What follows belongs to an exercise in optimizing a design on an open flow for small area and a short achievable clock period; a production flow would make more cautious choices.
Where RTL was checked, it was by simulation tests only, not by an equivalence proof against the original.
The series may have gaps, and a smaller design here may also do less where the tests do not look.
The RTL of runs 2 to 6 was laid out without a check of its function.

==> run_1/clock_tree.png <==
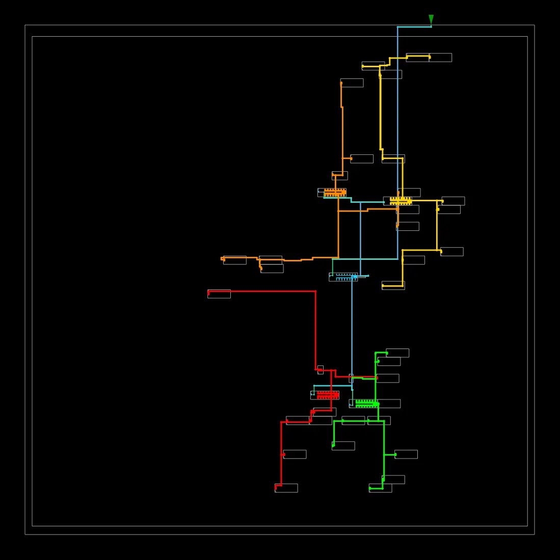
==> run_1/io_placement.png <==
(3 px per µm) Pins as bars across the die edge, other pins in gray.
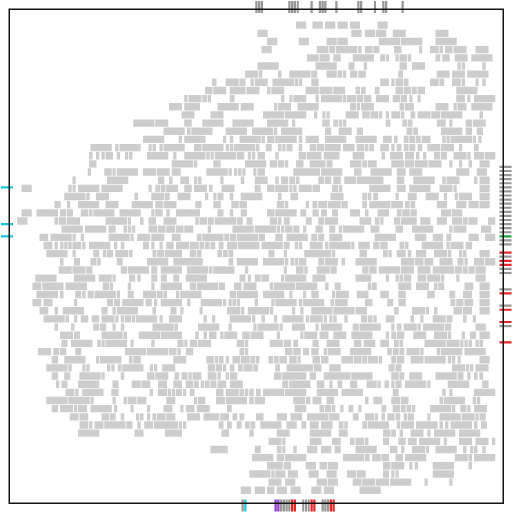
==> run_1/layer_met2.png <==
(4 px per µm)
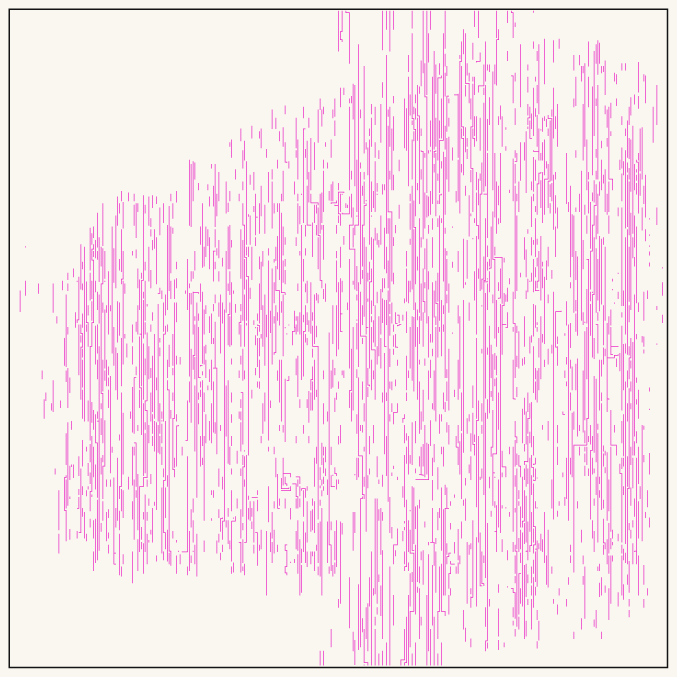
$ cat flow/design.v
module iq_comp (
	input clk, RESETn,
	input freeze_iqcomp,				 
	input [1:0] op_mode,
	input [3:0] Ix, Qx,
	input signed [12:0] Wr_in, Wj_in,	 
	output reg signed [3:0] Iy, Qy,		 
	output wire settled,				 
	output reg signed [12:0] Wr, Wj
);
localparam BYPASS = 2'b00;
localparam INT_W = 2'b01;
localparam EXT_W = 2'b10;
localparam CONT_W = 2'b11;				 
wire signed [3:0] Ix_s;
wire signed [3:0] Qx_s;
wire [3:0] M;
wire signed [12:0] Wr_use;
wire signed [12:0] Wj_use;
reg signed [3:0] I_math;
reg signed [3:0] Q_math;
wire signed [12:0] Wr_math;
wire signed [12:0] Wj_math;
wire signed [25:0] I_math_intermediate1;
wire signed [25:0] Q_math_intermediate1;
wire signed [4:0] I_math_intermediate2;
wire signed [4:0] Q_math_intermediate2;
wire signed [25:0] Ix_s_shifted;
wire signed [25:0] Qx_s_shifted;
assign settled = freeze_iqcomp;		 
assign M = 4'd9;					 
assign Ix_s = Ix - 4'd8;
assign Qx_s = Qx - 4'd8;
assign Wr_use = (op_mode == INT_W) ? Wr : Wr_in;
assign Wj_use = (op_mode == INT_W) ? Wj : Wj_in;
assign Ix_s_shifted = $signed(Ix_s) <<< M;
assign Qx_s_shifted = $signed(Qx_s) <<< M;
assign I_math_intermediate1 = Ix_s_shifted + $signed(((Wr_use * Ix_s) + (Wj_use * Qx_s)));
assign Q_math_intermediate1 = Qx_s_shifted + $signed(((Wj_use * Ix_s) - (Wr_use * Qx_s)));
assign I_math_intermediate2 = $signed(I_math_intermediate1) >>> M;
assign Q_math_intermediate2 = $signed(Q_math_intermediate1) >>> M;
always @(*) begin
	if($signed(I_math_intermediate2) < $signed(0-5'd8)) begin
		I_math = $signed(-4'd8);
	end
	else if($signed(I_math_intermediate2) > $signed(5'd7)) begin
		I_math = $signed(4'd7);
	end
	else begin
		I_math = $signed(I_math_intermediate2);
	end
	if($signed(Q_math_intermediate2) < $signed(0-5'd8)) begin
		Q_math = $signed(-4'd8);
	end
	else if($signed(Q_math_intermediate2) > $signed(5'd7)) begin
		Q_math = $signed(4'd7);
	end
	else begin
		Q_math = $signed(Q_math_intermediate2);
	end
end
assign Wr_math = $signed(Wr - ((Iy + Qy) * (Iy - Qy)));
assign Wj_math = $signed(Wj - 2 * Iy * Qy);
always @(posedge clk) begin
	if(~RESETn) begin
		Iy <= 0;
		Qy <= 0;
		Wr <= 0;
		Wj <= 0;
	end else begin
		case (op_mode)
			BYPASS: begin
				Iy <= Ix_s;
				Qy <= Qx_s;
				Wr <= 0;
				Wj <= 0;
			end
			INT_W: begin 
				Iy <= I_math;
				Qy <= Q_math;
				if(freeze_iqcomp) begin 
					Wr <= Wr;
					Wj <= Wj;
				end else begin
					Wr <= Wr_math;
					Wj <= Wj_math;
				end
			end
			EXT_W: begin
				Iy <= I_math;
				Qy <= Q_math;
				Wr <= Wr_use;	 
				Wj <= Wj_use;	 
			end
			CONT_W: begin		 
				Iy <= Ix_s;
				Qy <= Qx_s;
				Wr <= 0;
				Wj <= 0;
			end
			default :  ;
		endcase
	end
end
endmodule  
$ cat flow/run.sh
#!/bin/bash
# synth_recipe.tcl (not shown) runs the flow's synth.tcl, then flattens the netlist and writes it again
# the make line also repeats each setting of config.mk as NAME=value (left out here)
make -C /OpenROAD-flow-scripts/flow DESIGN_CONFIG=/design/flow/config.mk WORK_HOME=/design/flow/orfs CLKGATE_MAP_FILE= SYNTH_SCRIPT=/design/flow/synth_recipe.tcl finish
$ cat flow/config.mk
export PLATFORM = sky130hd
export DESIGN_NAME = iq_comp
export DESIGN_NICKNAME = iq_comp
export VERILOG_FILES = /design/flow/design.v
export SDC_FILE = /design/flow/constraint.sdc
export NUM_CORES = 4
export LEC_CHECK = 0
export CAP_MARGIN = 20
export CORE_MARGIN = 2
export CORE_UTILIZATION = 40
export SLEW_MARGIN = 20
$ cat flow/constraint.sdc
create_clock -name core_clock -period 8.0 [get_ports {clk}]
set_input_delay 1.6000 -clock core_clock [delete_from_list [all_inputs] [get_ports {clk}]]
set_output_delay 1.6000 -clock core_clock [all_outputs]
set_load 0.01 [all_outputs]
==> summary.txt, run 1 <==
Outcome = complete, no violations
Routability congestion estimate = 0.891
Max-Slew Margin vs Limit = 60.7%
Placed insts = 1644
Final #Nets = 1650
Share of cells above drive strength 1 = 10.2%
Cell variety after synth = 61
Die area = 27000 µm²
Area growth syn-to-layout = 18.1%
Global-route wire length before repair = 45000 µm
Crit-path max cell delay = 500 ps
Ys Warns = 1
Clk sinks = 34
Slowest cell on crit path = fa_1
M1 WL = 12100 µm
Post-Syn Area per Cell = 8.52 µm²
Placement Setup Slack = -298 ps
Async set-reset flop share out of synthesis = 0%
Total core area = 25200 µm²
Crit path DAT = 7870 ps
Synth top area share = 30.0%
Finished Cell Area = 12100 µm²
Critical Path Stages = 27
GRT busiest layer = met2
N_diodes = 0
Worst Setup Path Type = in2reg
Final Cycle Share = 96.0%
# hold bufs at CTS = 0
GRT Total Usage = 21.4%
Buf/Inv on CP = 9
Top layer in use = met4
Layout Skew = 7.76 ps
Met1 Use GR = 27.8%
Vias per cell = 5.10
First-pass DRT Iterations = 5
Final TNS setup = 0 ps
CP Launch Type = input pin
Hold_sp = Wj[12]$_SDFFE_PN0P_
Clock latency (worst-skew pair) = 290 ps
RSZ-0062 raised after global routing = no
Setup-failing EPs final = 0
Final Core Density = 48.1%
Cell count of the worst reg-to-reg path = 22
CTS max path bufs = 2
R2R setup slack = 2090 ps
Fill count = 2496
Post-synthesis register bit count = 34
Max-cap viol count = 0
Predominant post-synthesis flop cell = dfxtp_1
Worst path top cell family by delay = adder cells
Hold path depth = 2
Initial antenna violation count = 1
Routed WL per cell = 16.7 µm
Post-DP Area = 11900 µm²
Slew Viols, Final = 0
WHS Endpoint = Wj[12]$_SDFFE_PN0P_
Fmax = 130 MHz
FF-to-FF End = Qy[2]$_SDFF_PN0_
Register area share after synthesis = 6.63%
Synth area leaders = fa_1 30%, ha_1 16%, inv_1 7.7%, dfxtp_1 6.6%, and2_1 4.6%
Post-DP HPWL = 23400 µm
-- clock_tree.png (at the start) --
H-tree levels: 2
total CTS buffers: 5
Root Driver: clkbuf_16

-- io_placement.png (at the start) --
red -> Wr  # pins 13, direction output, edge 7 right, 6 bottom
cyan -> Ix  # pins 4, direction input, edge 3 left, 1 bottom
green -> freeze_iqcomp  # pins 1, direction input, edge right
purple -> op_mode  # pins 2, direction input, edge bottom
all pins by edge = 33 right, 20 bottom, 18 top, 3 left
Die Height: 164 µm
Port-buffer cells: 73
die width: 164 µm

-- layer_met2.png (at the start) --
nets with wire on the layer = 1361
share of all routed wire = 49%
main direction = vertical
wire length on this layer = 13500 µm
WL final: 27600 µm
routing usage on met2: 37.3%

## run 1: sequential cells by signal, indices dropped and copies added (netlist names)
signal / flops
Iy: 4
Wr: 13
Qy: 4
Wj: 13
## run 1: Yosys cell counts (9+ instances only)
cell type and n:
dfxtp_1 34, xnor2_1 49, xor2_1 19, inv_1 211
mux2_2 26, clkbuf_1 34, a21o_1 11, o21a_1 11
and2_1 75, o21ai_0 46, nand2_1 121, ha_1 135
nor2_1 63, fa_1 154, nor2b_1 32, nand3_1 9
a22oi_1 11, nand2b_1 17, a21oi_1 49
## run 1: tightest hold or removal path: stages (launching register included)
cell       delay, ps
dfxtp_1          340
o2111ai_1        100
nand3_1           60
## run 1: worst max path at each step
stage	start	end	slack, ps
floorplan	op_mode[1]	Qy[0]$_SDFF_PN0_	190
detailed placement	op_mode[1]	Qy[1]$_SDFF_PN0_	-300
finish	op_mode[0]	Qy[3]$_SDFF_PN0_	320
CTS	op_mode[1]	Qy[1]$_SDFF_PN0_	30
global placement	op_mode[1]	Qy[0]$_SDFF_PN0_	-140
global route	op_mode[0]	Iy[2]$_SDFF_PN0_	10
## run 1: cell type report
| cell class | count | area (µm²) | area share [%] |
|---|---|---|---|
| timing repair buffer | 150 | 1360 | 11.2 |
| clock buffer | 7 | 143 | 1.18 |
| clock inverter | 1 | 5.00 | 0.0413 |
| sequential | 34 | 681 | 5.62 |
| inverter | 212 | 796 | 6.57 |
| multi-input combinational | 919 | 8720 | 72.0 |
| tap | 330 | 413 | 3.41 |
## run 1: cell usage in the layout, fill, tap and decap left out, types with 34 or more instances in the layout
cell	count
inv_1	211
fa_1	153
ha_1	134
nand2_1	120
and2_1	75
buf_4	73
clkdlybuf4s50_1	72
nor2_1	63
xnor2_1	47
a21oi_1	44
o21ai_0	42
dfxtp_1	34
## run 1: kinds of logic (layout without fill, tap and decap cells)
group / after synthesis / count (layout) / synth area share [%]
AO/OA/AOI/OAI: 181 / 181 / 11.1
XOR/XNOR: 70 / 70 / 6.18
adder cells (fa/ha/maj): 289 / 289 / 46.5
buffers and inverters: 251 / 370 / 9.40
flip-flops: 34 / 34 / 6.63
multiplexers: 32 / 32 / 3.52
AND/OR/NAND/NOR: 347 / 347 / 16.7
==> run_1/io_fan.png <==
(3 px per µm)
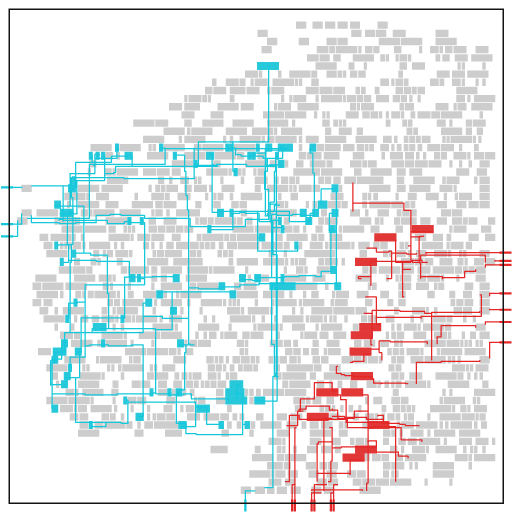

## Run 2: files that changed since run 1, shown whole
==> flow/design.v <==
module iq_comp (
	input clk, RESETn,
	input freeze_iqcomp,
	input [1:0] op_mode,
	input [3:0] Ix, Qx,
	input signed [12:0] Wr_in, Wj_in,
	output reg signed [3:0] Iy, Qy,
	output wire settled,
	output reg signed [12:0] Wr, Wj
);
assign settled = freeze_iqcomp;
wire [3:0] xi = {~Ix[3], Ix[2:0]};
wire [3:0] xq = {~Qx[3], Qx[2:0]};
wire int_w = ~op_mode[1] & op_mode[0];
wire [12:0] ur = int_w ? Wr : Wr_in;
wire [12:0] uj = int_w ? Wj : Wj_in;
wire [2:0] ei0 = {xi[1], xi[1] & ~xi[0], xi[0]};
wire [2:0] ei1 = {xi[3], (xi[3] ^ xi[2]) & ~(xi[2] ^ xi[1]), xi[2] ^ xi[1]};
wire [2:0] eq0 = {xq[1], xq[1] & ~xq[0], xq[0]};
wire [2:0] eq1 = {xq[3], (xq[3] ^ xq[2]) & ~(xq[2] ^ xq[1]), xq[2] ^ xq[1]};
wire [2:0] nq0 = {~eq0[2], eq0[1:0]};
wire [2:0] nq1 = {~eq1[2], eq1[1:0]};
wire [12:0] ei0_ur;
assign ei0_ur[0] = ((ei0[0] & ur[0]) | (ei0[1] & 1'b0)) ^ ei0[2];
assign ei0_ur[1] = ((ei0[0] & ur[1]) | (ei0[1] & ur[0])) ^ ei0[2];
assign ei0_ur[2] = ((ei0[0] & ur[2]) | (ei0[1] & ur[1])) ^ ei0[2];
assign ei0_ur[3] = ((ei0[0] & ur[3]) | (ei0[1] & ur[2])) ^ ei0[2];
assign ei0_ur[4] = ((ei0[0] & ur[4]) | (ei0[1] & ur[3])) ^ ei0[2];
assign ei0_ur[5] = ((ei0[0] & ur[5]) | (ei0[1] & ur[4])) ^ ei0[2];
assign ei0_ur[6] = ((ei0[0] & ur[6]) | (ei0[1] & ur[5])) ^ ei0[2];
assign ei0_ur[7] = ((ei0[0] & ur[7]) | (ei0[1] & ur[6])) ^ ei0[2];
assign ei0_ur[8] = ((ei0[0] & ur[8]) | (ei0[1] & ur[7])) ^ ei0[2];
assign ei0_ur[9] = ((ei0[0] & ur[9]) | (ei0[1] & ur[8])) ^ ei0[2];
assign ei0_ur[10] = ((ei0[0] & ur[10]) | (ei0[1] & ur[9])) ^ ei0[2];
assign ei0_ur[11] = ((ei0[0] & ur[11]) | (ei0[1] & ur[10])) ^ ei0[2];
assign ei0_ur[12] = ((ei0[0] & ur[12]) | (ei0[1] & ur[11])) ^ ei0[2];
wire [12:0] ei0_uj;
assign ei0_uj[0] = ((ei0[0] & uj[0]) | (ei0[1] & 1'b0)) ^ ei0[2];
assign ei0_uj[1] = ((ei0[0] & uj[1]) | (ei0[1] & uj[0])) ^ ei0[2];
assign ei0_uj[2] = ((ei0[0] & uj[2]) | (ei0[1] & uj[1])) ^ ei0[2];
assign ei0_uj[3] = ((ei0[0] & uj[3]) | (ei0[1] & uj[2])) ^ ei0[2];
assign ei0_uj[4] = ((ei0[0] & uj[4]) | (ei0[1] & uj[3])) ^ ei0[2];
assign ei0_uj[5] = ((ei0[0] & uj[5]) | (ei0[1] & uj[4])) ^ ei0[2];
assign ei0_uj[6] = ((ei0[0] & uj[6]) | (ei0[1] & uj[5])) ^ ei0[2];
assign ei0_uj[7] = ((ei0[0] & uj[7]) | (ei0[1] & uj[6])) ^ ei0[2];
assign ei0_uj[8] = ((ei0[0] & uj[8]) | (ei0[1] & uj[7])) ^ ei0[2];
assign ei0_uj[9] = ((ei0[0] & uj[9]) | (ei0[1] & uj[8])) ^ ei0[2];
assign ei0_uj[10] = ((ei0[0] & uj[10]) | (ei0[1] & uj[9])) ^ ei0[2];
assign ei0_uj[11] = ((ei0[0] & uj[11]) | (ei0[1] & uj[10])) ^ ei0[2];
assign ei0_uj[12] = ((ei0[0] & uj[12]) | (ei0[1] & uj[11])) ^ ei0[2];
wire [10:0] ei1_ur;
assign ei1_ur[0] = ((ei1[0] & ur[0]) | (ei1[1] & 1'b0)) ^ ei1[2];
assign ei1_ur[1] = ((ei1[0] & ur[1]) | (ei1[1] & ur[0])) ^ ei1[2];
assign ei1_ur[2] = ((ei1[0] & ur[2]) | (ei1[1] & ur[1])) ^ ei1[2];
assign ei1_ur[3] = ((ei1[0] & ur[3]) | (ei1[1] & ur[2])) ^ ei1[2];
assign ei1_ur[4] = ((ei1[0] & ur[4]) | (ei1[1] & ur[3])) ^ ei1[2];
assign ei1_ur[5] = ((ei1[0] & ur[5]) | (ei1[1] & ur[4])) ^ ei1[2];
assign ei1_ur[6] = ((ei1[0] & ur[6]) | (ei1[1] & ur[5])) ^ ei1[2];
assign ei1_ur[7] = ((ei1[0] & ur[7]) | (ei1[1] & ur[6])) ^ ei1[2];
assign ei1_ur[8] = ((ei1[0] & ur[8]) | (ei1[1] & ur[7])) ^ ei1[2];
assign ei1_ur[9] = ((ei1[0] & ur[9]) | (ei1[1] & ur[8])) ^ ei1[2];
assign ei1_ur[10] = ((ei1[0] & ur[10]) | (ei1[1] & ur[9])) ^ ei1[2];
wire [10:0] ei1_uj;
assign ei1_uj[0] = ((ei1[0] & uj[0]) | (ei1[1] & 1'b0)) ^ ei1[2];
assign ei1_uj[1] = ((ei1[0] & uj[1]) | (ei1[1] & uj[0])) ^ ei1[2];
assign ei1_uj[2] = ((ei1[0] & uj[2]) | (ei1[1] & uj[1])) ^ ei1[2];
assign ei1_uj[3] = ((ei1[0] & uj[3]) | (ei1[1] & uj[2])) ^ ei1[2];
assign ei1_uj[4] = ((ei1[0] & uj[4]) | (ei1[1] & uj[3])) ^ ei1[2];
assign ei1_uj[5] = ((ei1[0] & uj[5]) | (ei1[1] & uj[4])) ^ ei1[2];
assign ei1_uj[6] = ((ei1[0] & uj[6]) | (ei1[1] & uj[5])) ^ ei1[2];
assign ei1_uj[7] = ((ei1[0] & uj[7]) | (ei1[1] & uj[6])) ^ ei1[2];
assign ei1_uj[8] = ((ei1[0] & uj[8]) | (ei1[1] & uj[7])) ^ ei1[2];
assign ei1_uj[9] = ((ei1[0] & uj[9]) | (ei1[1] & uj[8])) ^ ei1[2];
assign ei1_uj[10] = ((ei1[0] & uj[10]) | (ei1[1] & uj[9])) ^ ei1[2];
wire [12:0] eq0_uj;
assign eq0_uj[0] = ((eq0[0] & uj[0]) | (eq0[1] & 1'b0)) ^ eq0[2];
assign eq0_uj[1] = ((eq0[0] & uj[1]) | (eq0[1] & uj[0])) ^ eq0[2];
assign eq0_uj[2] = ((eq0[0] & uj[2]) | (eq0[1] & uj[1])) ^ eq0[2];
assign eq0_uj[3] = ((eq0[0] & uj[3]) | (eq0[1] & uj[2])) ^ eq0[2];
assign eq0_uj[4] = ((eq0[0] & uj[4]) | (eq0[1] & uj[3])) ^ eq0[2];
assign eq0_uj[5] = ((eq0[0] & uj[5]) | (eq0[1] & uj[4])) ^ eq0[2];
assign eq0_uj[6] = ((eq0[0] & uj[6]) | (eq0[1] & uj[5])) ^ eq0[2];
assign eq0_uj[7] = ((eq0[0] & uj[7]) | (eq0[1] & uj[6])) ^ eq0[2];
assign eq0_uj[8] = ((eq0[0] & uj[8]) | (eq0[1] & uj[7])) ^ eq0[2];
assign eq0_uj[9] = ((eq0[0] & uj[9]) | (eq0[1] & uj[8])) ^ eq0[2];
assign eq0_uj[10] = ((eq0[0] & uj[10]) | (eq0[1] & uj[9])) ^ eq0[2];
assign eq0_uj[11] = ((eq0[0] & uj[11]) | (eq0[1] & uj[10])) ^ eq0[2];
assign eq0_uj[12] = ((eq0[0] & uj[12]) | (eq0[1] & uj[11])) ^ eq0[2];
wire [10:0] eq1_uj;
assign eq1_uj[0] = ((eq1[0] & uj[0]) | (eq1[1] & 1'b0)) ^ eq1[2];
assign eq1_uj[1] = ((eq1[0] & uj[1]) | (eq1[1] & uj[0])) ^ eq1[2];
assign eq1_uj[2] = ((eq1[0] & uj[2]) | (eq1[1] & uj[1])) ^ eq1[2];
assign eq1_uj[3] = ((eq1[0] & uj[3]) | (eq1[1] & uj[2])) ^ eq1[2];
assign eq1_uj[4] = ((eq1[0] & uj[4]) | (eq1[1] & uj[3])) ^ eq1[2];
assign eq1_uj[5] = ((eq1[0] & uj[5]) | (eq1[1] & uj[4])) ^ eq1[2];
assign eq1_uj[6] = ((eq1[0] & uj[6]) | (eq1[1] & uj[5])) ^ eq1[2];
assign eq1_uj[7] = ((eq1[0] & uj[7]) | (eq1[1] & uj[6])) ^ eq1[2];
assign eq1_uj[8] = ((eq1[0] & uj[8]) | (eq1[1] & uj[7])) ^ eq1[2];
assign eq1_uj[9] = ((eq1[0] & uj[9]) | (eq1[1] & uj[8])) ^ eq1[2];
assign eq1_uj[10] = ((eq1[0] & uj[10]) | (eq1[1] & uj[9])) ^ eq1[2];
wire [12:0] nq0_ur;
assign nq0_ur[0] = ((nq0[0] & ur[0]) | (nq0[1] & 1'b0)) ^ nq0[2];
assign nq0_ur[1] = ((nq0[0] & ur[1]) | (nq0[1] & ur[0])) ^ nq0[2];
assign nq0_ur[2] = ((nq0[0] & ur[2]) | (nq0[1] & ur[1])) ^ nq0[2];
assign nq0_ur[3] = ((nq0[0] & ur[3]) | (nq0[1] & ur[2])) ^ nq0[2];
assign nq0_ur[4] = ((nq0[0] & ur[4]) | (nq0[1] & ur[3])) ^ nq0[2];
assign nq0_ur[5] = ((nq0[0] & ur[5]) | (nq0[1] & ur[4])) ^ nq0[2];
assign nq0_ur[6] = ((nq0[0] & ur[6]) | (nq0[1] & ur[5])) ^ nq0[2];
assign nq0_ur[7] = ((nq0[0] & ur[7]) | (nq0[1] & ur[6])) ^ nq0[2];
assign nq0_ur[8] = ((nq0[0] & ur[8]) | (nq0[1] & ur[7])) ^ nq0[2];
assign nq0_ur[9] = ((nq0[0] & ur[9]) | (nq0[1] & ur[8])) ^ nq0[2];
assign nq0_ur[10] = ((nq0[0] & ur[10]) | (nq0[1] & ur[9])) ^ nq0[2];
assign nq0_ur[11] = ((nq0[0] & ur[11]) | (nq0[1] & ur[10])) ^ nq0[2];
assign nq0_ur[12] = ((nq0[0] & ur[12]) | (nq0[1] & ur[11])) ^ nq0[2];
wire [10:0] nq1_ur;
assign nq1_ur[0] = ((nq1[0] & ur[0]) | (nq1[1] & 1'b0)) ^ nq1[2];
assign nq1_ur[1] = ((nq1[0] & ur[1]) | (nq1[1] & ur[0])) ^ nq1[2];
assign nq1_ur[2] = ((nq1[0] & ur[2]) | (nq1[1] & ur[1])) ^ nq1[2];
assign nq1_ur[3] = ((nq1[0] & ur[3]) | (nq1[1] & ur[2])) ^ nq1[2];
assign nq1_ur[4] = ((nq1[0] & ur[4]) | (nq1[1] & ur[3])) ^ nq1[2];
assign nq1_ur[5] = ((nq1[0] & ur[5]) | (nq1[1] & ur[4])) ^ nq1[2];
assign nq1_ur[6] = ((nq1[0] & ur[6]) | (nq1[1] & ur[5])) ^ nq1[2];
assign nq1_ur[7] = ((nq1[0] & ur[7]) | (nq1[1] & ur[6])) ^ nq1[2];
assign nq1_ur[8] = ((nq1[0] & ur[8]) | (nq1[1] & ur[7])) ^ nq1[2];
assign nq1_ur[9] = ((nq1[0] & ur[9]) | (nq1[1] & ur[8])) ^ nq1[2];
assign nq1_ur[10] = ((nq1[0] & ur[10]) | (nq1[1] & ur[9])) ^ nq1[2];
wire ta_1, ta_2; iq_fa u_ta_1 (.a(ei1[2]), .b(eq1[2]), .c(ei0_ur[2]), .s(ta_1), .co(ta_2));
wire ta_3, ta_4; iq_ha u_ta_3 (.a(ei0_ur[3]), .b(ei1_ur[1]), .s(ta_3), .co(ta_4));
wire ta_5, ta_6; iq_ha u_ta_5 (.a(ei0_ur[4]), .b(ei1_ur[2]), .s(ta_5), .co(ta_6));
wire ta_7, ta_8; iq_ha u_ta_7 (.a(ei0_ur[5]), .b(ei1_ur[3]), .s(ta_7), .co(ta_8));
wire ta_9, ta_10; iq_ha u_ta_9 (.a(ei0_ur[6]), .b(ei1_ur[4]), .s(ta_9), .co(ta_10));
wire ta_11, ta_12; iq_ha u_ta_11 (.a(ei0_ur[7]), .b(ei1_ur[5]), .s(ta_11), .co(ta_12));
wire ta_13, ta_14; iq_ha u_ta_13 (.a(ei0_ur[8]), .b(ei1_ur[6]), .s(ta_13), .co(ta_14));
wire ta_15, ta_16; iq_ha u_ta_15 (.a(ei0_ur[9]), .b(ei1_ur[7]), .s(ta_15), .co(ta_16));
wire ta_17, ta_18; iq_ha u_ta_17 (.a(ei0_ur[10]), .b(ei1_ur[8]), .s(ta_17), .co(ta_18));
wire ta_19, ta_20; iq_ha u_ta_19 (.a(ei0_ur[11]), .b(ei1_ur[9]), .s(ta_19), .co(ta_20));
wire ta_21 = ei0_ur[12] ^ ei1_ur[10];
wire ta_23, ta_24; iq_ha u_ta_23 (.a(ei0[2]), .b(eq0[2]), .s(ta_23), .co(ta_24));
wire ta_25, ta_26; iq_ha u_ta_25 (.a(ei1_ur[0]), .b(eq0_uj[2]), .s(ta_25), .co(ta_26));
wire ta_27, ta_28; iq_fa u_ta_27 (.a(eq0_uj[3]), .b(eq1_uj[1]), .c(ta_3), .s(ta_27), .co(ta_28));
wire ta_29, ta_30; iq_fa u_ta_29 (.a(eq0_uj[4]), .b(eq1_uj[2]), .c(ta_5), .s(ta_29), .co(ta_30));
wire ta_31, ta_32; iq_fa u_ta_31 (.a(eq0_uj[5]), .b(eq1_uj[3]), .c(ta_7), .s(ta_31), .co(ta_32));
wire ta_33, ta_34; iq_fa u_ta_33 (.a(eq0_uj[6]), .b(eq1_uj[4]), .c(ta_9), .s(ta_33), .co(ta_34));
wire ta_35, ta_36; iq_fa u_ta_35 (.a(eq0_uj[7]), .b(eq1_uj[5]), .c(ta_11), .s(ta_35), .co(ta_36));
wire ta_37, ta_38; iq_fa u_ta_37 (.a(eq0_uj[8]), .b(eq1_uj[6]), .c(ta_13), .s(ta_37), .co(ta_38));
wire ta_39, ta_40; iq_fa u_ta_39 (.a(eq0_uj[9]), .b(eq1_uj[7]), .c(ta_15), .s(ta_39), .co(ta_40));
wire ta_41, ta_42; iq_fa u_ta_41 (.a(eq0_uj[10]), .b(eq1_uj[8]), .c(ta_17), .s(ta_41), .co(ta_42));
wire ta_43, ta_44; iq_fa u_ta_43 (.a(eq0_uj[11]), .b(eq1_uj[9]), .c(ta_19), .s(ta_43), .co(ta_44));
wire ta_45 = eq0_uj[12] ^ eq1_uj[10] ^ ta_21;
wire ta_47, ta_48; iq_ha u_ta_47 (.a(ta_23), .b(ei0_ur[0]), .s(ta_47), .co(ta_48));
wire ta_49, ta_50; iq_fa u_ta_49 (.a(ta_24), .b(ei0_ur[1]), .c(eq0_uj[1]), .s(ta_49), .co(ta_50));
wire ta_51, ta_52; iq_fa u_ta_51 (.a(eq1_uj[0]), .b(ta_25), .c(ta_1), .s(ta_51), .co(ta_52));
wire ta_53, ta_54; iq_fa u_ta_53 (.a(ta_26), .b(ta_2), .c(ta_27), .s(ta_53), .co(ta_54));
wire ta_55, ta_56; iq_fa u_ta_55 (.a(ta_4), .b(ta_29), .c(ta_28), .s(ta_55), .co(ta_56));
wire ta_57, ta_58; iq_fa u_ta_57 (.a(ta_6), .b(ta_31), .c(ta_30), .s(ta_57), .co(ta_58));
wire ta_59, ta_60; iq_fa u_ta_59 (.a(ta_8), .b(ta_33), .c(ta_32), .s(ta_59), .co(ta_60));
wire ta_61, ta_62; iq_fa u_ta_61 (.a(ta_10), .b(ta_35), .c(ta_34), .s(ta_61), .co(ta_62));
wire ta_63, ta_64; iq_fa u_ta_63 (.a(ta_12), .b(ta_37), .c(ta_36), .s(ta_63), .co(ta_64));
wire ta_65, ta_66; iq_fa u_ta_65 (.a(ta_14), .b(ta_39), .c(ta_38), .s(ta_65), .co(ta_66));
wire ta_67, ta_68; iq_fa u_ta_67 (.a(ta_16), .b(ta_41), .c(ta_40), .s(ta_67), .co(ta_68));
wire ta_69, ta_70; iq_fa u_ta_69 (.a(ta_18), .b(ta_43), .c(ta_42), .s(ta_69), .co(ta_70));
wire ta_71 = ta_20 ^ ta_45 ^ ta_44;
wire [12:0] taA = {ta_71, ta_69, ta_67, ta_65, ta_63, ta_61, ta_59, ta_57, ta_55, ta_52, ta_50, ta_48, eq0_uj[0]};
wire [12:0] taB = {ta_70, ta_68, ta_66, ta_64, ta_62, ta_60, ta_58, ta_56, ta_54, ta_53, ta_51, ta_49, ta_47};
wire tb_1, tb_2; iq_fa u_tb_1 (.a(ei1[2]), .b(nq1[2]), .c(ei0_uj[2]), .s(tb_1), .co(tb_2));
wire tb_3, tb_4; iq_ha u_tb_3 (.a(ei0_uj[3]), .b(ei1_uj[1]), .s(tb_3), .co(tb_4));
wire tb_5, tb_6; iq_ha u_tb_5 (.a(ei0_uj[4]), .b(ei1_uj[2]), .s(tb_5), .co(tb_6));
wire tb_7, tb_8; iq_ha u_tb_7 (.a(ei0_uj[5]), .b(ei1_uj[3]), .s(tb_7), .co(tb_8));
wire tb_9, tb_10; iq_ha u_tb_9 (.a(ei0_uj[6]), .b(ei1_uj[4]), .s(tb_9), .co(tb_10));
wire tb_11, tb_12; iq_ha u_tb_11 (.a(ei0_uj[7]), .b(ei1_uj[5]), .s(tb_11), .co(tb_12));
wire tb_13, tb_14; iq_ha u_tb_13 (.a(ei0_uj[8]), .b(ei1_uj[6]), .s(tb_13), .co(tb_14));
wire tb_15, tb_16; iq_ha u_tb_15 (.a(ei0_uj[9]), .b(ei1_uj[7]), .s(tb_15), .co(tb_16));
wire tb_17, tb_18; iq_ha u_tb_17 (.a(ei0_uj[10]), .b(ei1_uj[8]), .s(tb_17), .co(tb_18));
wire tb_19, tb_20; iq_ha u_tb_19 (.a(ei0_uj[11]), .b(ei1_uj[9]), .s(tb_19), .co(tb_20));
wire tb_21 = ei0_uj[12] ^ ei1_uj[10];
wire tb_23, tb_24; iq_ha u_tb_23 (.a(ei0[2]), .b(nq0[2]), .s(tb_23), .co(tb_24));
wire tb_25, tb_26; iq_ha u_tb_25 (.a(ei1_uj[0]), .b(nq0_ur[2]), .s(tb_25), .co(tb_26));
wire tb_27, tb_28; iq_fa u_tb_27 (.a(nq0_ur[3]), .b(nq1_ur[1]), .c(tb_3), .s(tb_27), .co(tb_28));
wire tb_29, tb_30; iq_fa u_tb_29 (.a(nq0_ur[4]), .b(nq1_ur[2]), .c(tb_5), .s(tb_29), .co(tb_30));
wire tb_31, tb_32; iq_fa u_tb_31 (.a(nq0_ur[5]), .b(nq1_ur[3]), .c(tb_7), .s(tb_31), .co(tb_32));
wire tb_33, tb_34; iq_fa u_tb_33 (.a(nq0_ur[6]), .b(nq1_ur[4]), .c(tb_9), .s(tb_33), .co(tb_34));
wire tb_35, tb_36; iq_fa u_tb_35 (.a(nq0_ur[7]), .b(nq1_ur[5]), .c(tb_11), .s(tb_35), .co(tb_36));
wire tb_37, tb_38; iq_fa u_tb_37 (.a(nq0_ur[8]), .b(nq1_ur[6]), .c(tb_13), .s(tb_37), .co(tb_38));
wire tb_39, tb_40; iq_fa u_tb_39 (.a(nq0_ur[9]), .b(nq1_ur[7]), .c(tb_15), .s(tb_39), .co(tb_40));
wire tb_41, tb_42; iq_fa u_tb_41 (.a(nq0_ur[10]), .b(nq1_ur[8]), .c(tb_17), .s(tb_41), .co(tb_42));
wire tb_43, tb_44; iq_fa u_tb_43 (.a(nq0_ur[11]), .b(nq1_ur[9]), .c(tb_19), .s(tb_43), .co(tb_44));
wire tb_45 = nq0_ur[12] ^ nq1_ur[10] ^ tb_21;
wire tb_47, tb_48; iq_ha u_tb_47 (.a(tb_23), .b(ei0_uj[0]), .s(tb_47), .co(tb_48));
wire tb_49, tb_50; iq_fa u_tb_49 (.a(tb_24), .b(ei0_uj[1]), .c(nq0_ur[1]), .s(tb_49), .co(tb_50));
wire tb_51, tb_52; iq_fa u_tb_51 (.a(nq1_ur[0]), .b(tb_25), .c(tb_1), .s(tb_51), .co(tb_52));
wire tb_53, tb_54; iq_fa u_tb_53 (.a(tb_26), .b(tb_2), .c(tb_27), .s(tb_53), .co(tb_54));
wire tb_55, tb_56; iq_fa u_tb_55 (.a(tb_4), .b(tb_29), .c(tb_28), .s(tb_55), .co(tb_56));
wire tb_57, tb_58; iq_fa u_tb_57 (.a(tb_6), .b(tb_31), .c(tb_30), .s(tb_57), .co(tb_58));
wire tb_59, tb_60; iq_fa u_tb_59 (.a(tb_8), .b(tb_33), .c(tb_32), .s(tb_59), .co(tb_60));
wire tb_61, tb_62; iq_fa u_tb_61 (.a(tb_10), .b(tb_35), .c(tb_34), .s(tb_61), .co(tb_62));
wire tb_63, tb_64; iq_fa u_tb_63 (.a(tb_12), .b(tb_37), .c(tb_36), .s(tb_63), .co(tb_64));
wire tb_65, tb_66; iq_fa u_tb_65 (.a(tb_14), .b(tb_39), .c(tb_38), .s(tb_65), .co(tb_66));
wire tb_67, tb_68; iq_fa u_tb_67 (.a(tb_16), .b(tb_41), .c(tb_40), .s(tb_67), .co(tb_68));
wire tb_69, tb_70; iq_fa u_tb_69 (.a(tb_18), .b(tb_43), .c(tb_42), .s(tb_69), .co(tb_70));
wire tb_71 = tb_20 ^ tb_45 ^ tb_44;
wire [12:0] tbA = {tb_71, tb_69, tb_67, tb_65, tb_63, tb_61, tb_59, tb_57, tb_55, tb_52, tb_50, tb_48, nq0_ur[0]};
wire [12:0] tbB = {tb_70, tb_68, tb_66, tb_64, tb_62, tb_60, tb_58, tb_56, tb_54, tb_53, tb_51, tb_49, tb_47};
wire tr_1, tr_2; iq_fa u_tr_1 (.a(Wr[4]), .b(Qy[2]), .c((Qy[1] & Qy[2])), .s(tr_1), .co(tr_2));
wire tr_3, tr_4; iq_fa u_tr_3 (.a(Wr[2]), .b(Qy[1]), .c((Qy[0] & Qy[1])), .s(tr_3), .co(tr_4));
wire tr_5, tr_6; iq_ha u_tr_5 (.a(Wr[3]), .b((Qy[0] & Qy[2])), .s(tr_5), .co(tr_6));
wire tr_7, tr_8; iq_fa u_tr_7 (.a(~(Qy[0] & Qy[3])), .b(~Iy[2]), .c(~(Iy[1] & Iy[2])), .s(tr_7), .co(tr_8));
wire tr_9, tr_10; iq_ha u_tr_9 (.a((Iy[0] & Iy[3])), .b(tr_1), .s(tr_9), .co(tr_10));
wire tr_11, tr_12; iq_fa u_tr_11 (.a(Wr[5]), .b(~(Qy[1] & Qy[3])), .c((Iy[1] & Iy[3])), .s(tr_11), .co(tr_12));
wire tr_13, tr_14; iq_ha u_tr_13 (.a(Wr[6]), .b((Qy[3] & ~Qy[2])), .s(tr_13), .co(tr_14));
wire tr_15, tr_16; iq_ha u_tr_15 (.a(Wr[0]), .b(Qy[0]), .s(tr_15), .co(tr_16));
wire tr_17, tr_18; iq_ha u_tr_17 (.a(~Iy[1]), .b(~(Iy[0] & Iy[1])), .s(tr_17), .co(tr_18));
wire tr_19, tr_20; iq_fa u_tr_19 (.a(~(Iy[0] & Iy[2])), .b(tr_5), .c(tr_4), .s(tr_19), .co(tr_20));
wire tr_21, tr_22; iq_fa u_tr_21 (.a(tr_6), .b(tr_7), .c(tr_9), .s(tr_21), .co(tr_22));
wire tr_23, tr_24; iq_fa u_tr_23 (.a(tr_11), .b(tr_2), .c(tr_8), .s(tr_23), .co(tr_24));
wire tr_25, tr_26; iq_fa u_tr_25 (.a(~(Iy[3] & ~Iy[2])), .b(tr_13), .c(tr_12), .s(tr_25), .co(tr_26));
wire tr_27, tr_28; iq_ha u_tr_27 (.a(~Iy[0]), .b(tr_15), .s(tr_27), .co(tr_28));
wire tr_29 = ~(Wr[1] ^ tr_16);
wire tr_30 = Wr[1] | tr_16;
wire tr_31 = ~(tr_17 ^ tr_3);
wire tr_32 = tr_17 | tr_3;
wire tr_33 = ~(tr_18 ^ tr_19);
wire tr_34 = tr_18 | tr_19;
wire tr_35 = ~(tr_20 ^ tr_21);
wire tr_36 = tr_20 | tr_21;
wire tr_37, tr_38; iq_fa u_tr_37 (.a(tr_10), .b(tr_23), .c(tr_22), .s(tr_37), .co(tr_38));
wire tr_39 = ~(tr_25 ^ tr_24);
wire tr_40 = tr_25 | tr_24;
wire tr_41, tr_42; iq_fa u_tr_41 (.a(Wr[7]), .b(tr_14), .c(tr_26), .s(tr_41), .co(tr_42));
wire tr_43 = ~Wr[8];
wire tr_44 = Wr[8];
wire tr_45 = ~Wr[9];
wire tr_46 = Wr[9];
wire tr_47 = ~Wr[10];
wire tr_48 = Wr[10];
wire tr_49 = ~Wr[11];
wire tr_50 = Wr[11];
wire tr_51 = ~Wr[12];
wire [12:0] wrA = {tr_51, tr_49, tr_47, tr_45, tr_42, tr_41, tr_38, tr_37, tr_35, tr_33, tr_31, tr_28, tr_27};
wire [12:0] wrB = {tr_50, tr_48, tr_46, tr_44, tr_43, tr_40, tr_39, tr_36, tr_34, tr_32, tr_30, tr_29, 1'b1};
wire tj_1, tj_2; iq_ha u_tj_1 (.a(Wj[3]), .b(~(Iy[0] & Qy[2])), .s(tj_1), .co(tj_2));
wire tj_3, tj_4; iq_fa u_tj_3 (.a(Wj[4]), .b((Iy[0] & Qy[3])), .c(~(Iy[1] & Qy[2])), .s(tj_3), .co(tj_4));
wire tj_5, tj_6; iq_ha u_tj_5 (.a(~(Iy[2] & Qy[1])), .b((Iy[3] & Qy[0])), .s(tj_5), .co(tj_6));
wire tj_7, tj_8; iq_fa u_tj_7 (.a(Wj[5]), .b((Iy[1] & Qy[3])), .c(~(Iy[2] & Qy[2])), .s(tj_7), .co(tj_8));
wire tj_9, tj_10; iq_ha u_tj_9 (.a(Wj[2]), .b(~(Iy[0] & Qy[1])), .s(tj_9), .co(tj_10));
wire tj_11, tj_12; iq_fa u_tj_11 (.a(~(Iy[1] & Qy[1])), .b(~(Iy[2] & Qy[0])), .c(tj_1), .s(tj_11), .co(tj_12));
wire tj_13, tj_14; iq_fa u_tj_13 (.a(tj_5), .b(tj_2), .c(tj_3), .s(tj_13), .co(tj_14));
wire tj_15, tj_16; iq_fa u_tj_15 (.a((Iy[3] & Qy[1])), .b(tj_6), .c(tj_7), .s(tj_15), .co(tj_16));
wire tj_17, tj_18; iq_fa u_tj_17 (.a(Wj[6]), .b((Iy[2] & Qy[3])), .c((Iy[3] & Qy[2])), .s(tj_17), .co(tj_18));
wire tj_19, tj_20; iq_ha u_tj_19 (.a(Wj[1]), .b(~(Iy[0] & Qy[0])), .s(tj_19), .co(tj_20));
wire tj_21 = ~(~(Iy[1] & Qy[0]) ^ tj_9);
wire tj_22 = ~(Iy[1] & Qy[0]) | tj_9;
wire tj_23 = ~(tj_10 ^ tj_11);
wire tj_24 = tj_10 | tj_11;
wire tj_25 = ~(tj_12 ^ tj_13);
wire tj_26 = tj_12 | tj_13;
wire tj_27, tj_28; iq_fa u_tj_27 (.a(tj_4), .b(tj_15), .c(tj_14), .s(tj_27), .co(tj_28));
wire tj_29, tj_30; iq_fa u_tj_29 (.a(tj_17), .b(tj_8), .c(tj_16), .s(tj_29), .co(tj_30));
wire tj_31, tj_32; iq_fa u_tj_31 (.a(Wj[7]), .b(~(Iy[3] & Qy[3])), .c(tj_18), .s(tj_31), .co(tj_32));
wire tj_33 = ~Wj[8];
wire tj_34 = Wj[8];
wire tj_35 = ~Wj[9];
wire tj_36 = Wj[9];
wire tj_37 = ~Wj[10];
wire tj_38 = Wj[10];
wire tj_39 = ~Wj[11];
wire tj_40 = Wj[11];
wire tj_41 = ~Wj[12];
wire [12:0] wjA = {tj_41, tj_39, tj_37, tj_35, tj_32, tj_31, tj_29, tj_27, tj_25, tj_23, tj_20, tj_19, Wj[0]};
wire [12:0] wjB = {tj_40, tj_38, tj_36, tj_34, tj_33, tj_30, tj_28, tj_26, tj_24, tj_22, tj_21, 1'b1, 1'b0};
wire [12:0] a = taA + taB;
wire [12:0] b = tbA + tbB;
wire [12:0] wr_nx = wrA + wrB;
wire [12:0] wj_nx = wjA + wjB;
wire [4:0] ti = {xi[3], xi} + {a[12], a[12:9]};
wire [4:0] tq = {xq[3], xq} + {b[12], b[12:9]};
wire [3:0] ci = (ti[4] != ti[3]) ? {ti[4], {3{~ti[4]}}} : ti[3:0];
wire [3:0] cq = (tq[4] != tq[3]) ? {tq[4], {3{~tq[4]}}} : tq[3:0];
always @(posedge clk) begin
	if (~RESETn) begin
		Iy <= 0; Qy <= 0; Wr <= 0; Wj <= 0;
	end else begin
		if (op_mode[0] ^ op_mode[1]) begin
			Iy <= ci; Qy <= cq;
		end else begin
			Iy <= xi; Qy <= xq;
		end
		case (op_mode)
			2'b01: if (!freeze_iqcomp) begin
				Wr <= wr_nx;
				Wj <= wj_nx;
			end
			2'b10: begin Wr <= Wr_in; Wj <= Wj_in; end
			default: begin Wr <= 0; Wj <= 0; end
		endcase
	end
end
endmodule
module iq_fa (input a, b, c, output s, co);
assign {co, s} = a + b + c;
endmodule
module iq_ha (input a, b, output s, co);
assign {co, s} = a + b;
endmodule
==> flow/config.mk <==
export PLATFORM = sky130hd
export DESIGN_NAME = iq_comp
export DESIGN_NICKNAME = iq_comp
export VERILOG_FILES = /design/flow/design.v
export SDC_FILE = /design/flow/constraint.sdc
export NUM_CORES = 4
export LEC_CHECK = 0
export CAP_MARGIN = 20
export CORE_MARGIN = 2
export CORE_UTILIZATION = 40
export SLEW_MARGIN = 20
export SYNTH_HIERARCHICAL = 1
export SYNTH_MINIMUM_KEEP_SIZE = 0
==> run_2/io_fan.png <==
(3 px per µm)
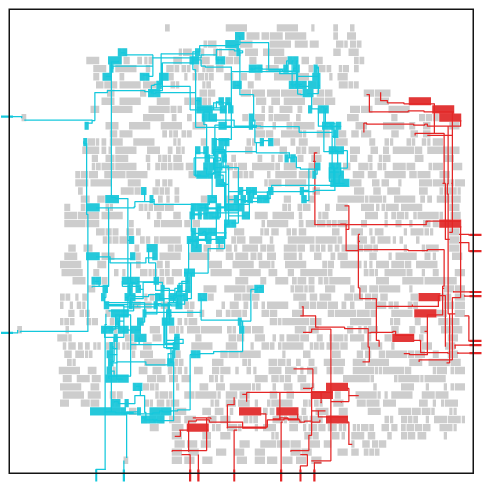
red -> Wr  # bits 13, direction output, end cells 13, buffers 13, wire 1130 µm
cyan -> Ix  # bits 4, direction input, end cells 204, buffers 11, wire 2400 µm
IO Count: 74

==> run_2/clocks.png <==
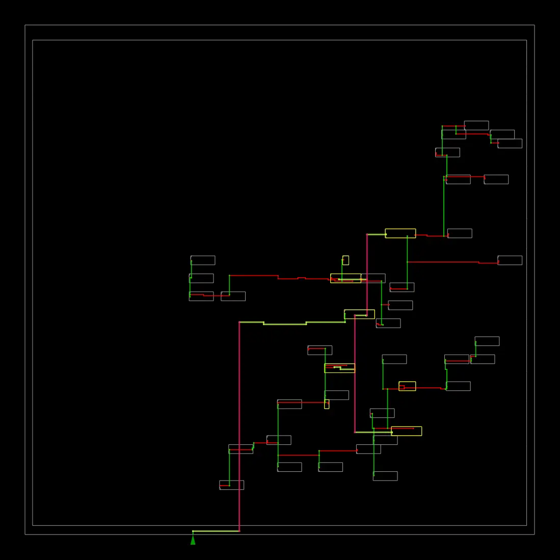
clk sinks: 34
CLK BUF: 7
FF+latch count: 34

==> summary.txt, run 2 <==
Outcome = complete, no violations
Routed WL per cell = 20.3 µm (+22%)
Die area = 23800 µm² (-12%)
Slew Viols, Final = 0 (unchanged)
Routability congestion estimate = 0.899 (+0.95%)
Area growth syn-to-layout = 12.4%
Final Core Density = 46.2% (-2.0 points)
Fmax = 135 MHz (+3.9%)
Die Height = 154 µm (-6.1%)
# hold bufs at CTS = 0 (unchanged)
Vias per cell = 6.06 (+19%)
First-pass DRT Iterations = 6 (+1)
Top Registers = Wj (13), Wr (13)
Synth top cells by count = 127 x a21oi_1, 113 x o21ai_0, 99 x nand2_1, 96 x ha_1, 69 x nor2_1
Synth area leaders = fa_1 14%, ha_1 13%, dfxtp_1 7.5%, a21oi_1 7.0%, o21ai_0 6.3%
CP Launch Type = input pin
Setup-failing EPs final = 0 (unchanged)
Cell count of the worst reg-to-reg path = 21 (-4.5%)
Post-DP HPWL = 23100 µm (-1.1%)
Global-route wire length before repair = 47600 µm (+5.6%)
Initial antenna violation count = 1 (unchanged)
Clock latency (worst-skew pair) = 290 ps (about the same)
Ys Warns = 7 (+6)
Final #Nets = 1414 (-14%)
Cell variety after synth = 68 (+11%)
Max-Slew Margin vs Limit = 37.1% (-24 points)
Final TNS setup = 0 ps (unchanged)
Top-count cell post-synth = a21oi_1
Total CTS buffers = 5 (unchanged)
Predominant post-synthesis flop cell = dfxtp_1
Register area share after synthesis = 7.55% (+0.91 points)
Share of cells above drive strength 1 = 8.64% (-1.6 points)
Synth top area share = 14.4% (-16 points)
Final Cycle Share = 92.4% (-3.6 points)
Max-cap viol count = 0 (unchanged)
Hold path depth = 2 (unchanged)
Port-buffer cells = 73 (unchanged)
Crit-path max cell delay = 520 ps (+20 ps)
Crit path DAT = 7570 ps (-300 ps)
Total core area = 22000 µm² (-13%)
CTS max path bufs = 2 (unchanged)
Layout Skew = 6.54 ps (-1.22 ps)
Async set-reset flop share out of synthesis = 0% (unchanged)
==> run_2/layer_met2.png <==
(4 px per µm)
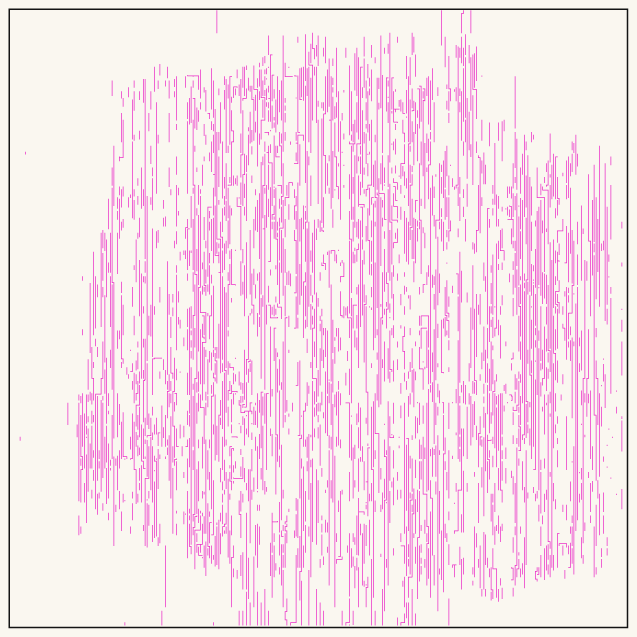
main direction = vertical
nets with wire on the layer = 1120
via count: 9063
WL final: 30400 µm

-- run 2: worst max-delay path, delay by kind of cell --
kind | cells | cell delay (ps)
buffers and inverters | 3 | 820
AO/OA/AOI/OAI | 6 | 1220
XOR/XNOR | 1 | 170
adder cells (fa/ha/maj) | 6 | 2200
multiplexers | 2 | 590
AND/OR/NAND/NOR | 6 | 940
-- run 2: per-layer routing --
| layer | global-route usage (%) | routed length, µm | vias to the layer above |
|---|---|---|---|
| li1 | - | - | 4344 |
| met1 | 35.5 | 13700 | 4323 |
| met2 | 41.0 | 14000 | 352 |
| met3 | 2.49 | 2040 | 44 |
| met4 | 7.08 | 741 | 0 |
| met5 | 0 | 0 | - |
-- run 2: cell type report --
class | count | area [µm²]
diodes | 1 | 2.50
clock buffers | 7 | 143
clock inverters | 1 | 5.00
fillers | 2237 | 11800
inverters | 65 | 244
multi-input cells | 989 | 7660
flip-flops and latches | 34 | 681
well taps | 280 | 350
repair buffers | 119 | 1050
-- run 2: final timing paths --
check                            end  slack (ps)               start
setup / recovery    Qy[3]$_SDFF_PN0_         610          op_mode[0]
hold / removal    Wj[6]$_SDFFE_PN0P_         580  Wj[6]$_SDFFE_PN0P_
setup reg to reg    Qy[3]$_SDFF_PN0_        2420  Wj[2]$_SDFFE_PN0P_
hold reg to reg   Wj[6]$_SDFFE_PN0P_         580  Wj[6]$_SDFFE_PN0P_
-- run 2: cells by family after synthesis --
| kind of cell | after synthesis | synth area share (%) |
|---|---|---|
| AOI/OAI and AO/OA | 426 | 28.9 |
| xor gates and xnor gates | 53 | 5.35 |
| adders and majority gates | 182 | 30.1 |
| buffers and inverters | 159 | 7.57 |
| DFF | 34 | 7.55 |
| muxes | 55 | 6.59 |
| and+or+nand+nor | 273 | 13.9 |
-- run 2: per-stage QoR --
stage | cell area, µm² | std cells | worst slack, ps
5_1_grt | 10100 | 1496 | 245
3_3_place_gp | 9990 | 1487 | 440
3_5_place_dp | 9990 | 1487 | 357
2_1_floorplan | 9020 | 1182 | 1060
4_1_cts | 10100 | 1495 | 635
6_report | 10100 | 1496 | 608
==> run_2/io_placement.png <==
(3 px per µm) Pins as bars across the die edge, other pins in gray.
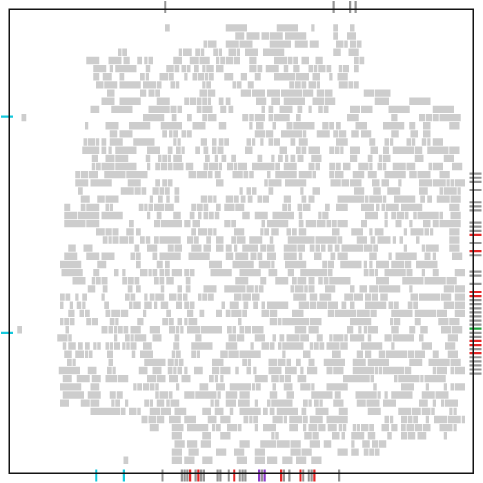

==> run 3: a larger rewrite; changed files in full <==
==> flow/design.v <==
module iq_comp (
	input clk, RESETn,
	input freeze_iqcomp,
	input [1:0] op_mode,
	input [3:0] Ix, Qx,
	input signed [12:0] Wr_in, Wj_in,
	output reg signed [3:0] Iy, Qy,
	output wire settled,
	output reg signed [12:0] Wr, Wj
);
assign settled = freeze_iqcomp;
wire [3:0] xi = {~Ix[3], Ix[2:0]};
wire [3:0] xq = {~Qx[3], Qx[2:0]};
wire int_w = ~op_mode[1] & op_mode[0];
wire [12:0] ur = int_w ? Wr : Wr_in;
wire [12:0] uj = int_w ? Wj : Wj_in;
wire [2:0] ei0 = {xi[1], xi[1] & ~xi[0], xi[0]};
wire [2:0] ei1 = {xi[3], (xi[3] ^ xi[2]) & ~(xi[2] ^ xi[1]), xi[2] ^ xi[1]};
wire [2:0] eq0 = {xq[1], xq[1] & ~xq[0], xq[0]};
wire [2:0] eq1 = {xq[3], (xq[3] ^ xq[2]) & ~(xq[2] ^ xq[1]), xq[2] ^ xq[1]};
wire [2:0] nq0 = {~eq0[2], eq0[1:0]};
wire [2:0] nq1 = {~eq1[2], eq1[1:0]};
wire [12:0] ei0_ur;
iq_bpp u_ei0_ur_0 (.e(ei0), .u1(ur[0]), .u0(1'b0), .p(ei0_ur[0]));
iq_bpp u_ei0_ur_1 (.e(ei0), .u1(ur[1]), .u0(ur[0]), .p(ei0_ur[1]));
iq_bpp u_ei0_ur_2 (.e(ei0), .u1(ur[2]), .u0(ur[1]), .p(ei0_ur[2]));
iq_bpp u_ei0_ur_3 (.e(ei0), .u1(ur[3]), .u0(ur[2]), .p(ei0_ur[3]));
iq_bpp u_ei0_ur_4 (.e(ei0), .u1(ur[4]), .u0(ur[3]), .p(ei0_ur[4]));
iq_bpp u_ei0_ur_5 (.e(ei0), .u1(ur[5]), .u0(ur[4]), .p(ei0_ur[5]));
iq_bpp u_ei0_ur_6 (.e(ei0), .u1(ur[6]), .u0(ur[5]), .p(ei0_ur[6]));
iq_bpp u_ei0_ur_7 (.e(ei0), .u1(ur[7]), .u0(ur[6]), .p(ei0_ur[7]));
iq_bpp u_ei0_ur_8 (.e(ei0), .u1(ur[8]), .u0(ur[7]), .p(ei0_ur[8]));
iq_bpp u_ei0_ur_9 (.e(ei0), .u1(ur[9]), .u0(ur[8]), .p(ei0_ur[9]));
iq_bpp u_ei0_ur_10 (.e(ei0), .u1(ur[10]), .u0(ur[9]), .p(ei0_ur[10]));
iq_bpp u_ei0_ur_11 (.e(ei0), .u1(ur[11]), .u0(ur[10]), .p(ei0_ur[11]));
iq_bpp u_ei0_ur_12 (.e(ei0), .u1(ur[12]), .u0(ur[11]), .p(ei0_ur[12]));
wire [12:0] ei0_uj;
iq_bpp u_ei0_uj_0 (.e(ei0), .u1(uj[0]), .u0(1'b0), .p(ei0_uj[0]));
iq_bpp u_ei0_uj_1 (.e(ei0), .u1(uj[1]), .u0(uj[0]), .p(ei0_uj[1]));
iq_bpp u_ei0_uj_2 (.e(ei0), .u1(uj[2]), .u0(uj[1]), .p(ei0_uj[2]));
iq_bpp u_ei0_uj_3 (.e(ei0), .u1(uj[3]), .u0(uj[2]), .p(ei0_uj[3]));
iq_bpp u_ei0_uj_4 (.e(ei0), .u1(uj[4]), .u0(uj[3]), .p(ei0_uj[4]));
iq_bpp u_ei0_uj_5 (.e(ei0), .u1(uj[5]), .u0(uj[4]), .p(ei0_uj[5]));
iq_bpp u_ei0_uj_6 (.e(ei0), .u1(uj[6]), .u0(uj[5]), .p(ei0_uj[6]));
iq_bpp u_ei0_uj_7 (.e(ei0), .u1(uj[7]), .u0(uj[6]), .p(ei0_uj[7]));
iq_bpp u_ei0_uj_8 (.e(ei0), .u1(uj[8]), .u0(uj[7]), .p(ei0_uj[8]));
iq_bpp u_ei0_uj_9 (.e(ei0), .u1(uj[9]), .u0(uj[8]), .p(ei0_uj[9]));
iq_bpp u_ei0_uj_10 (.e(ei0), .u1(uj[10]), .u0(uj[9]), .p(ei0_uj[10]));
iq_bpp u_ei0_uj_11 (.e(ei0), .u1(uj[11]), .u0(uj[10]), .p(ei0_uj[11]));
iq_bpp u_ei0_uj_12 (.e(ei0), .u1(uj[12]), .u0(uj[11]), .p(ei0_uj[12]));
wire [10:0] ei1_ur;
iq_bpp u_ei1_ur_0 (.e(ei1), .u1(ur[0]), .u0(1'b0), .p(ei1_ur[0]));
iq_bpp u_ei1_ur_1 (.e(ei1), .u1(ur[1]), .u0(ur[0]), .p(ei1_ur[1]));
iq_bpp u_ei1_ur_2 (.e(ei1), .u1(ur[2]), .u0(ur[1]), .p(ei1_ur[2]));
iq_bpp u_ei1_ur_3 (.e(ei1), .u1(ur[3]), .u0(ur[2]), .p(ei1_ur[3]));
iq_bpp u_ei1_ur_4 (.e(ei1), .u1(ur[4]), .u0(ur[3]), .p(ei1_ur[4]));
iq_bpp u_ei1_ur_5 (.e(ei1), .u1(ur[5]), .u0(ur[4]), .p(ei1_ur[5]));
iq_bpp u_ei1_ur_6 (.e(ei1), .u1(ur[6]), .u0(ur[5]), .p(ei1_ur[6]));
iq_bpp u_ei1_ur_7 (.e(ei1), .u1(ur[7]), .u0(ur[6]), .p(ei1_ur[7]));
iq_bpp u_ei1_ur_8 (.e(ei1), .u1(ur[8]), .u0(ur[7]), .p(ei1_ur[8]));
iq_bpp u_ei1_ur_9 (.e(ei1), .u1(ur[9]), .u0(ur[8]), .p(ei1_ur[9]));
iq_bpp u_ei1_ur_10 (.e(ei1), .u1(ur[10]), .u0(ur[9]), .p(ei1_ur[10]));
wire [10:0] ei1_uj;
iq_bpp u_ei1_uj_0 (.e(ei1), .u1(uj[0]), .u0(1'b0), .p(ei1_uj[0]));
iq_bpp u_ei1_uj_1 (.e(ei1), .u1(uj[1]), .u0(uj[0]), .p(ei1_uj[1]));
iq_bpp u_ei1_uj_2 (.e(ei1), .u1(uj[2]), .u0(uj[1]), .p(ei1_uj[2]));
iq_bpp u_ei1_uj_3 (.e(ei1), .u1(uj[3]), .u0(uj[2]), .p(ei1_uj[3]));
iq_bpp u_ei1_uj_4 (.e(ei1), .u1(uj[4]), .u0(uj[3]), .p(ei1_uj[4]));
iq_bpp u_ei1_uj_5 (.e(ei1), .u1(uj[5]), .u0(uj[4]), .p(ei1_uj[5]));
iq_bpp u_ei1_uj_6 (.e(ei1), .u1(uj[6]), .u0(uj[5]), .p(ei1_uj[6]));
iq_bpp u_ei1_uj_7 (.e(ei1), .u1(uj[7]), .u0(uj[6]), .p(ei1_uj[7]));
iq_bpp u_ei1_uj_8 (.e(ei1), .u1(uj[8]), .u0(uj[7]), .p(ei1_uj[8]));
iq_bpp u_ei1_uj_9 (.e(ei1), .u1(uj[9]), .u0(uj[8]), .p(ei1_uj[9]));
iq_bpp u_ei1_uj_10 (.e(ei1), .u1(uj[10]), .u0(uj[9]), .p(ei1_uj[10]));
wire [12:0] eq0_uj;
iq_bpp u_eq0_uj_0 (.e(eq0), .u1(uj[0]), .u0(1'b0), .p(eq0_uj[0]));
iq_bpp u_eq0_uj_1 (.e(eq0), .u1(uj[1]), .u0(uj[0]), .p(eq0_uj[1]));
iq_bpp u_eq0_uj_2 (.e(eq0), .u1(uj[2]), .u0(uj[1]), .p(eq0_uj[2]));
iq_bpp u_eq0_uj_3 (.e(eq0), .u1(uj[3]), .u0(uj[2]), .p(eq0_uj[3]));
iq_bpp u_eq0_uj_4 (.e(eq0), .u1(uj[4]), .u0(uj[3]), .p(eq0_uj[4]));
iq_bpp u_eq0_uj_5 (.e(eq0), .u1(uj[5]), .u0(uj[4]), .p(eq0_uj[5]));
iq_bpp u_eq0_uj_6 (.e(eq0), .u1(uj[6]), .u0(uj[5]), .p(eq0_uj[6]));
iq_bpp u_eq0_uj_7 (.e(eq0), .u1(uj[7]), .u0(uj[6]), .p(eq0_uj[7]));
iq_bpp u_eq0_uj_8 (.e(eq0), .u1(uj[8]), .u0(uj[7]), .p(eq0_uj[8]));
iq_bpp u_eq0_uj_9 (.e(eq0), .u1(uj[9]), .u0(uj[8]), .p(eq0_uj[9]));
iq_bpp u_eq0_uj_10 (.e(eq0), .u1(uj[10]), .u0(uj[9]), .p(eq0_uj[10]));
iq_bpp u_eq0_uj_11 (.e(eq0), .u1(uj[11]), .u0(uj[10]), .p(eq0_uj[11]));
iq_bpp u_eq0_uj_12 (.e(eq0), .u1(uj[12]), .u0(uj[11]), .p(eq0_uj[12]));
wire [10:0] eq1_uj;
iq_bpp u_eq1_uj_0 (.e(eq1), .u1(uj[0]), .u0(1'b0), .p(eq1_uj[0]));
iq_bpp u_eq1_uj_1 (.e(eq1), .u1(uj[1]), .u0(uj[0]), .p(eq1_uj[1]));
iq_bpp u_eq1_uj_2 (.e(eq1), .u1(uj[2]), .u0(uj[1]), .p(eq1_uj[2]));
iq_bpp u_eq1_uj_3 (.e(eq1), .u1(uj[3]), .u0(uj[2]), .p(eq1_uj[3]));
iq_bpp u_eq1_uj_4 (.e(eq1), .u1(uj[4]), .u0(uj[3]), .p(eq1_uj[4]));
iq_bpp u_eq1_uj_5 (.e(eq1), .u1(uj[5]), .u0(uj[4]), .p(eq1_uj[5]));
iq_bpp u_eq1_uj_6 (.e(eq1), .u1(uj[6]), .u0(uj[5]), .p(eq1_uj[6]));
iq_bpp u_eq1_uj_7 (.e(eq1), .u1(uj[7]), .u0(uj[6]), .p(eq1_uj[7]));
iq_bpp u_eq1_uj_8 (.e(eq1), .u1(uj[8]), .u0(uj[7]), .p(eq1_uj[8]));
iq_bpp u_eq1_uj_9 (.e(eq1), .u1(uj[9]), .u0(uj[8]), .p(eq1_uj[9]));
iq_bpp u_eq1_uj_10 (.e(eq1), .u1(uj[10]), .u0(uj[9]), .p(eq1_uj[10]));
wire [12:0] nq0_ur;
iq_bpp u_nq0_ur_0 (.e(nq0), .u1(ur[0]), .u0(1'b0), .p(nq0_ur[0]));
iq_bpp u_nq0_ur_1 (.e(nq0), .u1(ur[1]), .u0(ur[0]), .p(nq0_ur[1]));
iq_bpp u_nq0_ur_2 (.e(nq0), .u1(ur[2]), .u0(ur[1]), .p(nq0_ur[2]));
iq_bpp u_nq0_ur_3 (.e(nq0), .u1(ur[3]), .u0(ur[2]), .p(nq0_ur[3]));
iq_bpp u_nq0_ur_4 (.e(nq0), .u1(ur[4]), .u0(ur[3]), .p(nq0_ur[4]));
iq_bpp u_nq0_ur_5 (.e(nq0), .u1(ur[5]), .u0(ur[4]), .p(nq0_ur[5]));
iq_bpp u_nq0_ur_6 (.e(nq0), .u1(ur[6]), .u0(ur[5]), .p(nq0_ur[6]));
iq_bpp u_nq0_ur_7 (.e(nq0), .u1(ur[7]), .u0(ur[6]), .p(nq0_ur[7]));
iq_bpp u_nq0_ur_8 (.e(nq0), .u1(ur[8]), .u0(ur[7]), .p(nq0_ur[8]));
iq_bpp u_nq0_ur_9 (.e(nq0), .u1(ur[9]), .u0(ur[8]), .p(nq0_ur[9]));
iq_bpp u_nq0_ur_10 (.e(nq0), .u1(ur[10]), .u0(ur[9]), .p(nq0_ur[10]));
iq_bpp u_nq0_ur_11 (.e(nq0), .u1(ur[11]), .u0(ur[10]), .p(nq0_ur[11]));
iq_bpp u_nq0_ur_12 (.e(nq0), .u1(ur[12]), .u0(ur[11]), .p(nq0_ur[12]));
wire [10:0] nq1_ur;
iq_bpp u_nq1_ur_0 (.e(nq1), .u1(ur[0]), .u0(1'b0), .p(nq1_ur[0]));
iq_bpp u_nq1_ur_1 (.e(nq1), .u1(ur[1]), .u0(ur[0]), .p(nq1_ur[1]));
iq_bpp u_nq1_ur_2 (.e(nq1), .u1(ur[2]), .u0(ur[1]), .p(nq1_ur[2]));
iq_bpp u_nq1_ur_3 (.e(nq1), .u1(ur[3]), .u0(ur[2]), .p(nq1_ur[3]));
iq_bpp u_nq1_ur_4 (.e(nq1), .u1(ur[4]), .u0(ur[3]), .p(nq1_ur[4]));
iq_bpp u_nq1_ur_5 (.e(nq1), .u1(ur[5]), .u0(ur[4]), .p(nq1_ur[5]));
iq_bpp u_nq1_ur_6 (.e(nq1), .u1(ur[6]), .u0(ur[5]), .p(nq1_ur[6]));
iq_bpp u_nq1_ur_7 (.e(nq1), .u1(ur[7]), .u0(ur[6]), .p(nq1_ur[7]));
iq_bpp u_nq1_ur_8 (.e(nq1), .u1(ur[8]), .u0(ur[7]), .p(nq1_ur[8]));
iq_bpp u_nq1_ur_9 (.e(nq1), .u1(ur[9]), .u0(ur[8]), .p(nq1_ur[9]));
iq_bpp u_nq1_ur_10 (.e(nq1), .u1(ur[10]), .u0(ur[9]), .p(nq1_ur[10]));
wire ta_1, ta_2; iq_fa u_ta_1 (.a(ei1[2]), .b(eq1[2]), .c(ei0_ur[2]), .s(ta_1), .co(ta_2));
wire ta_3, ta_4; iq_ha u_ta_3 (.a(ei0_ur[3]), .b(ei1_ur[1]), .s(ta_3), .co(ta_4));
wire ta_5, ta_6; iq_ha u_ta_5 (.a(ei0_ur[4]), .b(ei1_ur[2]), .s(ta_5), .co(ta_6));
wire ta_7, ta_8; iq_ha u_ta_7 (.a(ei0_ur[5]), .b(ei1_ur[3]), .s(ta_7), .co(ta_8));
wire ta_9, ta_10; iq_ha u_ta_9 (.a(ei0_ur[6]), .b(ei1_ur[4]), .s(ta_9), .co(ta_10));
wire ta_11, ta_12; iq_ha u_ta_11 (.a(ei0_ur[7]), .b(ei1_ur[5]), .s(ta_11), .co(ta_12));
wire ta_13, ta_14; iq_ha u_ta_13 (.a(ei0_ur[8]), .b(ei1_ur[6]), .s(ta_13), .co(ta_14));
wire ta_15, ta_16; iq_ha u_ta_15 (.a(ei0_ur[9]), .b(ei1_ur[7]), .s(ta_15), .co(ta_16));
wire ta_17, ta_18; iq_ha u_ta_17 (.a(ei0_ur[10]), .b(ei1_ur[8]), .s(ta_17), .co(ta_18));
wire ta_19, ta_20; iq_ha u_ta_19 (.a(ei0_ur[11]), .b(ei1_ur[9]), .s(ta_19), .co(ta_20));
wire ta_21 = ei0_ur[12] ^ ei1_ur[10];
wire ta_23, ta_24; iq_ha u_ta_23 (.a(ei0[2]), .b(eq0[2]), .s(ta_23), .co(ta_24));
wire ta_25, ta_26; iq_ha u_ta_25 (.a(ei1_ur[0]), .b(eq0_uj[2]), .s(ta_25), .co(ta_26));
wire ta_27, ta_28; iq_fa u_ta_27 (.a(eq0_uj[3]), .b(eq1_uj[1]), .c(ta_3), .s(ta_27), .co(ta_28));
wire ta_29, ta_30; iq_fa u_ta_29 (.a(eq0_uj[4]), .b(eq1_uj[2]), .c(ta_5), .s(ta_29), .co(ta_30));
wire ta_31, ta_32; iq_fa u_ta_31 (.a(eq0_uj[5]), .b(eq1_uj[3]), .c(ta_7), .s(ta_31), .co(ta_32));
wire ta_33, ta_34; iq_fa u_ta_33 (.a(eq0_uj[6]), .b(eq1_uj[4]), .c(ta_9), .s(ta_33), .co(ta_34));
wire ta_35, ta_36; iq_fa u_ta_35 (.a(eq0_uj[7]), .b(eq1_uj[5]), .c(ta_11), .s(ta_35), .co(ta_36));
wire ta_37, ta_38; iq_fa u_ta_37 (.a(eq0_uj[8]), .b(eq1_uj[6]), .c(ta_13), .s(ta_37), .co(ta_38));
wire ta_39, ta_40; iq_fa u_ta_39 (.a(eq0_uj[9]), .b(eq1_uj[7]), .c(ta_15), .s(ta_39), .co(ta_40));
wire ta_41, ta_42; iq_fa u_ta_41 (.a(eq0_uj[10]), .b(eq1_uj[8]), .c(ta_17), .s(ta_41), .co(ta_42));
wire ta_43, ta_44; iq_fa u_ta_43 (.a(eq0_uj[11]), .b(eq1_uj[9]), .c(ta_19), .s(ta_43), .co(ta_44));
wire ta_45 = eq0_uj[12] ^ eq1_uj[10] ^ ta_21;
wire ta_47, ta_48; iq_ha u_ta_47 (.a(ta_23), .b(ei0_ur[0]), .s(ta_47), .co(ta_48));
wire ta_49, ta_50; iq_fa u_ta_49 (.a(ta_24), .b(ei0_ur[1]), .c(eq0_uj[1]), .s(ta_49), .co(ta_50));
wire ta_51, ta_52; iq_fa u_ta_51 (.a(eq1_uj[0]), .b(ta_25), .c(ta_1), .s(ta_51), .co(ta_52));
wire ta_53, ta_54; iq_fa u_ta_53 (.a(ta_26), .b(ta_2), .c(ta_27), .s(ta_53), .co(ta_54));
wire ta_55, ta_56; iq_fa u_ta_55 (.a(ta_4), .b(ta_29), .c(ta_28), .s(ta_55), .co(ta_56));
wire ta_57, ta_58; iq_fa u_ta_57 (.a(ta_6), .b(ta_31), .c(ta_30), .s(ta_57), .co(ta_58));
wire ta_59, ta_60; iq_fa u_ta_59 (.a(ta_8), .b(ta_33), .c(ta_32), .s(ta_59), .co(ta_60));
wire ta_61, ta_62; iq_fa u_ta_61 (.a(ta_10), .b(ta_35), .c(ta_34), .s(ta_61), .co(ta_62));
wire ta_63, ta_64; iq_fa u_ta_63 (.a(ta_12), .b(ta_37), .c(ta_36), .s(ta_63), .co(ta_64));
wire ta_65, ta_66; iq_fa u_ta_65 (.a(ta_14), .b(ta_39), .c(ta_38), .s(ta_65), .co(ta_66));
wire ta_67, ta_68; iq_fa u_ta_67 (.a(ta_16), .b(ta_41), .c(ta_40), .s(ta_67), .co(ta_68));
wire ta_69, ta_70; iq_fa u_ta_69 (.a(ta_18), .b(ta_43), .c(ta_42), .s(ta_69), .co(ta_70));
wire ta_71 = ta_20 ^ ta_45 ^ ta_44;
wire [12:0] taA = {ta_71, ta_69, ta_67, ta_65, ta_63, ta_61, ta_59, ta_57, ta_55, ta_52, ta_50, ta_48, eq0_uj[0]};
wire [12:0] taB = {ta_70, ta_68, ta_66, ta_64, ta_62, ta_60, ta_58, ta_56, ta_54, ta_53, ta_51, ta_49, ta_47};
wire tb_1, tb_2; iq_fa u_tb_1 (.a(ei1[2]), .b(nq1[2]), .c(ei0_uj[2]), .s(tb_1), .co(tb_2));
wire tb_3, tb_4; iq_ha u_tb_3 (.a(ei0_uj[3]), .b(ei1_uj[1]), .s(tb_3), .co(tb_4));
wire tb_5, tb_6; iq_ha u_tb_5 (.a(ei0_uj[4]), .b(ei1_uj[2]), .s(tb_5), .co(tb_6));
wire tb_7, tb_8; iq_ha u_tb_7 (.a(ei0_uj[5]), .b(ei1_uj[3]), .s(tb_7), .co(tb_8));
wire tb_9, tb_10; iq_ha u_tb_9 (.a(ei0_uj[6]), .b(ei1_uj[4]), .s(tb_9), .co(tb_10));
wire tb_11, tb_12; iq_ha u_tb_11 (.a(ei0_uj[7]), .b(ei1_uj[5]), .s(tb_11), .co(tb_12));
wire tb_13, tb_14; iq_ha u_tb_13 (.a(ei0_uj[8]), .b(ei1_uj[6]), .s(tb_13), .co(tb_14));
wire tb_15, tb_16; iq_ha u_tb_15 (.a(ei0_uj[9]), .b(ei1_uj[7]), .s(tb_15), .co(tb_16));
wire tb_17, tb_18; iq_ha u_tb_17 (.a(ei0_uj[10]), .b(ei1_uj[8]), .s(tb_17), .co(tb_18));
wire tb_19, tb_20; iq_ha u_tb_19 (.a(ei0_uj[11]), .b(ei1_uj[9]), .s(tb_19), .co(tb_20));
wire tb_21 = ei0_uj[12] ^ ei1_uj[10];
wire tb_23, tb_24; iq_ha u_tb_23 (.a(ei0[2]), .b(nq0[2]), .s(tb_23), .co(tb_24));
wire tb_25, tb_26; iq_ha u_tb_25 (.a(ei1_uj[0]), .b(nq0_ur[2]), .s(tb_25), .co(tb_26));
wire tb_27, tb_28; iq_fa u_tb_27 (.a(nq0_ur[3]), .b(nq1_ur[1]), .c(tb_3), .s(tb_27), .co(tb_28));
wire tb_29, tb_30; iq_fa u_tb_29 (.a(nq0_ur[4]), .b(nq1_ur[2]), .c(tb_5), .s(tb_29), .co(tb_30));
wire tb_31, tb_32; iq_fa u_tb_31 (.a(nq0_ur[5]), .b(nq1_ur[3]), .c(tb_7), .s(tb_31), .co(tb_32));
wire tb_33, tb_34; iq_fa u_tb_33 (.a(nq0_ur[6]), .b(nq1_ur[4]), .c(tb_9), .s(tb_33), .co(tb_34));
wire tb_35, tb_36; iq_fa u_tb_35 (.a(nq0_ur[7]), .b(nq1_ur[5]), .c(tb_11), .s(tb_35), .co(tb_36));
wire tb_37, tb_38; iq_fa u_tb_37 (.a(nq0_ur[8]), .b(nq1_ur[6]), .c(tb_13), .s(tb_37), .co(tb_38));
wire tb_39, tb_40; iq_fa u_tb_39 (.a(nq0_ur[9]), .b(nq1_ur[7]), .c(tb_15), .s(tb_39), .co(tb_40));
wire tb_41, tb_42; iq_fa u_tb_41 (.a(nq0_ur[10]), .b(nq1_ur[8]), .c(tb_17), .s(tb_41), .co(tb_42));
wire tb_43, tb_44; iq_fa u_tb_43 (.a(nq0_ur[11]), .b(nq1_ur[9]), .c(tb_19), .s(tb_43), .co(tb_44));
wire tb_45 = nq0_ur[12] ^ nq1_ur[10] ^ tb_21;
wire tb_47, tb_48; iq_ha u_tb_47 (.a(tb_23), .b(ei0_uj[0]), .s(tb_47), .co(tb_48));
wire tb_49, tb_50; iq_fa u_tb_49 (.a(tb_24), .b(ei0_uj[1]), .c(nq0_ur[1]), .s(tb_49), .co(tb_50));
wire tb_51, tb_52; iq_fa u_tb_51 (.a(nq1_ur[0]), .b(tb_25), .c(tb_1), .s(tb_51), .co(tb_52));
wire tb_53, tb_54; iq_fa u_tb_53 (.a(tb_26), .b(tb_2), .c(tb_27), .s(tb_53), .co(tb_54));
wire tb_55, tb_56; iq_fa u_tb_55 (.a(tb_4), .b(tb_29), .c(tb_28), .s(tb_55), .co(tb_56));
wire tb_57, tb_58; iq_fa u_tb_57 (.a(tb_6), .b(tb_31), .c(tb_30), .s(tb_57), .co(tb_58));
wire tb_59, tb_60; iq_fa u_tb_59 (.a(tb_8), .b(tb_33), .c(tb_32), .s(tb_59), .co(tb_60));
wire tb_61, tb_62; iq_fa u_tb_61 (.a(tb_10), .b(tb_35), .c(tb_34), .s(tb_61), .co(tb_62));
wire tb_63, tb_64; iq_fa u_tb_63 (.a(tb_12), .b(tb_37), .c(tb_36), .s(tb_63), .co(tb_64));
wire tb_65, tb_66; iq_fa u_tb_65 (.a(tb_14), .b(tb_39), .c(tb_38), .s(tb_65), .co(tb_66));
wire tb_67, tb_68; iq_fa u_tb_67 (.a(tb_16), .b(tb_41), .c(tb_40), .s(tb_67), .co(tb_68));
wire tb_69, tb_70; iq_fa u_tb_69 (.a(tb_18), .b(tb_43), .c(tb_42), .s(tb_69), .co(tb_70));
wire tb_71 = tb_20 ^ tb_45 ^ tb_44;
wire [12:0] tbA = {tb_71, tb_69, tb_67, tb_65, tb_63, tb_61, tb_59, tb_57, tb_55, tb_52, tb_50, tb_48, nq0_ur[0]};
wire [12:0] tbB = {tb_70, tb_68, tb_66, tb_64, tb_62, tb_60, tb_58, tb_56, tb_54, tb_53, tb_51, tb_49, tb_47};
wire tr_1, tr_2; iq_fa u_tr_1 (.a(Wr[4]), .b(Qy[2]), .c((Qy[1] & Qy[2])), .s(tr_1), .co(tr_2));
wire tr_3, tr_4; iq_fa u_tr_3 (.a(Wr[2]), .b(Qy[1]), .c((Qy[0] & Qy[1])), .s(tr_3), .co(tr_4));
wire tr_5, tr_6; iq_ha u_tr_5 (.a(Wr[3]), .b((Qy[0] & Qy[2])), .s(tr_5), .co(tr_6));
wire tr_7, tr_8; iq_fa u_tr_7 (.a(~(Qy[0] & Qy[3])), .b(~Iy[2]), .c(~(Iy[1] & Iy[2])), .s(tr_7), .co(tr_8));
wire tr_9, tr_10; iq_ha u_tr_9 (.a((Iy[0] & Iy[3])), .b(tr_1), .s(tr_9), .co(tr_10));
wire tr_11, tr_12; iq_fa u_tr_11 (.a(Wr[5]), .b(~(Qy[1] & Qy[3])), .c((Iy[1] & Iy[3])), .s(tr_11), .co(tr_12));
wire tr_13, tr_14; iq_ha u_tr_13 (.a(Wr[6]), .b((Qy[3] & ~Qy[2])), .s(tr_13), .co(tr_14));
wire tr_15, tr_16; iq_ha u_tr_15 (.a(Wr[0]), .b(Qy[0]), .s(tr_15), .co(tr_16));
wire tr_17, tr_18; iq_ha u_tr_17 (.a(~Iy[1]), .b(~(Iy[0] & Iy[1])), .s(tr_17), .co(tr_18));
wire tr_19, tr_20; iq_fa u_tr_19 (.a(~(Iy[0] & Iy[2])), .b(tr_5), .c(tr_4), .s(tr_19), .co(tr_20));
wire tr_21, tr_22; iq_fa u_tr_21 (.a(tr_6), .b(tr_7), .c(tr_9), .s(tr_21), .co(tr_22));
wire tr_23, tr_24; iq_fa u_tr_23 (.a(tr_11), .b(tr_2), .c(tr_8), .s(tr_23), .co(tr_24));
wire tr_25, tr_26; iq_fa u_tr_25 (.a(~(Iy[3] & ~Iy[2])), .b(tr_13), .c(tr_12), .s(tr_25), .co(tr_26));
wire tr_27, tr_28; iq_ha u_tr_27 (.a(~Iy[0]), .b(tr_15), .s(tr_27), .co(tr_28));
wire tr_29 = ~(Wr[1] ^ tr_16);
wire tr_30 = Wr[1] | tr_16;
wire tr_31 = ~(tr_17 ^ tr_3);
wire tr_32 = tr_17 | tr_3;
wire tr_33 = ~(tr_18 ^ tr_19);
wire tr_34 = tr_18 | tr_19;
wire tr_35 = ~(tr_20 ^ tr_21);
wire tr_36 = tr_20 | tr_21;
wire tr_37, tr_38; iq_fa u_tr_37 (.a(tr_10), .b(tr_23), .c(tr_22), .s(tr_37), .co(tr_38));
wire tr_39 = ~(tr_25 ^ tr_24);
wire tr_40 = tr_25 | tr_24;
wire tr_41, tr_42; iq_fa u_tr_41 (.a(Wr[7]), .b(tr_14), .c(tr_26), .s(tr_41), .co(tr_42));
wire tr_43 = ~Wr[8];
wire tr_44 = Wr[8];
wire tr_45 = ~Wr[9];
wire tr_46 = Wr[9];
wire tr_47 = ~Wr[10];
wire tr_48 = Wr[10];
wire tr_49 = ~Wr[11];
wire tr_50 = Wr[11];
wire tr_51 = ~Wr[12];
wire [12:0] wrA = {tr_51, tr_49, tr_47, tr_45, tr_42, tr_41, tr_38, tr_37, tr_35, tr_33, tr_31, tr_28, tr_27};
wire [12:0] wrB = {tr_50, tr_48, tr_46, tr_44, tr_43, tr_40, tr_39, tr_36, tr_34, tr_32, tr_30, tr_29, 1'b1};
wire tj_1, tj_2; iq_ha u_tj_1 (.a(Wj[3]), .b(~(Iy[0] & Qy[2])), .s(tj_1), .co(tj_2));
wire tj_3, tj_4; iq_fa u_tj_3 (.a(Wj[4]), .b((Iy[0] & Qy[3])), .c(~(Iy[1] & Qy[2])), .s(tj_3), .co(tj_4));
wire tj_5, tj_6; iq_ha u_tj_5 (.a(~(Iy[2] & Qy[1])), .b((Iy[3] & Qy[0])), .s(tj_5), .co(tj_6));
wire tj_7, tj_8; iq_fa u_tj_7 (.a(Wj[5]), .b((Iy[1] & Qy[3])), .c(~(Iy[2] & Qy[2])), .s(tj_7), .co(tj_8));
wire tj_9, tj_10; iq_ha u_tj_9 (.a(Wj[2]), .b(~(Iy[0] & Qy[1])), .s(tj_9), .co(tj_10));
wire tj_11, tj_12; iq_fa u_tj_11 (.a(~(Iy[1] & Qy[1])), .b(~(Iy[2] & Qy[0])), .c(tj_1), .s(tj_11), .co(tj_12));
wire tj_13, tj_14; iq_fa u_tj_13 (.a(tj_5), .b(tj_2), .c(tj_3), .s(tj_13), .co(tj_14));
wire tj_15, tj_16; iq_fa u_tj_15 (.a((Iy[3] & Qy[1])), .b(tj_6), .c(tj_7), .s(tj_15), .co(tj_16));
wire tj_17, tj_18; iq_fa u_tj_17 (.a(Wj[6]), .b((Iy[2] & Qy[3])), .c((Iy[3] & Qy[2])), .s(tj_17), .co(tj_18));
wire tj_19, tj_20; iq_ha u_tj_19 (.a(Wj[1]), .b(~(Iy[0] & Qy[0])), .s(tj_19), .co(tj_20));
wire tj_21 = ~(~(Iy[1] & Qy[0]) ^ tj_9);
wire tj_22 = ~(Iy[1] & Qy[0]) | tj_9;
wire tj_23 = ~(tj_10 ^ tj_11);
wire tj_24 = tj_10 | tj_11;
wire tj_25 = ~(tj_12 ^ tj_13);
wire tj_26 = tj_12 | tj_13;
wire tj_27, tj_28; iq_fa u_tj_27 (.a(tj_4), .b(tj_15), .c(tj_14), .s(tj_27), .co(tj_28));
wire tj_29, tj_30; iq_fa u_tj_29 (.a(tj_17), .b(tj_8), .c(tj_16), .s(tj_29), .co(tj_30));
wire tj_31, tj_32; iq_fa u_tj_31 (.a(Wj[7]), .b(~(Iy[3] & Qy[3])), .c(tj_18), .s(tj_31), .co(tj_32));
wire tj_33 = ~Wj[8];
wire tj_34 = Wj[8];
wire tj_35 = ~Wj[9];
wire tj_36 = Wj[9];
wire tj_37 = ~Wj[10];
wire tj_38 = Wj[10];
wire tj_39 = ~Wj[11];
wire tj_40 = Wj[11];
wire tj_41 = ~Wj[12];
wire [12:0] wjA = {tj_41, tj_39, tj_37, tj_35, tj_32, tj_31, tj_29, tj_27, tj_25, tj_23, tj_20, tj_19, Wj[0]};
wire [12:0] wjB = {tj_40, tj_38, tj_36, tj_34, tj_33, tj_30, tj_28, tj_26, tj_24, tj_22, tj_21, 1'b1, 1'b0};
wire [12:0] a, b, wr_nx, wj_nx;
iq_add13 u_adda (.x(taA), .y(taB), .s(a));
iq_add13 u_addb (.x(tbA), .y(tbB), .s(b));
iq_add13 u_addr (.x(wrA), .y(wrB), .s(wr_nx));
iq_add13 u_addj (.x(wjA), .y(wjB), .s(wj_nx));
wire [4:0] ti = {xi[3], xi} + {a[12], a[12:9]};
wire [4:0] tq = {xq[3], xq} + {b[12], b[12:9]};
wire [3:0] ci = (ti[4] != ti[3]) ? {ti[4], {3{~ti[4]}}} : ti[3:0];
wire [3:0] cq = (tq[4] != tq[3]) ? {tq[4], {3{~tq[4]}}} : tq[3:0];
always @(posedge clk) begin
	if (~RESETn) begin
		Iy <= 0; Qy <= 0; Wr <= 0; Wj <= 0;
	end else begin
		if (op_mode[0] ^ op_mode[1]) begin
			Iy <= ci; Qy <= cq;
		end else begin
			Iy <= xi; Qy <= xq;
		end
		case (op_mode)
			2'b01: if (!freeze_iqcomp) begin
				Wr <= wr_nx;
				Wj <= wj_nx;
			end
			2'b10: begin Wr <= Wr_in; Wj <= Wj_in; end
			default: begin Wr <= 0; Wj <= 0; end
		endcase
	end
end
endmodule
module iq_fa (input a, b, c, output s, co);
assign {co, s} = a + b + c;
endmodule
module iq_bpp (input [2:0] e, input u1, u0, output p);
assign p = ((e[0] & u1) | (e[1] & u0)) ^ e[2];
endmodule
module iq_add13 (input [12:0] x, y, output [12:0] s);
assign s = x + y;
endmodule
module iq_ha (input a, b, output s, co);
assign {co, s} = a + b;
endmodule
==> run_3/io_placement.png <==
(3 px per µm) Pins as bars across the die edge, other pins in gray.
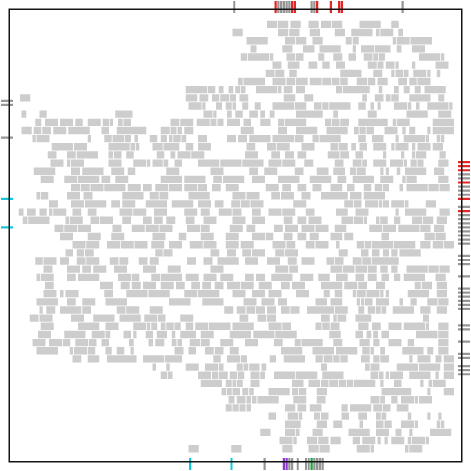
green -> freeze_iqcomp  # pins 1, direction input, edge bottom
cyan -> Ix  # pins 4, direction input, edge 2 left, 2 bottom
red -> Wr  # pins 13, direction output, edge 7 top, 6 right
purple -> op_mode  # pins 2, direction input, edge bottom
Die Height: 150 µm
die width: 150 µm

==> run_3/clock_tree.png <==
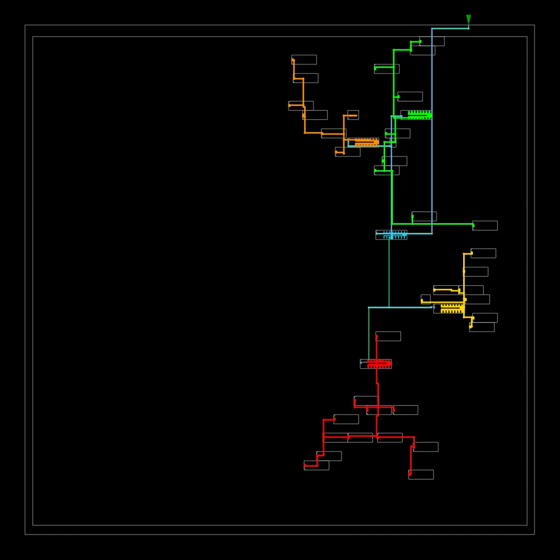

==> summary.txt, run 3 <==
Post-route DRC = 0
Layout Skew = 9.40 ps (+2.86 ps)
Slew Viols, Final = 0 (unchanged)
First-pass DRT Iterations = 4 (-2)
Fmax = 137 MHz (+1.0%)
Routed WL per cell = 18.2 µm (-11%)
Die area = 22600 µm² (-4.9%)
Area growth syn-to-layout = 15.1%
Row count = 53
CP Launch Type = input pin
Post-DP Area = 9710 µm² (-2.8%)
Max-cap viol count = 0 (unchanged)
Buf/Inv on CP = 2 (-1)
N_diodes = 0 (-1)
Setup-failing EPs final = 0 (unchanged)
# hold bufs at CTS = 0 (unchanged)
Final #Nets = 1144 (-19%)
Clock latency (worst-skew pair) = 290 ps (about the same)
Iteration-0 DRC Markers = 296
IO Count = 74 (unchanged)
Total core area = 21000 µm² (-4.3%)
Port-buffer cells = 73 (unchanged)
CTS resizes = 0
Worst hold slack = 611 ps
CTS max path bufs = 2 (unchanged)
Slowest cell on crit path = ha_2
Outcome = complete, no violations
Top Registers = Wj (13), Wr (13)
CP Max Fanout = 26
Clk sinks = 34 (unchanged)
Crit-path max cell delay = 550 ps (+30 ps)
Share of cells above drive strength 1 = 19.8% (+11 points)
Max-Slew Margin vs Limit = 33.8% (-3.3 points)
Vias per cell = 5.58 (-7.9%)
Post-DP HPWL = 17500 µm (-24%)
Worst path top cell family by delay = adder cells
Final Cycle Share = 91.5% (-0.92 points)
Global-route wire length before repair = 35800 µm (-25%)
Total CTS buffers = 5 (unchanged)
Ys Warns = 7 (unchanged)
Routability congestion estimate = 0.841 (-6.4%)
Finished Cell Area = 9850 µm² (-2.8%)
Placed insts = 1206 (-19%)
Final TNS setup = 0 ps (unchanged)
Initial antenna violation count = 0 (-1)
Non-Filler Instances = 1214 (-19%)
Crit path DAT = 7490 ps (-80 ps)
H-tree levels = 2
==> run_3/layer_met2.png <==
(4 px per µm)
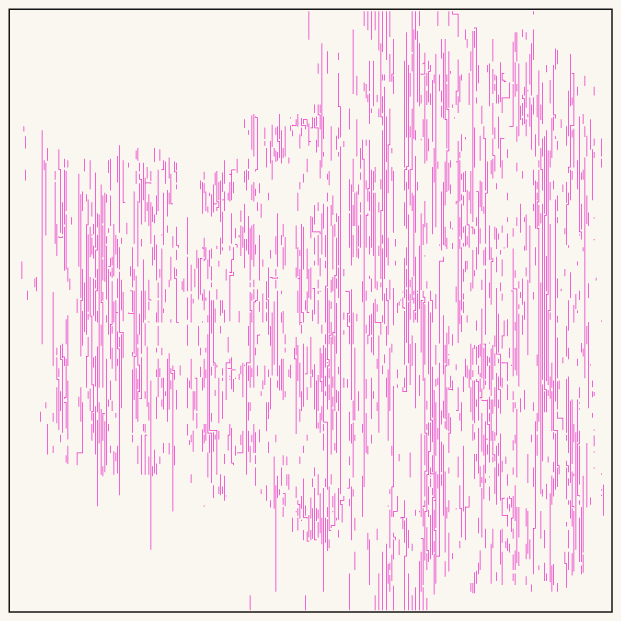
main direction = vertical
longest straight run = 86.7 µm
nets with wire on the layer = 946
wire length on this layer = 10300 µm
share of all routed wire = 47%
via count: 6772
WL final: 22000 µm
routing usage on met2: 32.5%

[run 3: path summary, 6_finish.rpt]
check	depth (start not counted)	endpoint	slack (ps)	from
hold / removal	2	Wj[0]$_SDFFE_PN0P_	610	Wj[0]$_SDFFE_PN0P_
setup / recovery	20	Iy[1]$_SDFF_PN0_	680	op_mode[0]
setup reg to reg	17	Iy[1]$_SDFF_PN0_	2760	Wr[4]$_SDFFE_PN0P_
hold reg to reg	2	Wj[0]$_SDFFE_PN0P_	610	Wj[0]$_SDFFE_PN0P_
[run 3: layer usage]
layer / part of all wire, % / GRT usage [%] / vias to the layer above / routed length, µm
li1: - / - / 3284 / -
met1: 49 / 29.1 / 3327 / 10800
met2: 47 / 32.5 / 150 / 10300
met3: 3.8 / 1.36 / 11 / 836
met4: 0.66 / 3.30 / 0 / 145
met5: 0 / 0 / - / 0
[run 3: worst min-delay path: stages (launching register included)]
cell     delay [ps]
dfxtp_1         370
a22oi_1         100
nor2b_1         100
[run 3: final cells by class]
cell class / instances / area, µm²
Timing Repair Buffer: 94 / 923
Sequential cell: 34 / 681
Clock inverter: 3 / 21.3
Tap cell: 275 / 344
Fill cell: 2078 / 11200
Clock buffer: 5 / 125
Inverter: 49 / 184
Multi-Input combinational cell: 754 / 7580
[run 3: per-stage QoR]
step | util [%] | worst slack [ps]
3_5_place_dp | 46.2 | 405
5_1_grt | 46.9 | 425
6_report | 46.9 | 681
4_1_cts | 46.9 | 690
3_3_place_gp | 46.2 | 394
2_1_floorplan | - | 640
==> run_3/io_fan.png <==
(3 px per µm)
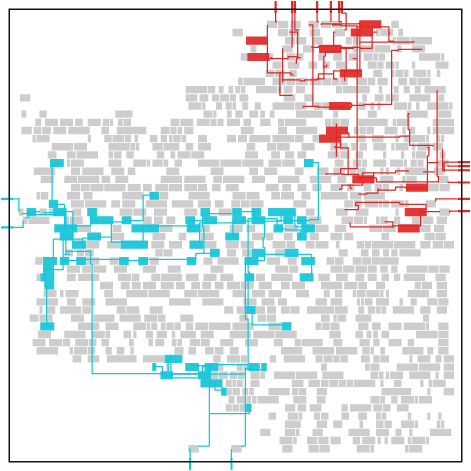

## Run 4: large edit since run 3, in outline
flow/design.v: 310 -> 528 lines; modules unchanged: 2
  iq_comp: edited, 298 -> 469 lines
  iq_a21oi: new, 3 lines
  iq_a22oi: new, 3 lines
  iq_and2: new, 3 lines
  iq_buf4: new, 3 lines
  iq_inv: new, 3 lines
  iq_mux2i: new, 3 lines
  iq_nand2: new, 3 lines
  iq_nor2: new, 3 lines
  iq_xnor2: new, 3 lines
  iq_xor2: new, 3 lines
  iq_benc: new, 14 lines
  iq_fin: new, 6 lines
  iq_wfin: new, 3 lines
  removed: iq_bpp, iq_add13
==> module iq_nand2 as of run 4 <==
module iq_nand2 (input a, b, output y);
assign y = ~(a & b);
endmodule
==> module iq_benc as of run 4 <==
module iq_benc (input [3:0] x, output [11:0] e);
assign e[0]  = x[0];
assign e[1]  = x[1] & ~x[0];
assign e[2]  = x[1];
assign e[3]  = x[1] | ~x[0];
assign e[4]  = ~x[1] & x[0];
assign e[5]  = ~x[1];
assign e[6]  = x[1] ^ x[2];
assign e[7]  = (x[3] & ~x[2] & ~x[1]) | (~x[3] & x[2] & x[1]);
assign e[8]  = x[3] & ~(x[2] & x[1]);
assign e[9]  = x[3] | (~x[2] & ~x[1]);
assign e[10] = ~x[3] & (x[2] | x[1]);
assign e[11] = ~x[3] | (x[2] & x[1]);
endmodule
==> module iq_buf4 as of run 4 <==
module iq_buf4 (input a, output y);
assign y = a;
endmodule
==> module iq_inv as of run 4 <==
module iq_inv (input a, output y);
assign y = ~a;
endmodule
==> module iq_xor2 as of run 4 <==
module iq_xor2 (input a, b, output y);
assign y = a ^ b;
endmodule
==> module iq_wfin as of run 4 <==
module iq_wfin (input [12:0] A, B, h, input upd, output [12:0] d);
assign d = upd ? A + B : h;
endmodule
==> module iq_a22oi as of run 4 <==
module iq_a22oi (input a, b, c, d, output y);
assign y = ~((a & b) | (c & d));
endmodule
==> module iq_a21oi as of run 4 <==
module iq_a21oi (input a, b, c, output y);
assign y = ~((a & b) | c);
endmodule
==> module iq_xnor2 as of run 4 <==
module iq_xnor2 (input a, b, output y);
assign y = ~(a ^ b);
endmodule
==> module iq_and2 as of run 4 <==
module iq_and2 (input a, b, output y);
assign y = a & b;
endmodule
==> module iq_mux2i as of run 4 <==
module iq_mux2i (input a0, a1, s, output y);
assign y = ~(s ? a1 : a0);
endmodule
==> module iq_fin as of run 4 <==
module iq_fin (input [12:0] A, B, input [3:0] x, input sel, rn, output [3:0] d);
wire [12:0] s = A + B;
wire [4:0] t = {x[3], x} + {s[12], s[12:9]};
wire [3:0] c = (t[4] != t[3]) ? {t[4], {3{~t[4]}}} : t[3:0];
assign d = rn ? (sel ? c : x) : 4'd0;
endmodule
==> module iq_nor2 as of run 4 <==
module iq_nor2 (input a, b, output y);
assign y = ~(a | b);
endmodule
new, not shown: flow/flow/run.sh
new, not shown: flow/flow/canon.tcl
new, not shown: flow/flow/cells_map.v
new, not shown: flow/flow/leaf_modules.txt
new, not shown: flow/standard.sh
removed: flow/run.sh
==> run_4/io_fan.png <==
(4 px per µm)
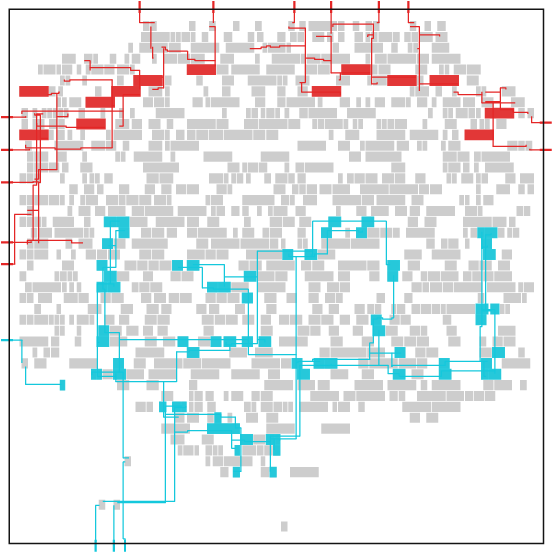
cyan -> Ix  # bits 4, direction input, end cells 68, buffers 5, wire 928 µm
red -> Wr  # bits 13, direction output, end cells 13, buffers 13, wire 588 µm

==> run_4/clocks.png <==
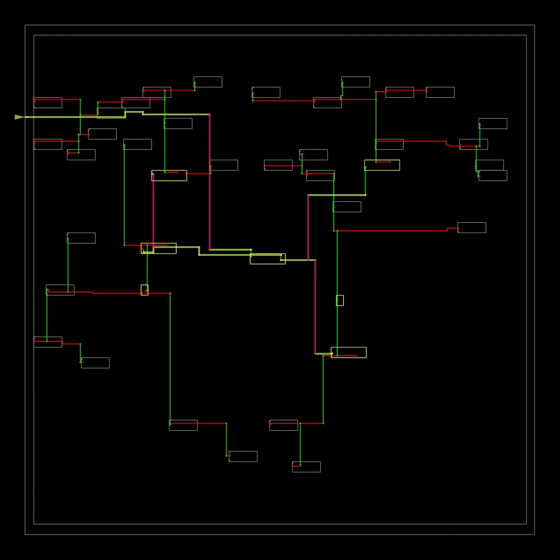
clock latency (worst-skew pair): 300 ps
CLK BUF: 5

==> summary.txt, run 4 <==
Outcome = complete, no violations
First-pass DRT Iterations = 5 (+1)
Largest net degree at the start of global routing = 53
Row count = 47 (-11%)
Iteration-0 DRC Markers = 337 (+14%)
Max-Slew Margin vs Limit = 31.9% (-1.9 points)
Worst path top cell family by delay = compound AO/OA/AOI/OAI gates
RSZ-0062 raised after global routing = no
Final Cycle Share = 85.3% (-6.2 points)
Total core area = 16500 µm² (-22%)
Post-DP Area = 7310 µm² (-25%)
Post-route ant nets = 0
Slew Viols, Final = 0 (unchanged)
Grt total ovfl = 0
Fin. Hold Viols = 0
Max-cap viol count = 0 (unchanged)
Via count = 5788 (-15%)
Share of cells above drive strength 1 = 13.1% (-6.7 points)
Post-DP HPWL = 13000 µm (-25%)
Post-CTS Setup Bufs = 0
Vias in the first global route = 5612
# hold bufs at CTS = 0 (unchanged)
Ys Warns = 7 (unchanged)
Port-buffer cells = 73 (unchanged)
Die area = 17700 µm² (-21%)
Post-Syn Area per Cell = 8.64 µm²
Final #Nets = 985 (-14%)
Finished Cell Area = 7450 µm² (-24%)
Area growth syn-to-layout = 11.5%
CP Max Fanout = 13 (-50%)
N_diodes = 0 (unchanged)
Most common cell after layout, fill and taps aside = xor2_1
Hold WC Path Type = reg2reg
Crit-path cells = buf_2, inv_1, ha_2, mux2i_1, a22oi_1, xor2_1, ha_1, fa_1, fa_1, o22ai_1, a21o_1, a21oi_1, o21ai_0, a311oi_1, o21ai_0, nand2_1, xnor3_1, o2111ai_1, nand3_1, a31oi_1
Crit-path max cell delay = 790 ps (+240 ps)
Routing usage on met2 = 33.8% (+1.3 points)
Routed WL per cell = 16.6 µm (-8.6%)
Top Registers = Wj (13), Wr (13)
Vias per cell = 5.40 (-3.2%)
Buf/Inv on CP = 2 (unchanged)
Global-route wire length before repair = 29400 µm (-18%)
Crit path DAT = 7050 ps (-440 ps)
Worst Setup Path Type = in2reg
GRT Total Usage = 20.5%
IO Count = 74 (unchanged)
H-tree levels = 2 (unchanged)
Fmax = 147 MHz (+7.3%)
Required @ worst endpoint = 8230 ps
Met1 Use GR = 29.0% (-0.14 points)
Mapped Cells = 773
Most frequent cells in the layout = 130 x xor2_1, 92 x a22oi_1, 84 x nor2_1
Root Driver = clkbuf_16
TritonCTS clock tree = done
Initial antenna violation count = 0 (unchanged)
Worst-Margin Slew = 1020 ps
CP endpoint kind = flip-flop
Placed insts = 1065 (-12%)
CTS resizes = 0 (unchanged)
Final Critical Period = 6820 ps
Total CTS buffers = 5 (unchanged)
CTS max path bufs = 2 (unchanged)
Clk sinks = 34 (unchanged)
Final Core Density = 45.2% (-1.6 points)
Slowest cell on crit path = mux2i_1
WL final = 17800 µm (-19%)
Layout Skew = 10.7 ps (+1.28 ps)
Setup-failing EPs final = 0 (unchanged)
GRT busiest layer = met2
Post-route DRC = 0 (unchanged)
Clock transition at path regs = 60 ps
Routability congestion estimate = 0.824 (-2.1%)
Post-synth design cell area = 6680 µm²
Non-Filler Instances = 1072 (-12%)
Final TNS setup = 0 ps (unchanged)
Fill count = 1653 (-20%)
CP Launch Type = input pin
Met3 Use GR = 2.13% (+0.77 points)
Initial Utilization = 40.6%
==> run_4/io_placement.png <==
(4 px per µm) Pins as bars across the die edge, other pins in gray.
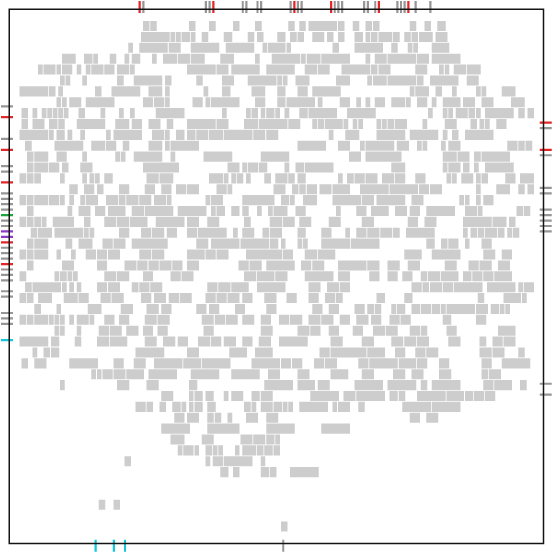
purple -> op_mode  # pins 2, direction input, edge left
cyan -> Ix  # pins 4, direction input, edge 3 bottom, 1 left
green -> freeze_iqcomp  # pins 1, direction input, edge left
red -> Wr  # pins 13, direction output, edge 6 top, 5 left, 2 right
all pins by edge = 30 left, 27 top, 13 right, 4 bottom
Die Height: 133 µm
die width: 133 µm

run 4: cell type report:
class	instances	area [µm²]	share of cell area (%)
Sequential cell	34	681	9.14
Multi-Input combinational cell	670	5630	75.6
Clock buffer	5	125	1.68
Clock inverter	2	10.0	0.134
Tap cell	220	275	3.69
Timing Repair Buffer	102	583	7.83
Inverter	39	146	1.97
run 4: through the flow:
stage | hold WS [ps] | setup slack [ps]
after detailed placement | 599 | 975
after floorplan | 603 | 1980
after global placement | 582 | 1040
final | 613 | 1180
after global routing | 634 | 771
after CTS | 608 | 1240
run 4: path summary, 6_finish.rpt:
path / start / slack (ps) / cells after the start / endpoint
setup / recovery: op_mode[1] / 1180 / 20 / Qy[0]$_DFF_P_
hold reg to reg: Wj[0]$_DFF_P_ / 610 / 2 / Wj[0]$_DFF_P_
setup reg to reg: Wj[3]$_DFF_P_ / 2850 / 17 / Qy[0]$_DFF_P_
hold / removal: Wj[0]$_DFF_P_ / 610 / 2 / Wj[0]$_DFF_P_
run 4: worst register-to-register path: stages (launching register included):
cell       delay [ps]
dfxtp_1           360
mux2i_1           700
a22oi_1           230
xor2_1            200
ha_1              330
fa_1              510
fa_1              430
o22ai_1           130
a21o_1            110
a21oi_1            60
o21ai_0           340
a311oi_1          190
o21ai_0           390
nand2_1           130
xnor3_1           400
o2111ai_1         300
nand3_1           110
a31oi_1           160
run 4: routing by layer:
| metal | vias up | share of wire [%] | wire, µm |
|---|---|---|---|
| met5 | - | 0 | 0 |
| met4 | 0 | 1.6 | 278 |
| met3 | 14 | 4.4 | 774 |
| met2 | 148 | 47 | 8420 |
| met1 | 2796 | 47 | 8310 |
| li1 | 2830 | - | - |
==> run_4/logic_types.png <==
(3 px per µm)
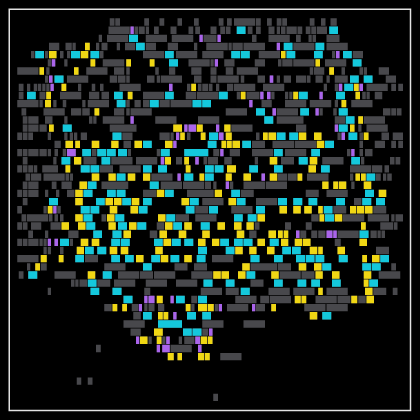

--- run 5 (diff from run 4) ---
--- a/flow/config.mk
+++ b/flow/config.mk
@@ -10,2 +10,3 @@
 export CORE_UTILIZATION = 40
+export SETUP_SLACK_MARGIN = 1.5
 export SLEW_MARGIN = 20
==> run_5/logic_types.png <==
(3 px per µm)
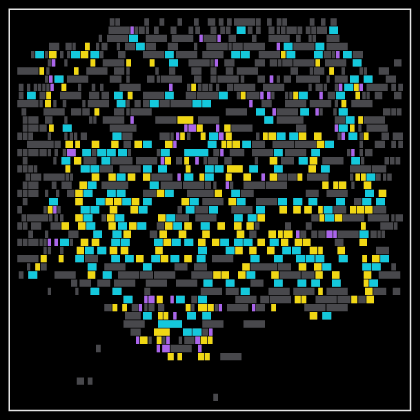
yellow -> inverting AOI/OAI gates  # cells 180
cyan -> XOR/XNOR gates  # cells 170
purple -> NAND gates  # cells 56, where spread over the die
Non-Filler Instances: 1081
fraction of area in multi-input gates: 74.9%
most common cell after layout, fill and taps aside: xor2_1

==> run_5/io_placement.png <==
(4 px per µm) Pins as bars across the die edge, other pins in gray.
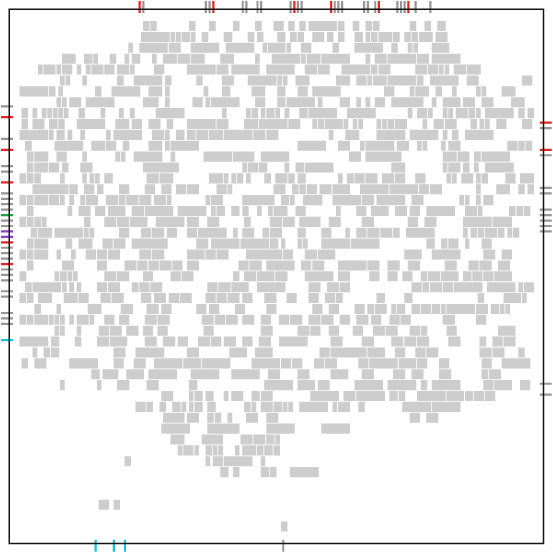
red -> Wr  # pins 13, direction output, edge 6 top, 5 left, 2 right
cyan -> Ix  # pins 4, direction input, edge 3 bottom, 1 left
purple -> op_mode  # pins 2, direction input, edge left
green -> freeze_iqcomp  # pins 1, direction input, edge left
all pins by edge = 30 left, 27 top, 13 right, 4 bottom

==> run_5/clock_tree.png <==
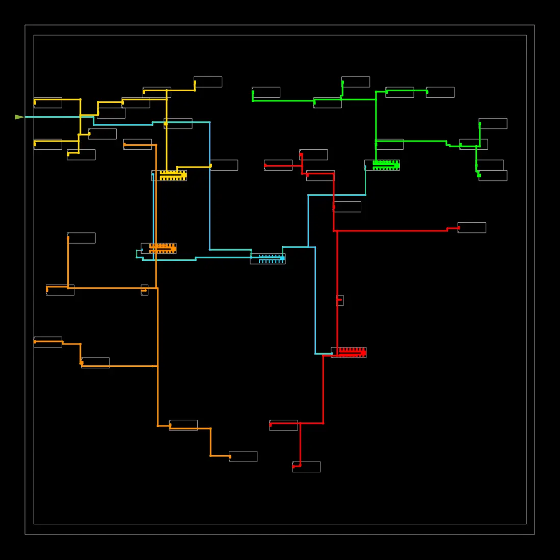

==> summary.txt, run 5 <==
N_diodes = 0 (unchanged)
Crit path DAT = 6400 ps (-650 ps)
Clk sinks = 34 (unchanged)
Die width = 133 µm (unchanged)
Initial antenna violation count = 0 (unchanged)
Final setup margin = 1830 ps (+649 ps)
Grt total ovfl = 0 (unchanged)
Global-route wire length before repair = 29400 µm (about the same)
Total core area = 16500 µm² (unchanged)
H-tree levels = 2 (unchanged)
Total CTS buffers = 5 (unchanged)
Via count = 5831 (+0.74%)
Routed WL per cell = 16.8 µm (+1.3%)
CP Max Fanout = 18 (+5)
GRT Total Usage = 20.5% (about the same)
GRT busiest layer = met2
Clock latency (worst-skew pair) = 300 ps (about the same)
Worst Setup Path Type = in2reg
Worst-Margin Slew = 938 ps (-82.2 ps)
Layout Skew = 10.2 ps (-0.477 ps)
Post-route DRC = 0 (unchanged)
CTS max path bufs = 2 (unchanged)
RSZ-0062 raised after global routing = yes
WL final = 18200 µm (+2.2%)
CP endpoint kind = flip-flop
Hold WC Path Type = reg2reg
Area growth syn-to-layout = 13.7%
Outcome = complete, no violations
Crit-path cells = clkbuf_4, buf_8, clkinv_1, nor2_2, buf_6, a22oi_1, xor2_1, ha_1, fa_1, fa_1, o22ai_1, a21o_1, a21oi_1, o21ai_1, a311oi_1, nor2_1, xor2_1, maj3_1, o21ai_0, nand2_1, a31oi_1
Final Cycle Share = 77.2% (-8.1 points)
Port-buffer cells = 73 (unchanged)
Most frequent cells in the layout = 130 x xor2_1, 92 x a22oi_1, 83 x nor2_1
Setup-failing EPs final = 0 (unchanged)
Vias per cell = 5.39 (about the same)
Largest net degree at the start of global routing = 53 (unchanged)
CP Launch Type = input pin
Worst hold slack = 613 ps (+0.781 ps)
TritonCTS clock tree = done
Post-route ant nets = 0 (unchanged)
Placement Setup Slack = 975 ps (unchanged)
Routing usage on met2 = 33.8% (about the same)
Share of cells above drive strength 1 = 15.1% (+2.0 points)
Post-Syn Area per Cell = 8.64 µm² (unchanged)
[run 5: final cells by class]
class                           count  area [µm²]  share of cell area, %
Sequential cell                    34         681                   8.97
Clock inverter                      2        10.0                  0.132
Timing Repair Buffer              111         668                   8.80
Multi-Input combinational cell    670        5690                   74.9
Inverter                           39         146                   1.93
Tap cell                          220         275                   3.63
Clock buffer                        5         125                   1.65
[run 5: path summary, 6_finish.rpt]
check	startpoint	end	slack, ps	cells after the start
hold / removal	Wj[0]$_DFF_P_	Wj[0]$_DFF_P_	610	2
setup reg to reg	Iy[1]$_DFF_P_	Wr[12]$_DFF_P_	2970	13
hold reg to reg	Wj[0]$_DFF_P_	Wj[0]$_DFF_P_	610	2
setup / recovery	Ix[1]	Iy[1]$_DFF_P_	1830	21
[run 5: tightest hold or removal path: stages, from the launching register on]
cell     delay [ps]
dfxtp_1         350
xnor2_1         160
a21oi_1          60
[run 5: through the flow]
stage                     instances  instance area (µm²)  util [%]
after floorplan                 774                 6680         -
after global placement         1065                 7310      44.4
after detailed placement       1065                 7310      44.4
after CTS                      1072                 7470      45.4
after global routing           1081                 7590      46.1
final                          1081                 7590      46.1
[run 5: what timing repair did]
| item | in CTS | in global routing |
|---|---|---|
| endpoints found under the setup margin | 8 | 8 |
| cloned | 0 | 1 |
| gates resized for setup | 4 | 19 |
| hold buffers | 0 | 0 |
| buffers inserted | 0 | 8 |
| pin swaps | 0 | 1 |
[run 5: layer usage]
| metal | wire length [µm] | vias to the layer above |
|---|---|---|
| li1 | - | 2851 |
| met4 | 289 | 0 |
| met1 | 8500 | 2818 |
| met2 | 8590 | 149 |
| met3 | 791 | 13 |
| met5 | 0 | - |
==> run_5/clocks.png <==
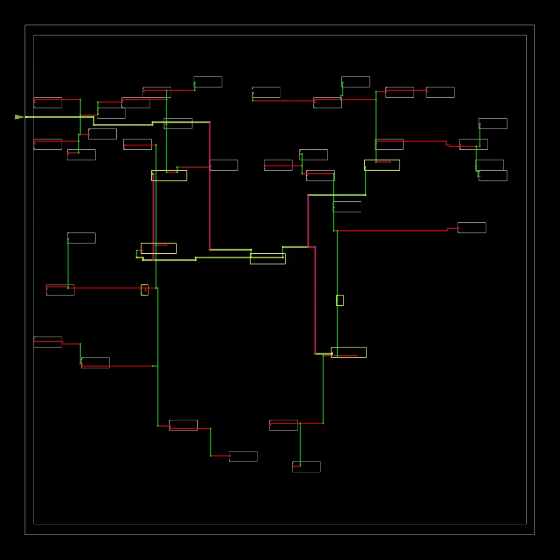

--- run 6 (diff from run 5) ---
--- a/flow/config.mk
+++ b/flow/config.mk
@@ -10,3 +10,3 @@
 export CORE_UTILIZATION = 40
-export SETUP_SLACK_MARGIN = 1.5
+export SETUP_SLACK_MARGIN = 3
 export SLEW_MARGIN = 20
==> run_6/clocks.png <==
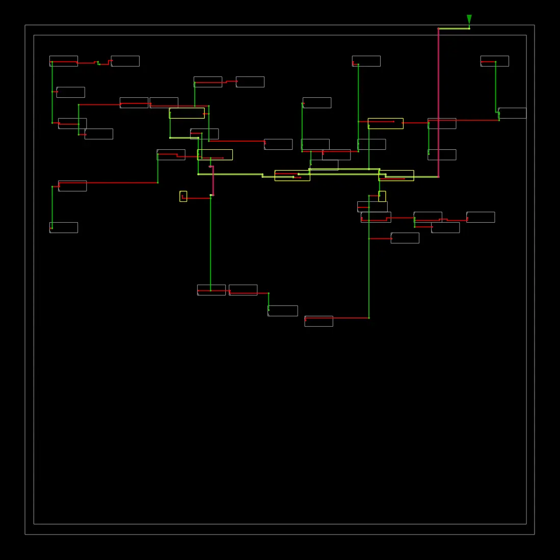
clock latency (worst-skew pair): 280 ps
Layout Skew: 4.77 ps

==> run_6/layer_met2.png <==
(4 px per µm)
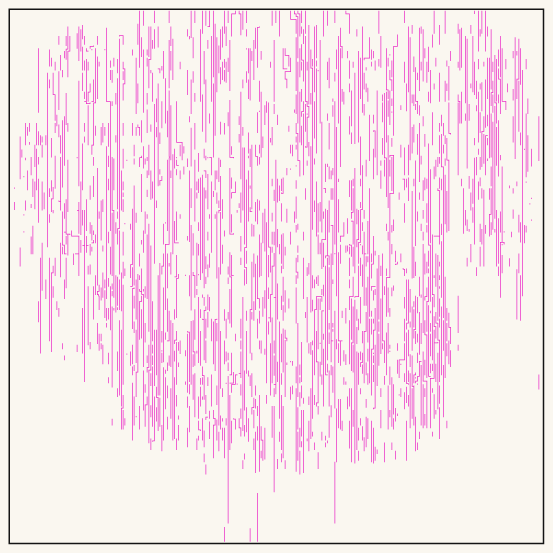
nets with wire on the layer = 871
main direction = vertical
routing usage on met2: 37.9%
via count: 6242
WL final: 20500 µm

==> summary.txt, run 6 <==
Outcome = complete, no violations
Final #Nets = 1043
Top Registers = Wj (13), Wr (13)
N_diodes = 0 (unchanged)
R2R setup slack = 3180 ps (+210 ps)
Total core area = 16500 µm² (unchanged)
Crit-path max cell delay = 580 ps
Non-Filler Instances = 1130 (+4.5%)
Routability congestion estimate = 0.833
Fin. Hold Viols = 0
Fill count = 1576
IO Count = 74
Post-DP Area = 7460 µm² (+2.1%)
Slowest cell on crit path = fa_1
Clk sinks = 34 (unchanged)
Setup-failing EPs final = 0 (unchanged)
Placed insts = 1059 (-0.56%)
H-tree levels = 2 (unchanged)
Post-DP HPWL = 14200 µm
Die Height = 133 µm
Total CTS buffers = 5 (unchanged)
CP Max Fanout = 5 (-13)
Crit-path cells = buf_8, inv_12, ha_4, buf_16, mux2i_4, a22oi_2, xor2_1, ha_1, fa_1, fa_1, o22ai_2, a21o_1, a21oi_2, o21ai_2, a311oi_2, nor2_1, xor2_1, maj3_2, o2111ai_4, nand3_1, a31oi_1
TritonCTS clock tree = done
GRT Total Usage = 23.0% (+2.5 points)
Largest net degree at the start of global routing = 53 (unchanged)
CTS max path bufs = 2 (unchanged)
Fmax = 171 MHz
Grt total ovfl = 0 (unchanged)
Worst-Margin Slew = 944 ps (+5.66 ps)
Post-synth design cell area = 6680 µm²
Final setup margin = 2170 ps (+342 ps)
Routed WL per cell = 18.1 µm (+7.8%)
Hold path depth = 2 (unchanged)
Required @ worst endpoint = 8200 ps
CP Launch Type = input pin
Iteration-0 DRC Markers = 464
Worst Setup Path Type = in2reg
Vias in the first global route = 6250
Vias per cell = 5.52 (+2.4%)
Finished Cell Area = 8440 µm² (+11%)
Final Critical Period = 5830 ps
R2r startpoint = Iy[0]$_DFF_P_
RSZ-0062 raised after global routing = yes
Row count = 47
FF-to-FF End = Wj[12]$_DFF_P_
Post-route ant nets = 0 (unchanged)
Share of cells above drive strength 1 = 24.3% (+9.2 points)
Clock transition at path regs = 60 ps
Initial Utilization = 40.6%
Die area = 17700 µm²
First-pass DRT Iterations = 5
Max-Slew Margin vs Limit = 37.1%
Most frequent cells in the layout = 130 x xor2_1, 85 x a22oi_1, 81 x nor2_1
Root Driver = clkbuf_16
Placement Setup Slack = 1250 ps (+278 ps)
Die width = 133 µm (unchanged)
Crit path DAT = 6040 ps (-360 ps)
Area growth syn-to-layout = 26.4%
Global-route wire length before repair = 33000 µm (+12%)
Max-cap viol count = 0
Final Cycle Share = 72.9% (-4.3 points)
Slew Viols, Final = 0
Cell count of the worst reg-to-reg path = 12 (-1)
Post-Syn Area per Cell = 8.64 µm² (unchanged)
Hold_sp = Wj[0]$_DFF_P_
Post-route DRC = 0 (unchanged)
WHS Endpoint = Wj[0]$_DFF_P_
Hold WC Path Type = reg2reg
Port-buffer cells = 73 (unchanged)
Initial antenna violation count = 0 (unchanged)
CP endpoint kind = flip-flop
Ys Warns = 7
Most common cell after layout, fill and taps aside = xor2_1
Mapped Cells = 773
Final TNS setup = 0 ps
==> run_6/io_fan.png <==
(4 px per µm)
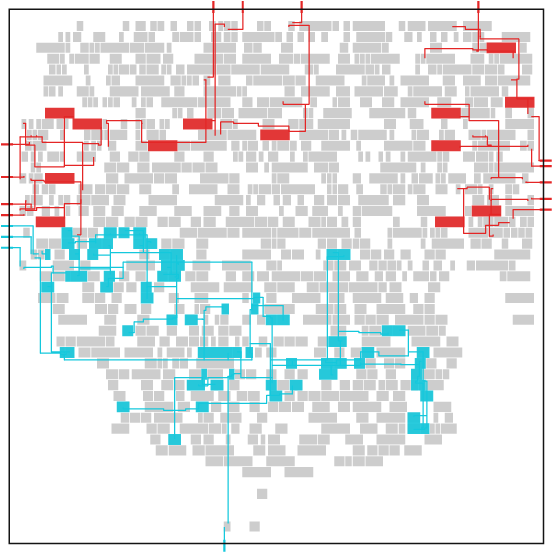
red -> Wr  # bits 13, direction output, end cells 13, buffers 13, wire 610 µm
cyan -> Ix  # bits 4, direction input, end cells 68, buffers 5, wire 843 µm

## run 6: metal layers
metal	track usage (%)	wire length [µm]	up-vias	part of all wire [%]
met1	32.1	9240	3058	45
met4	5.44	397	0	1.9
met3	3.31	1200	33	5.9
li1	-	-	2943	-
met2	37.9	9650	208	47
met5	0	0	-	0
## run 6: timing repair
action	4_1_cts	5_1_grt
resized for setup	30	24
cloned	1	1
endpoints found under the setup margin	9	10
pin swaps	31	14
hold buffers	0	0
buffers inserted	51	11
## run 6: per-stage QoR
stage,util (%),hold WS (ps)
after floorplan,-,603
after global placement,45.3,629
after detailed placement,45.3,621
after CTS,50.1,634
after global routing,51.3,660
final,51.3,642
## run 6: area by class of cell
cell class / instances / area (µm²) / share of cell area (%)
timing repair buffer: 160 / 1200 / 14.2
tap: 220 / 275 / 3.26
sequential: 34 / 684 / 8.11
clock inverter: 2 / 10.0 / 0.119
multi-input combinational: 670 / 5990 / 70.9
inverter: 39 / 159 / 1.88
clock buffer: 5 / 125 / 1.48
## run 6: worst max-delay path, delay by kind of cell
| kind | cells | cell delay, ps |
|---|---|---|
| adder cells (fa/ha/maj) | 5 | 1910 |
| AO/OA/AOI/OAI | 8 | 1310 |
| multiplexers | 1 | 370 |
| XOR/XNOR | 2 | 340 |
| buffers and inverters | 3 | 300 |
| AND/OR/NAND/NOR | 2 | 210 |
## run 6: worst max-delay path by stage
stage | start | end | slack [ps] | depth (start not counted)
floorplan | op_mode[1] | Qy[0]$_DFF_P_ | 2340 | 20
global placement | op_mode[1] | Qy[2]$_DFF_P_ | 1340 | 20
detailed placement | op_mode[1] | Iy[0]$_DFF_P_ | 1250 | 19
CTS | op_mode[1] | Iy[0]$_DFF_P_ | 2210 | 22
global route | op_mode[1] | Iy[0]$_DFF_P_ | 1910 | 22
finish | op_mode[1] | Iy[0]$_DFF_P_ | 2170 | 21

## Gallery

CTS result over the die.
(a)
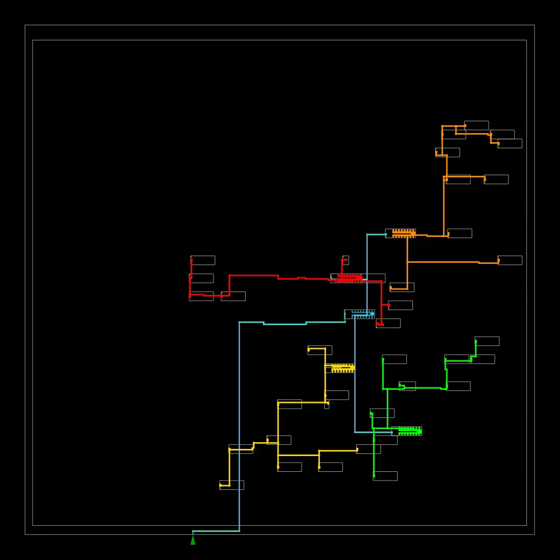
(b)
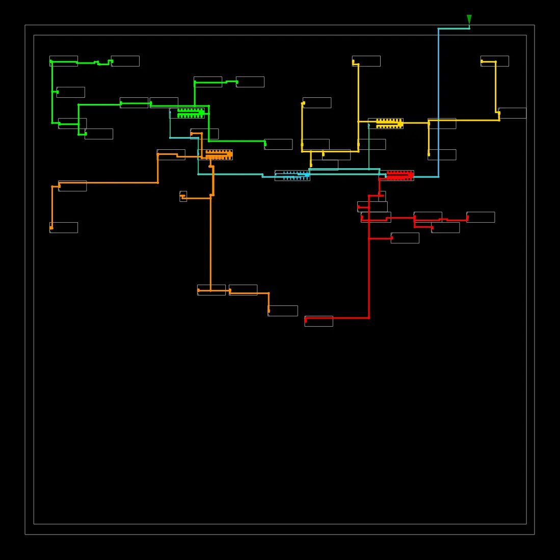
(c)
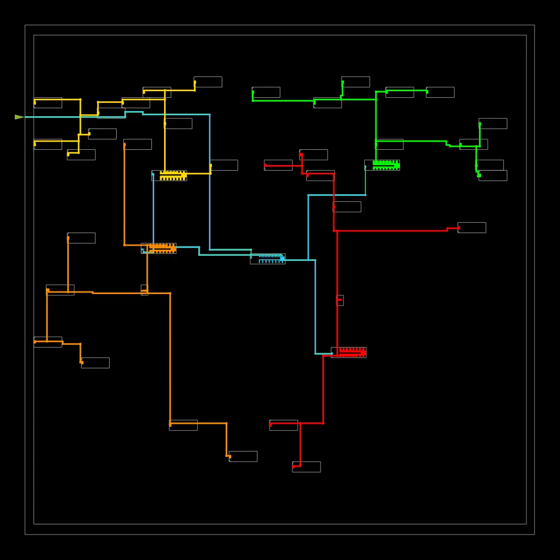
(b) comes from run 6.
(c) comes from run 4.
(a) comes from run 2.


==> notes/layouts.md <==
Pictures saved along the way, in no particular order.

Selected gate families.
Plate I
(2 px per µm)
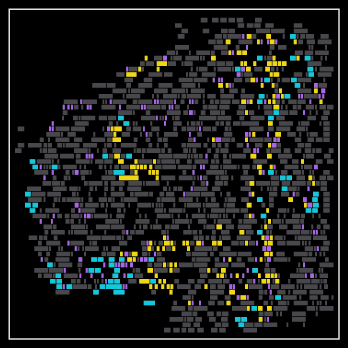
Plate II
(2 px per µm)
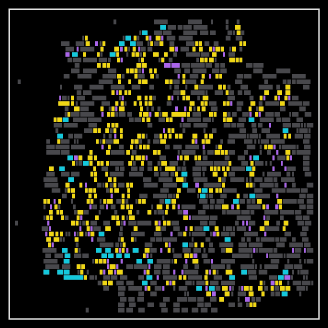
Plate III
(3 px per µm)
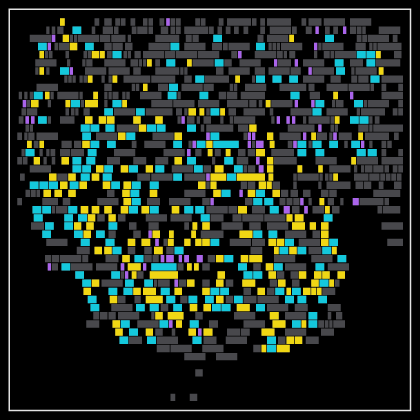
Plate IV
(2 px per µm)
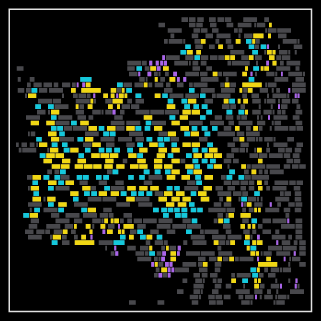
The one with the smallest die is Plate III.
For run 6, see Plate III.
For run 3, see Plate IV.
For run 2, see Plate II.
For run 1, see Plate I.

what the ideal ports hide:
The results above use ideal ports. As a check the final layouts listed here were re-extracted and re-timed, cells and wires unchanged. Step 1 (the two cells are an assumption about what drives the block):
set clk [get_ports {clk}]
set_driving_cell -lib_cell sky130_fd_sc_hd__clkbuf_16 $clk
set_driving_cell -lib_cell sky130_fd_sc_hd__buf_2 [delete_from_list [all_inputs] $clk]
Step 2 adds t to the input delays and takes it off the output delays; t is the mean of the earliest and latest rising clock arrival at the registers after step 1. Input paths then give back, and output paths get back, about the clock's delay inside the block. Three values: ideal ports, drivers, drivers and shift; two values: the first two.
run	t (ns)	slack for setup (ns)	hold slack, ns	worst setup path at the end	latest minus earliest clock arrival (ns)
run 1	0.328	0.316 / 0.333 / 0.005	0.550 / 0.550 / 0.550	input to register	0.008 / 0.007
run 2	0.327	0.608 / 0.627 / 0.300	0.576 / 0.576 / 0.576	input to register	0.007 / 0.007
run 3	0.318	0.681 / 0.692 / 0.374	0.611 / 0.611 / 0.611	input to register	0.010 / 0.010
run 4	0.334	1.176 / 1.196 / 0.862	0.613 / 0.613 / 0.613	input to register	0.010 / 0.011
run 5	0.335	1.825 / 1.838 / 1.503	0.613 / 0.613 / 0.613	input to register	0.010 / 0.011
run 6	0.319	2.167 / 2.160 / 1.841	0.642 / 0.642 / 0.642	input to register	0.004 / 0.005
After both steps setup and hold are still met in every run listed. For run 6, which loses most, drivers alone change the setup slack by -0.007 ns; drivers and shift together by -0.326 ns.
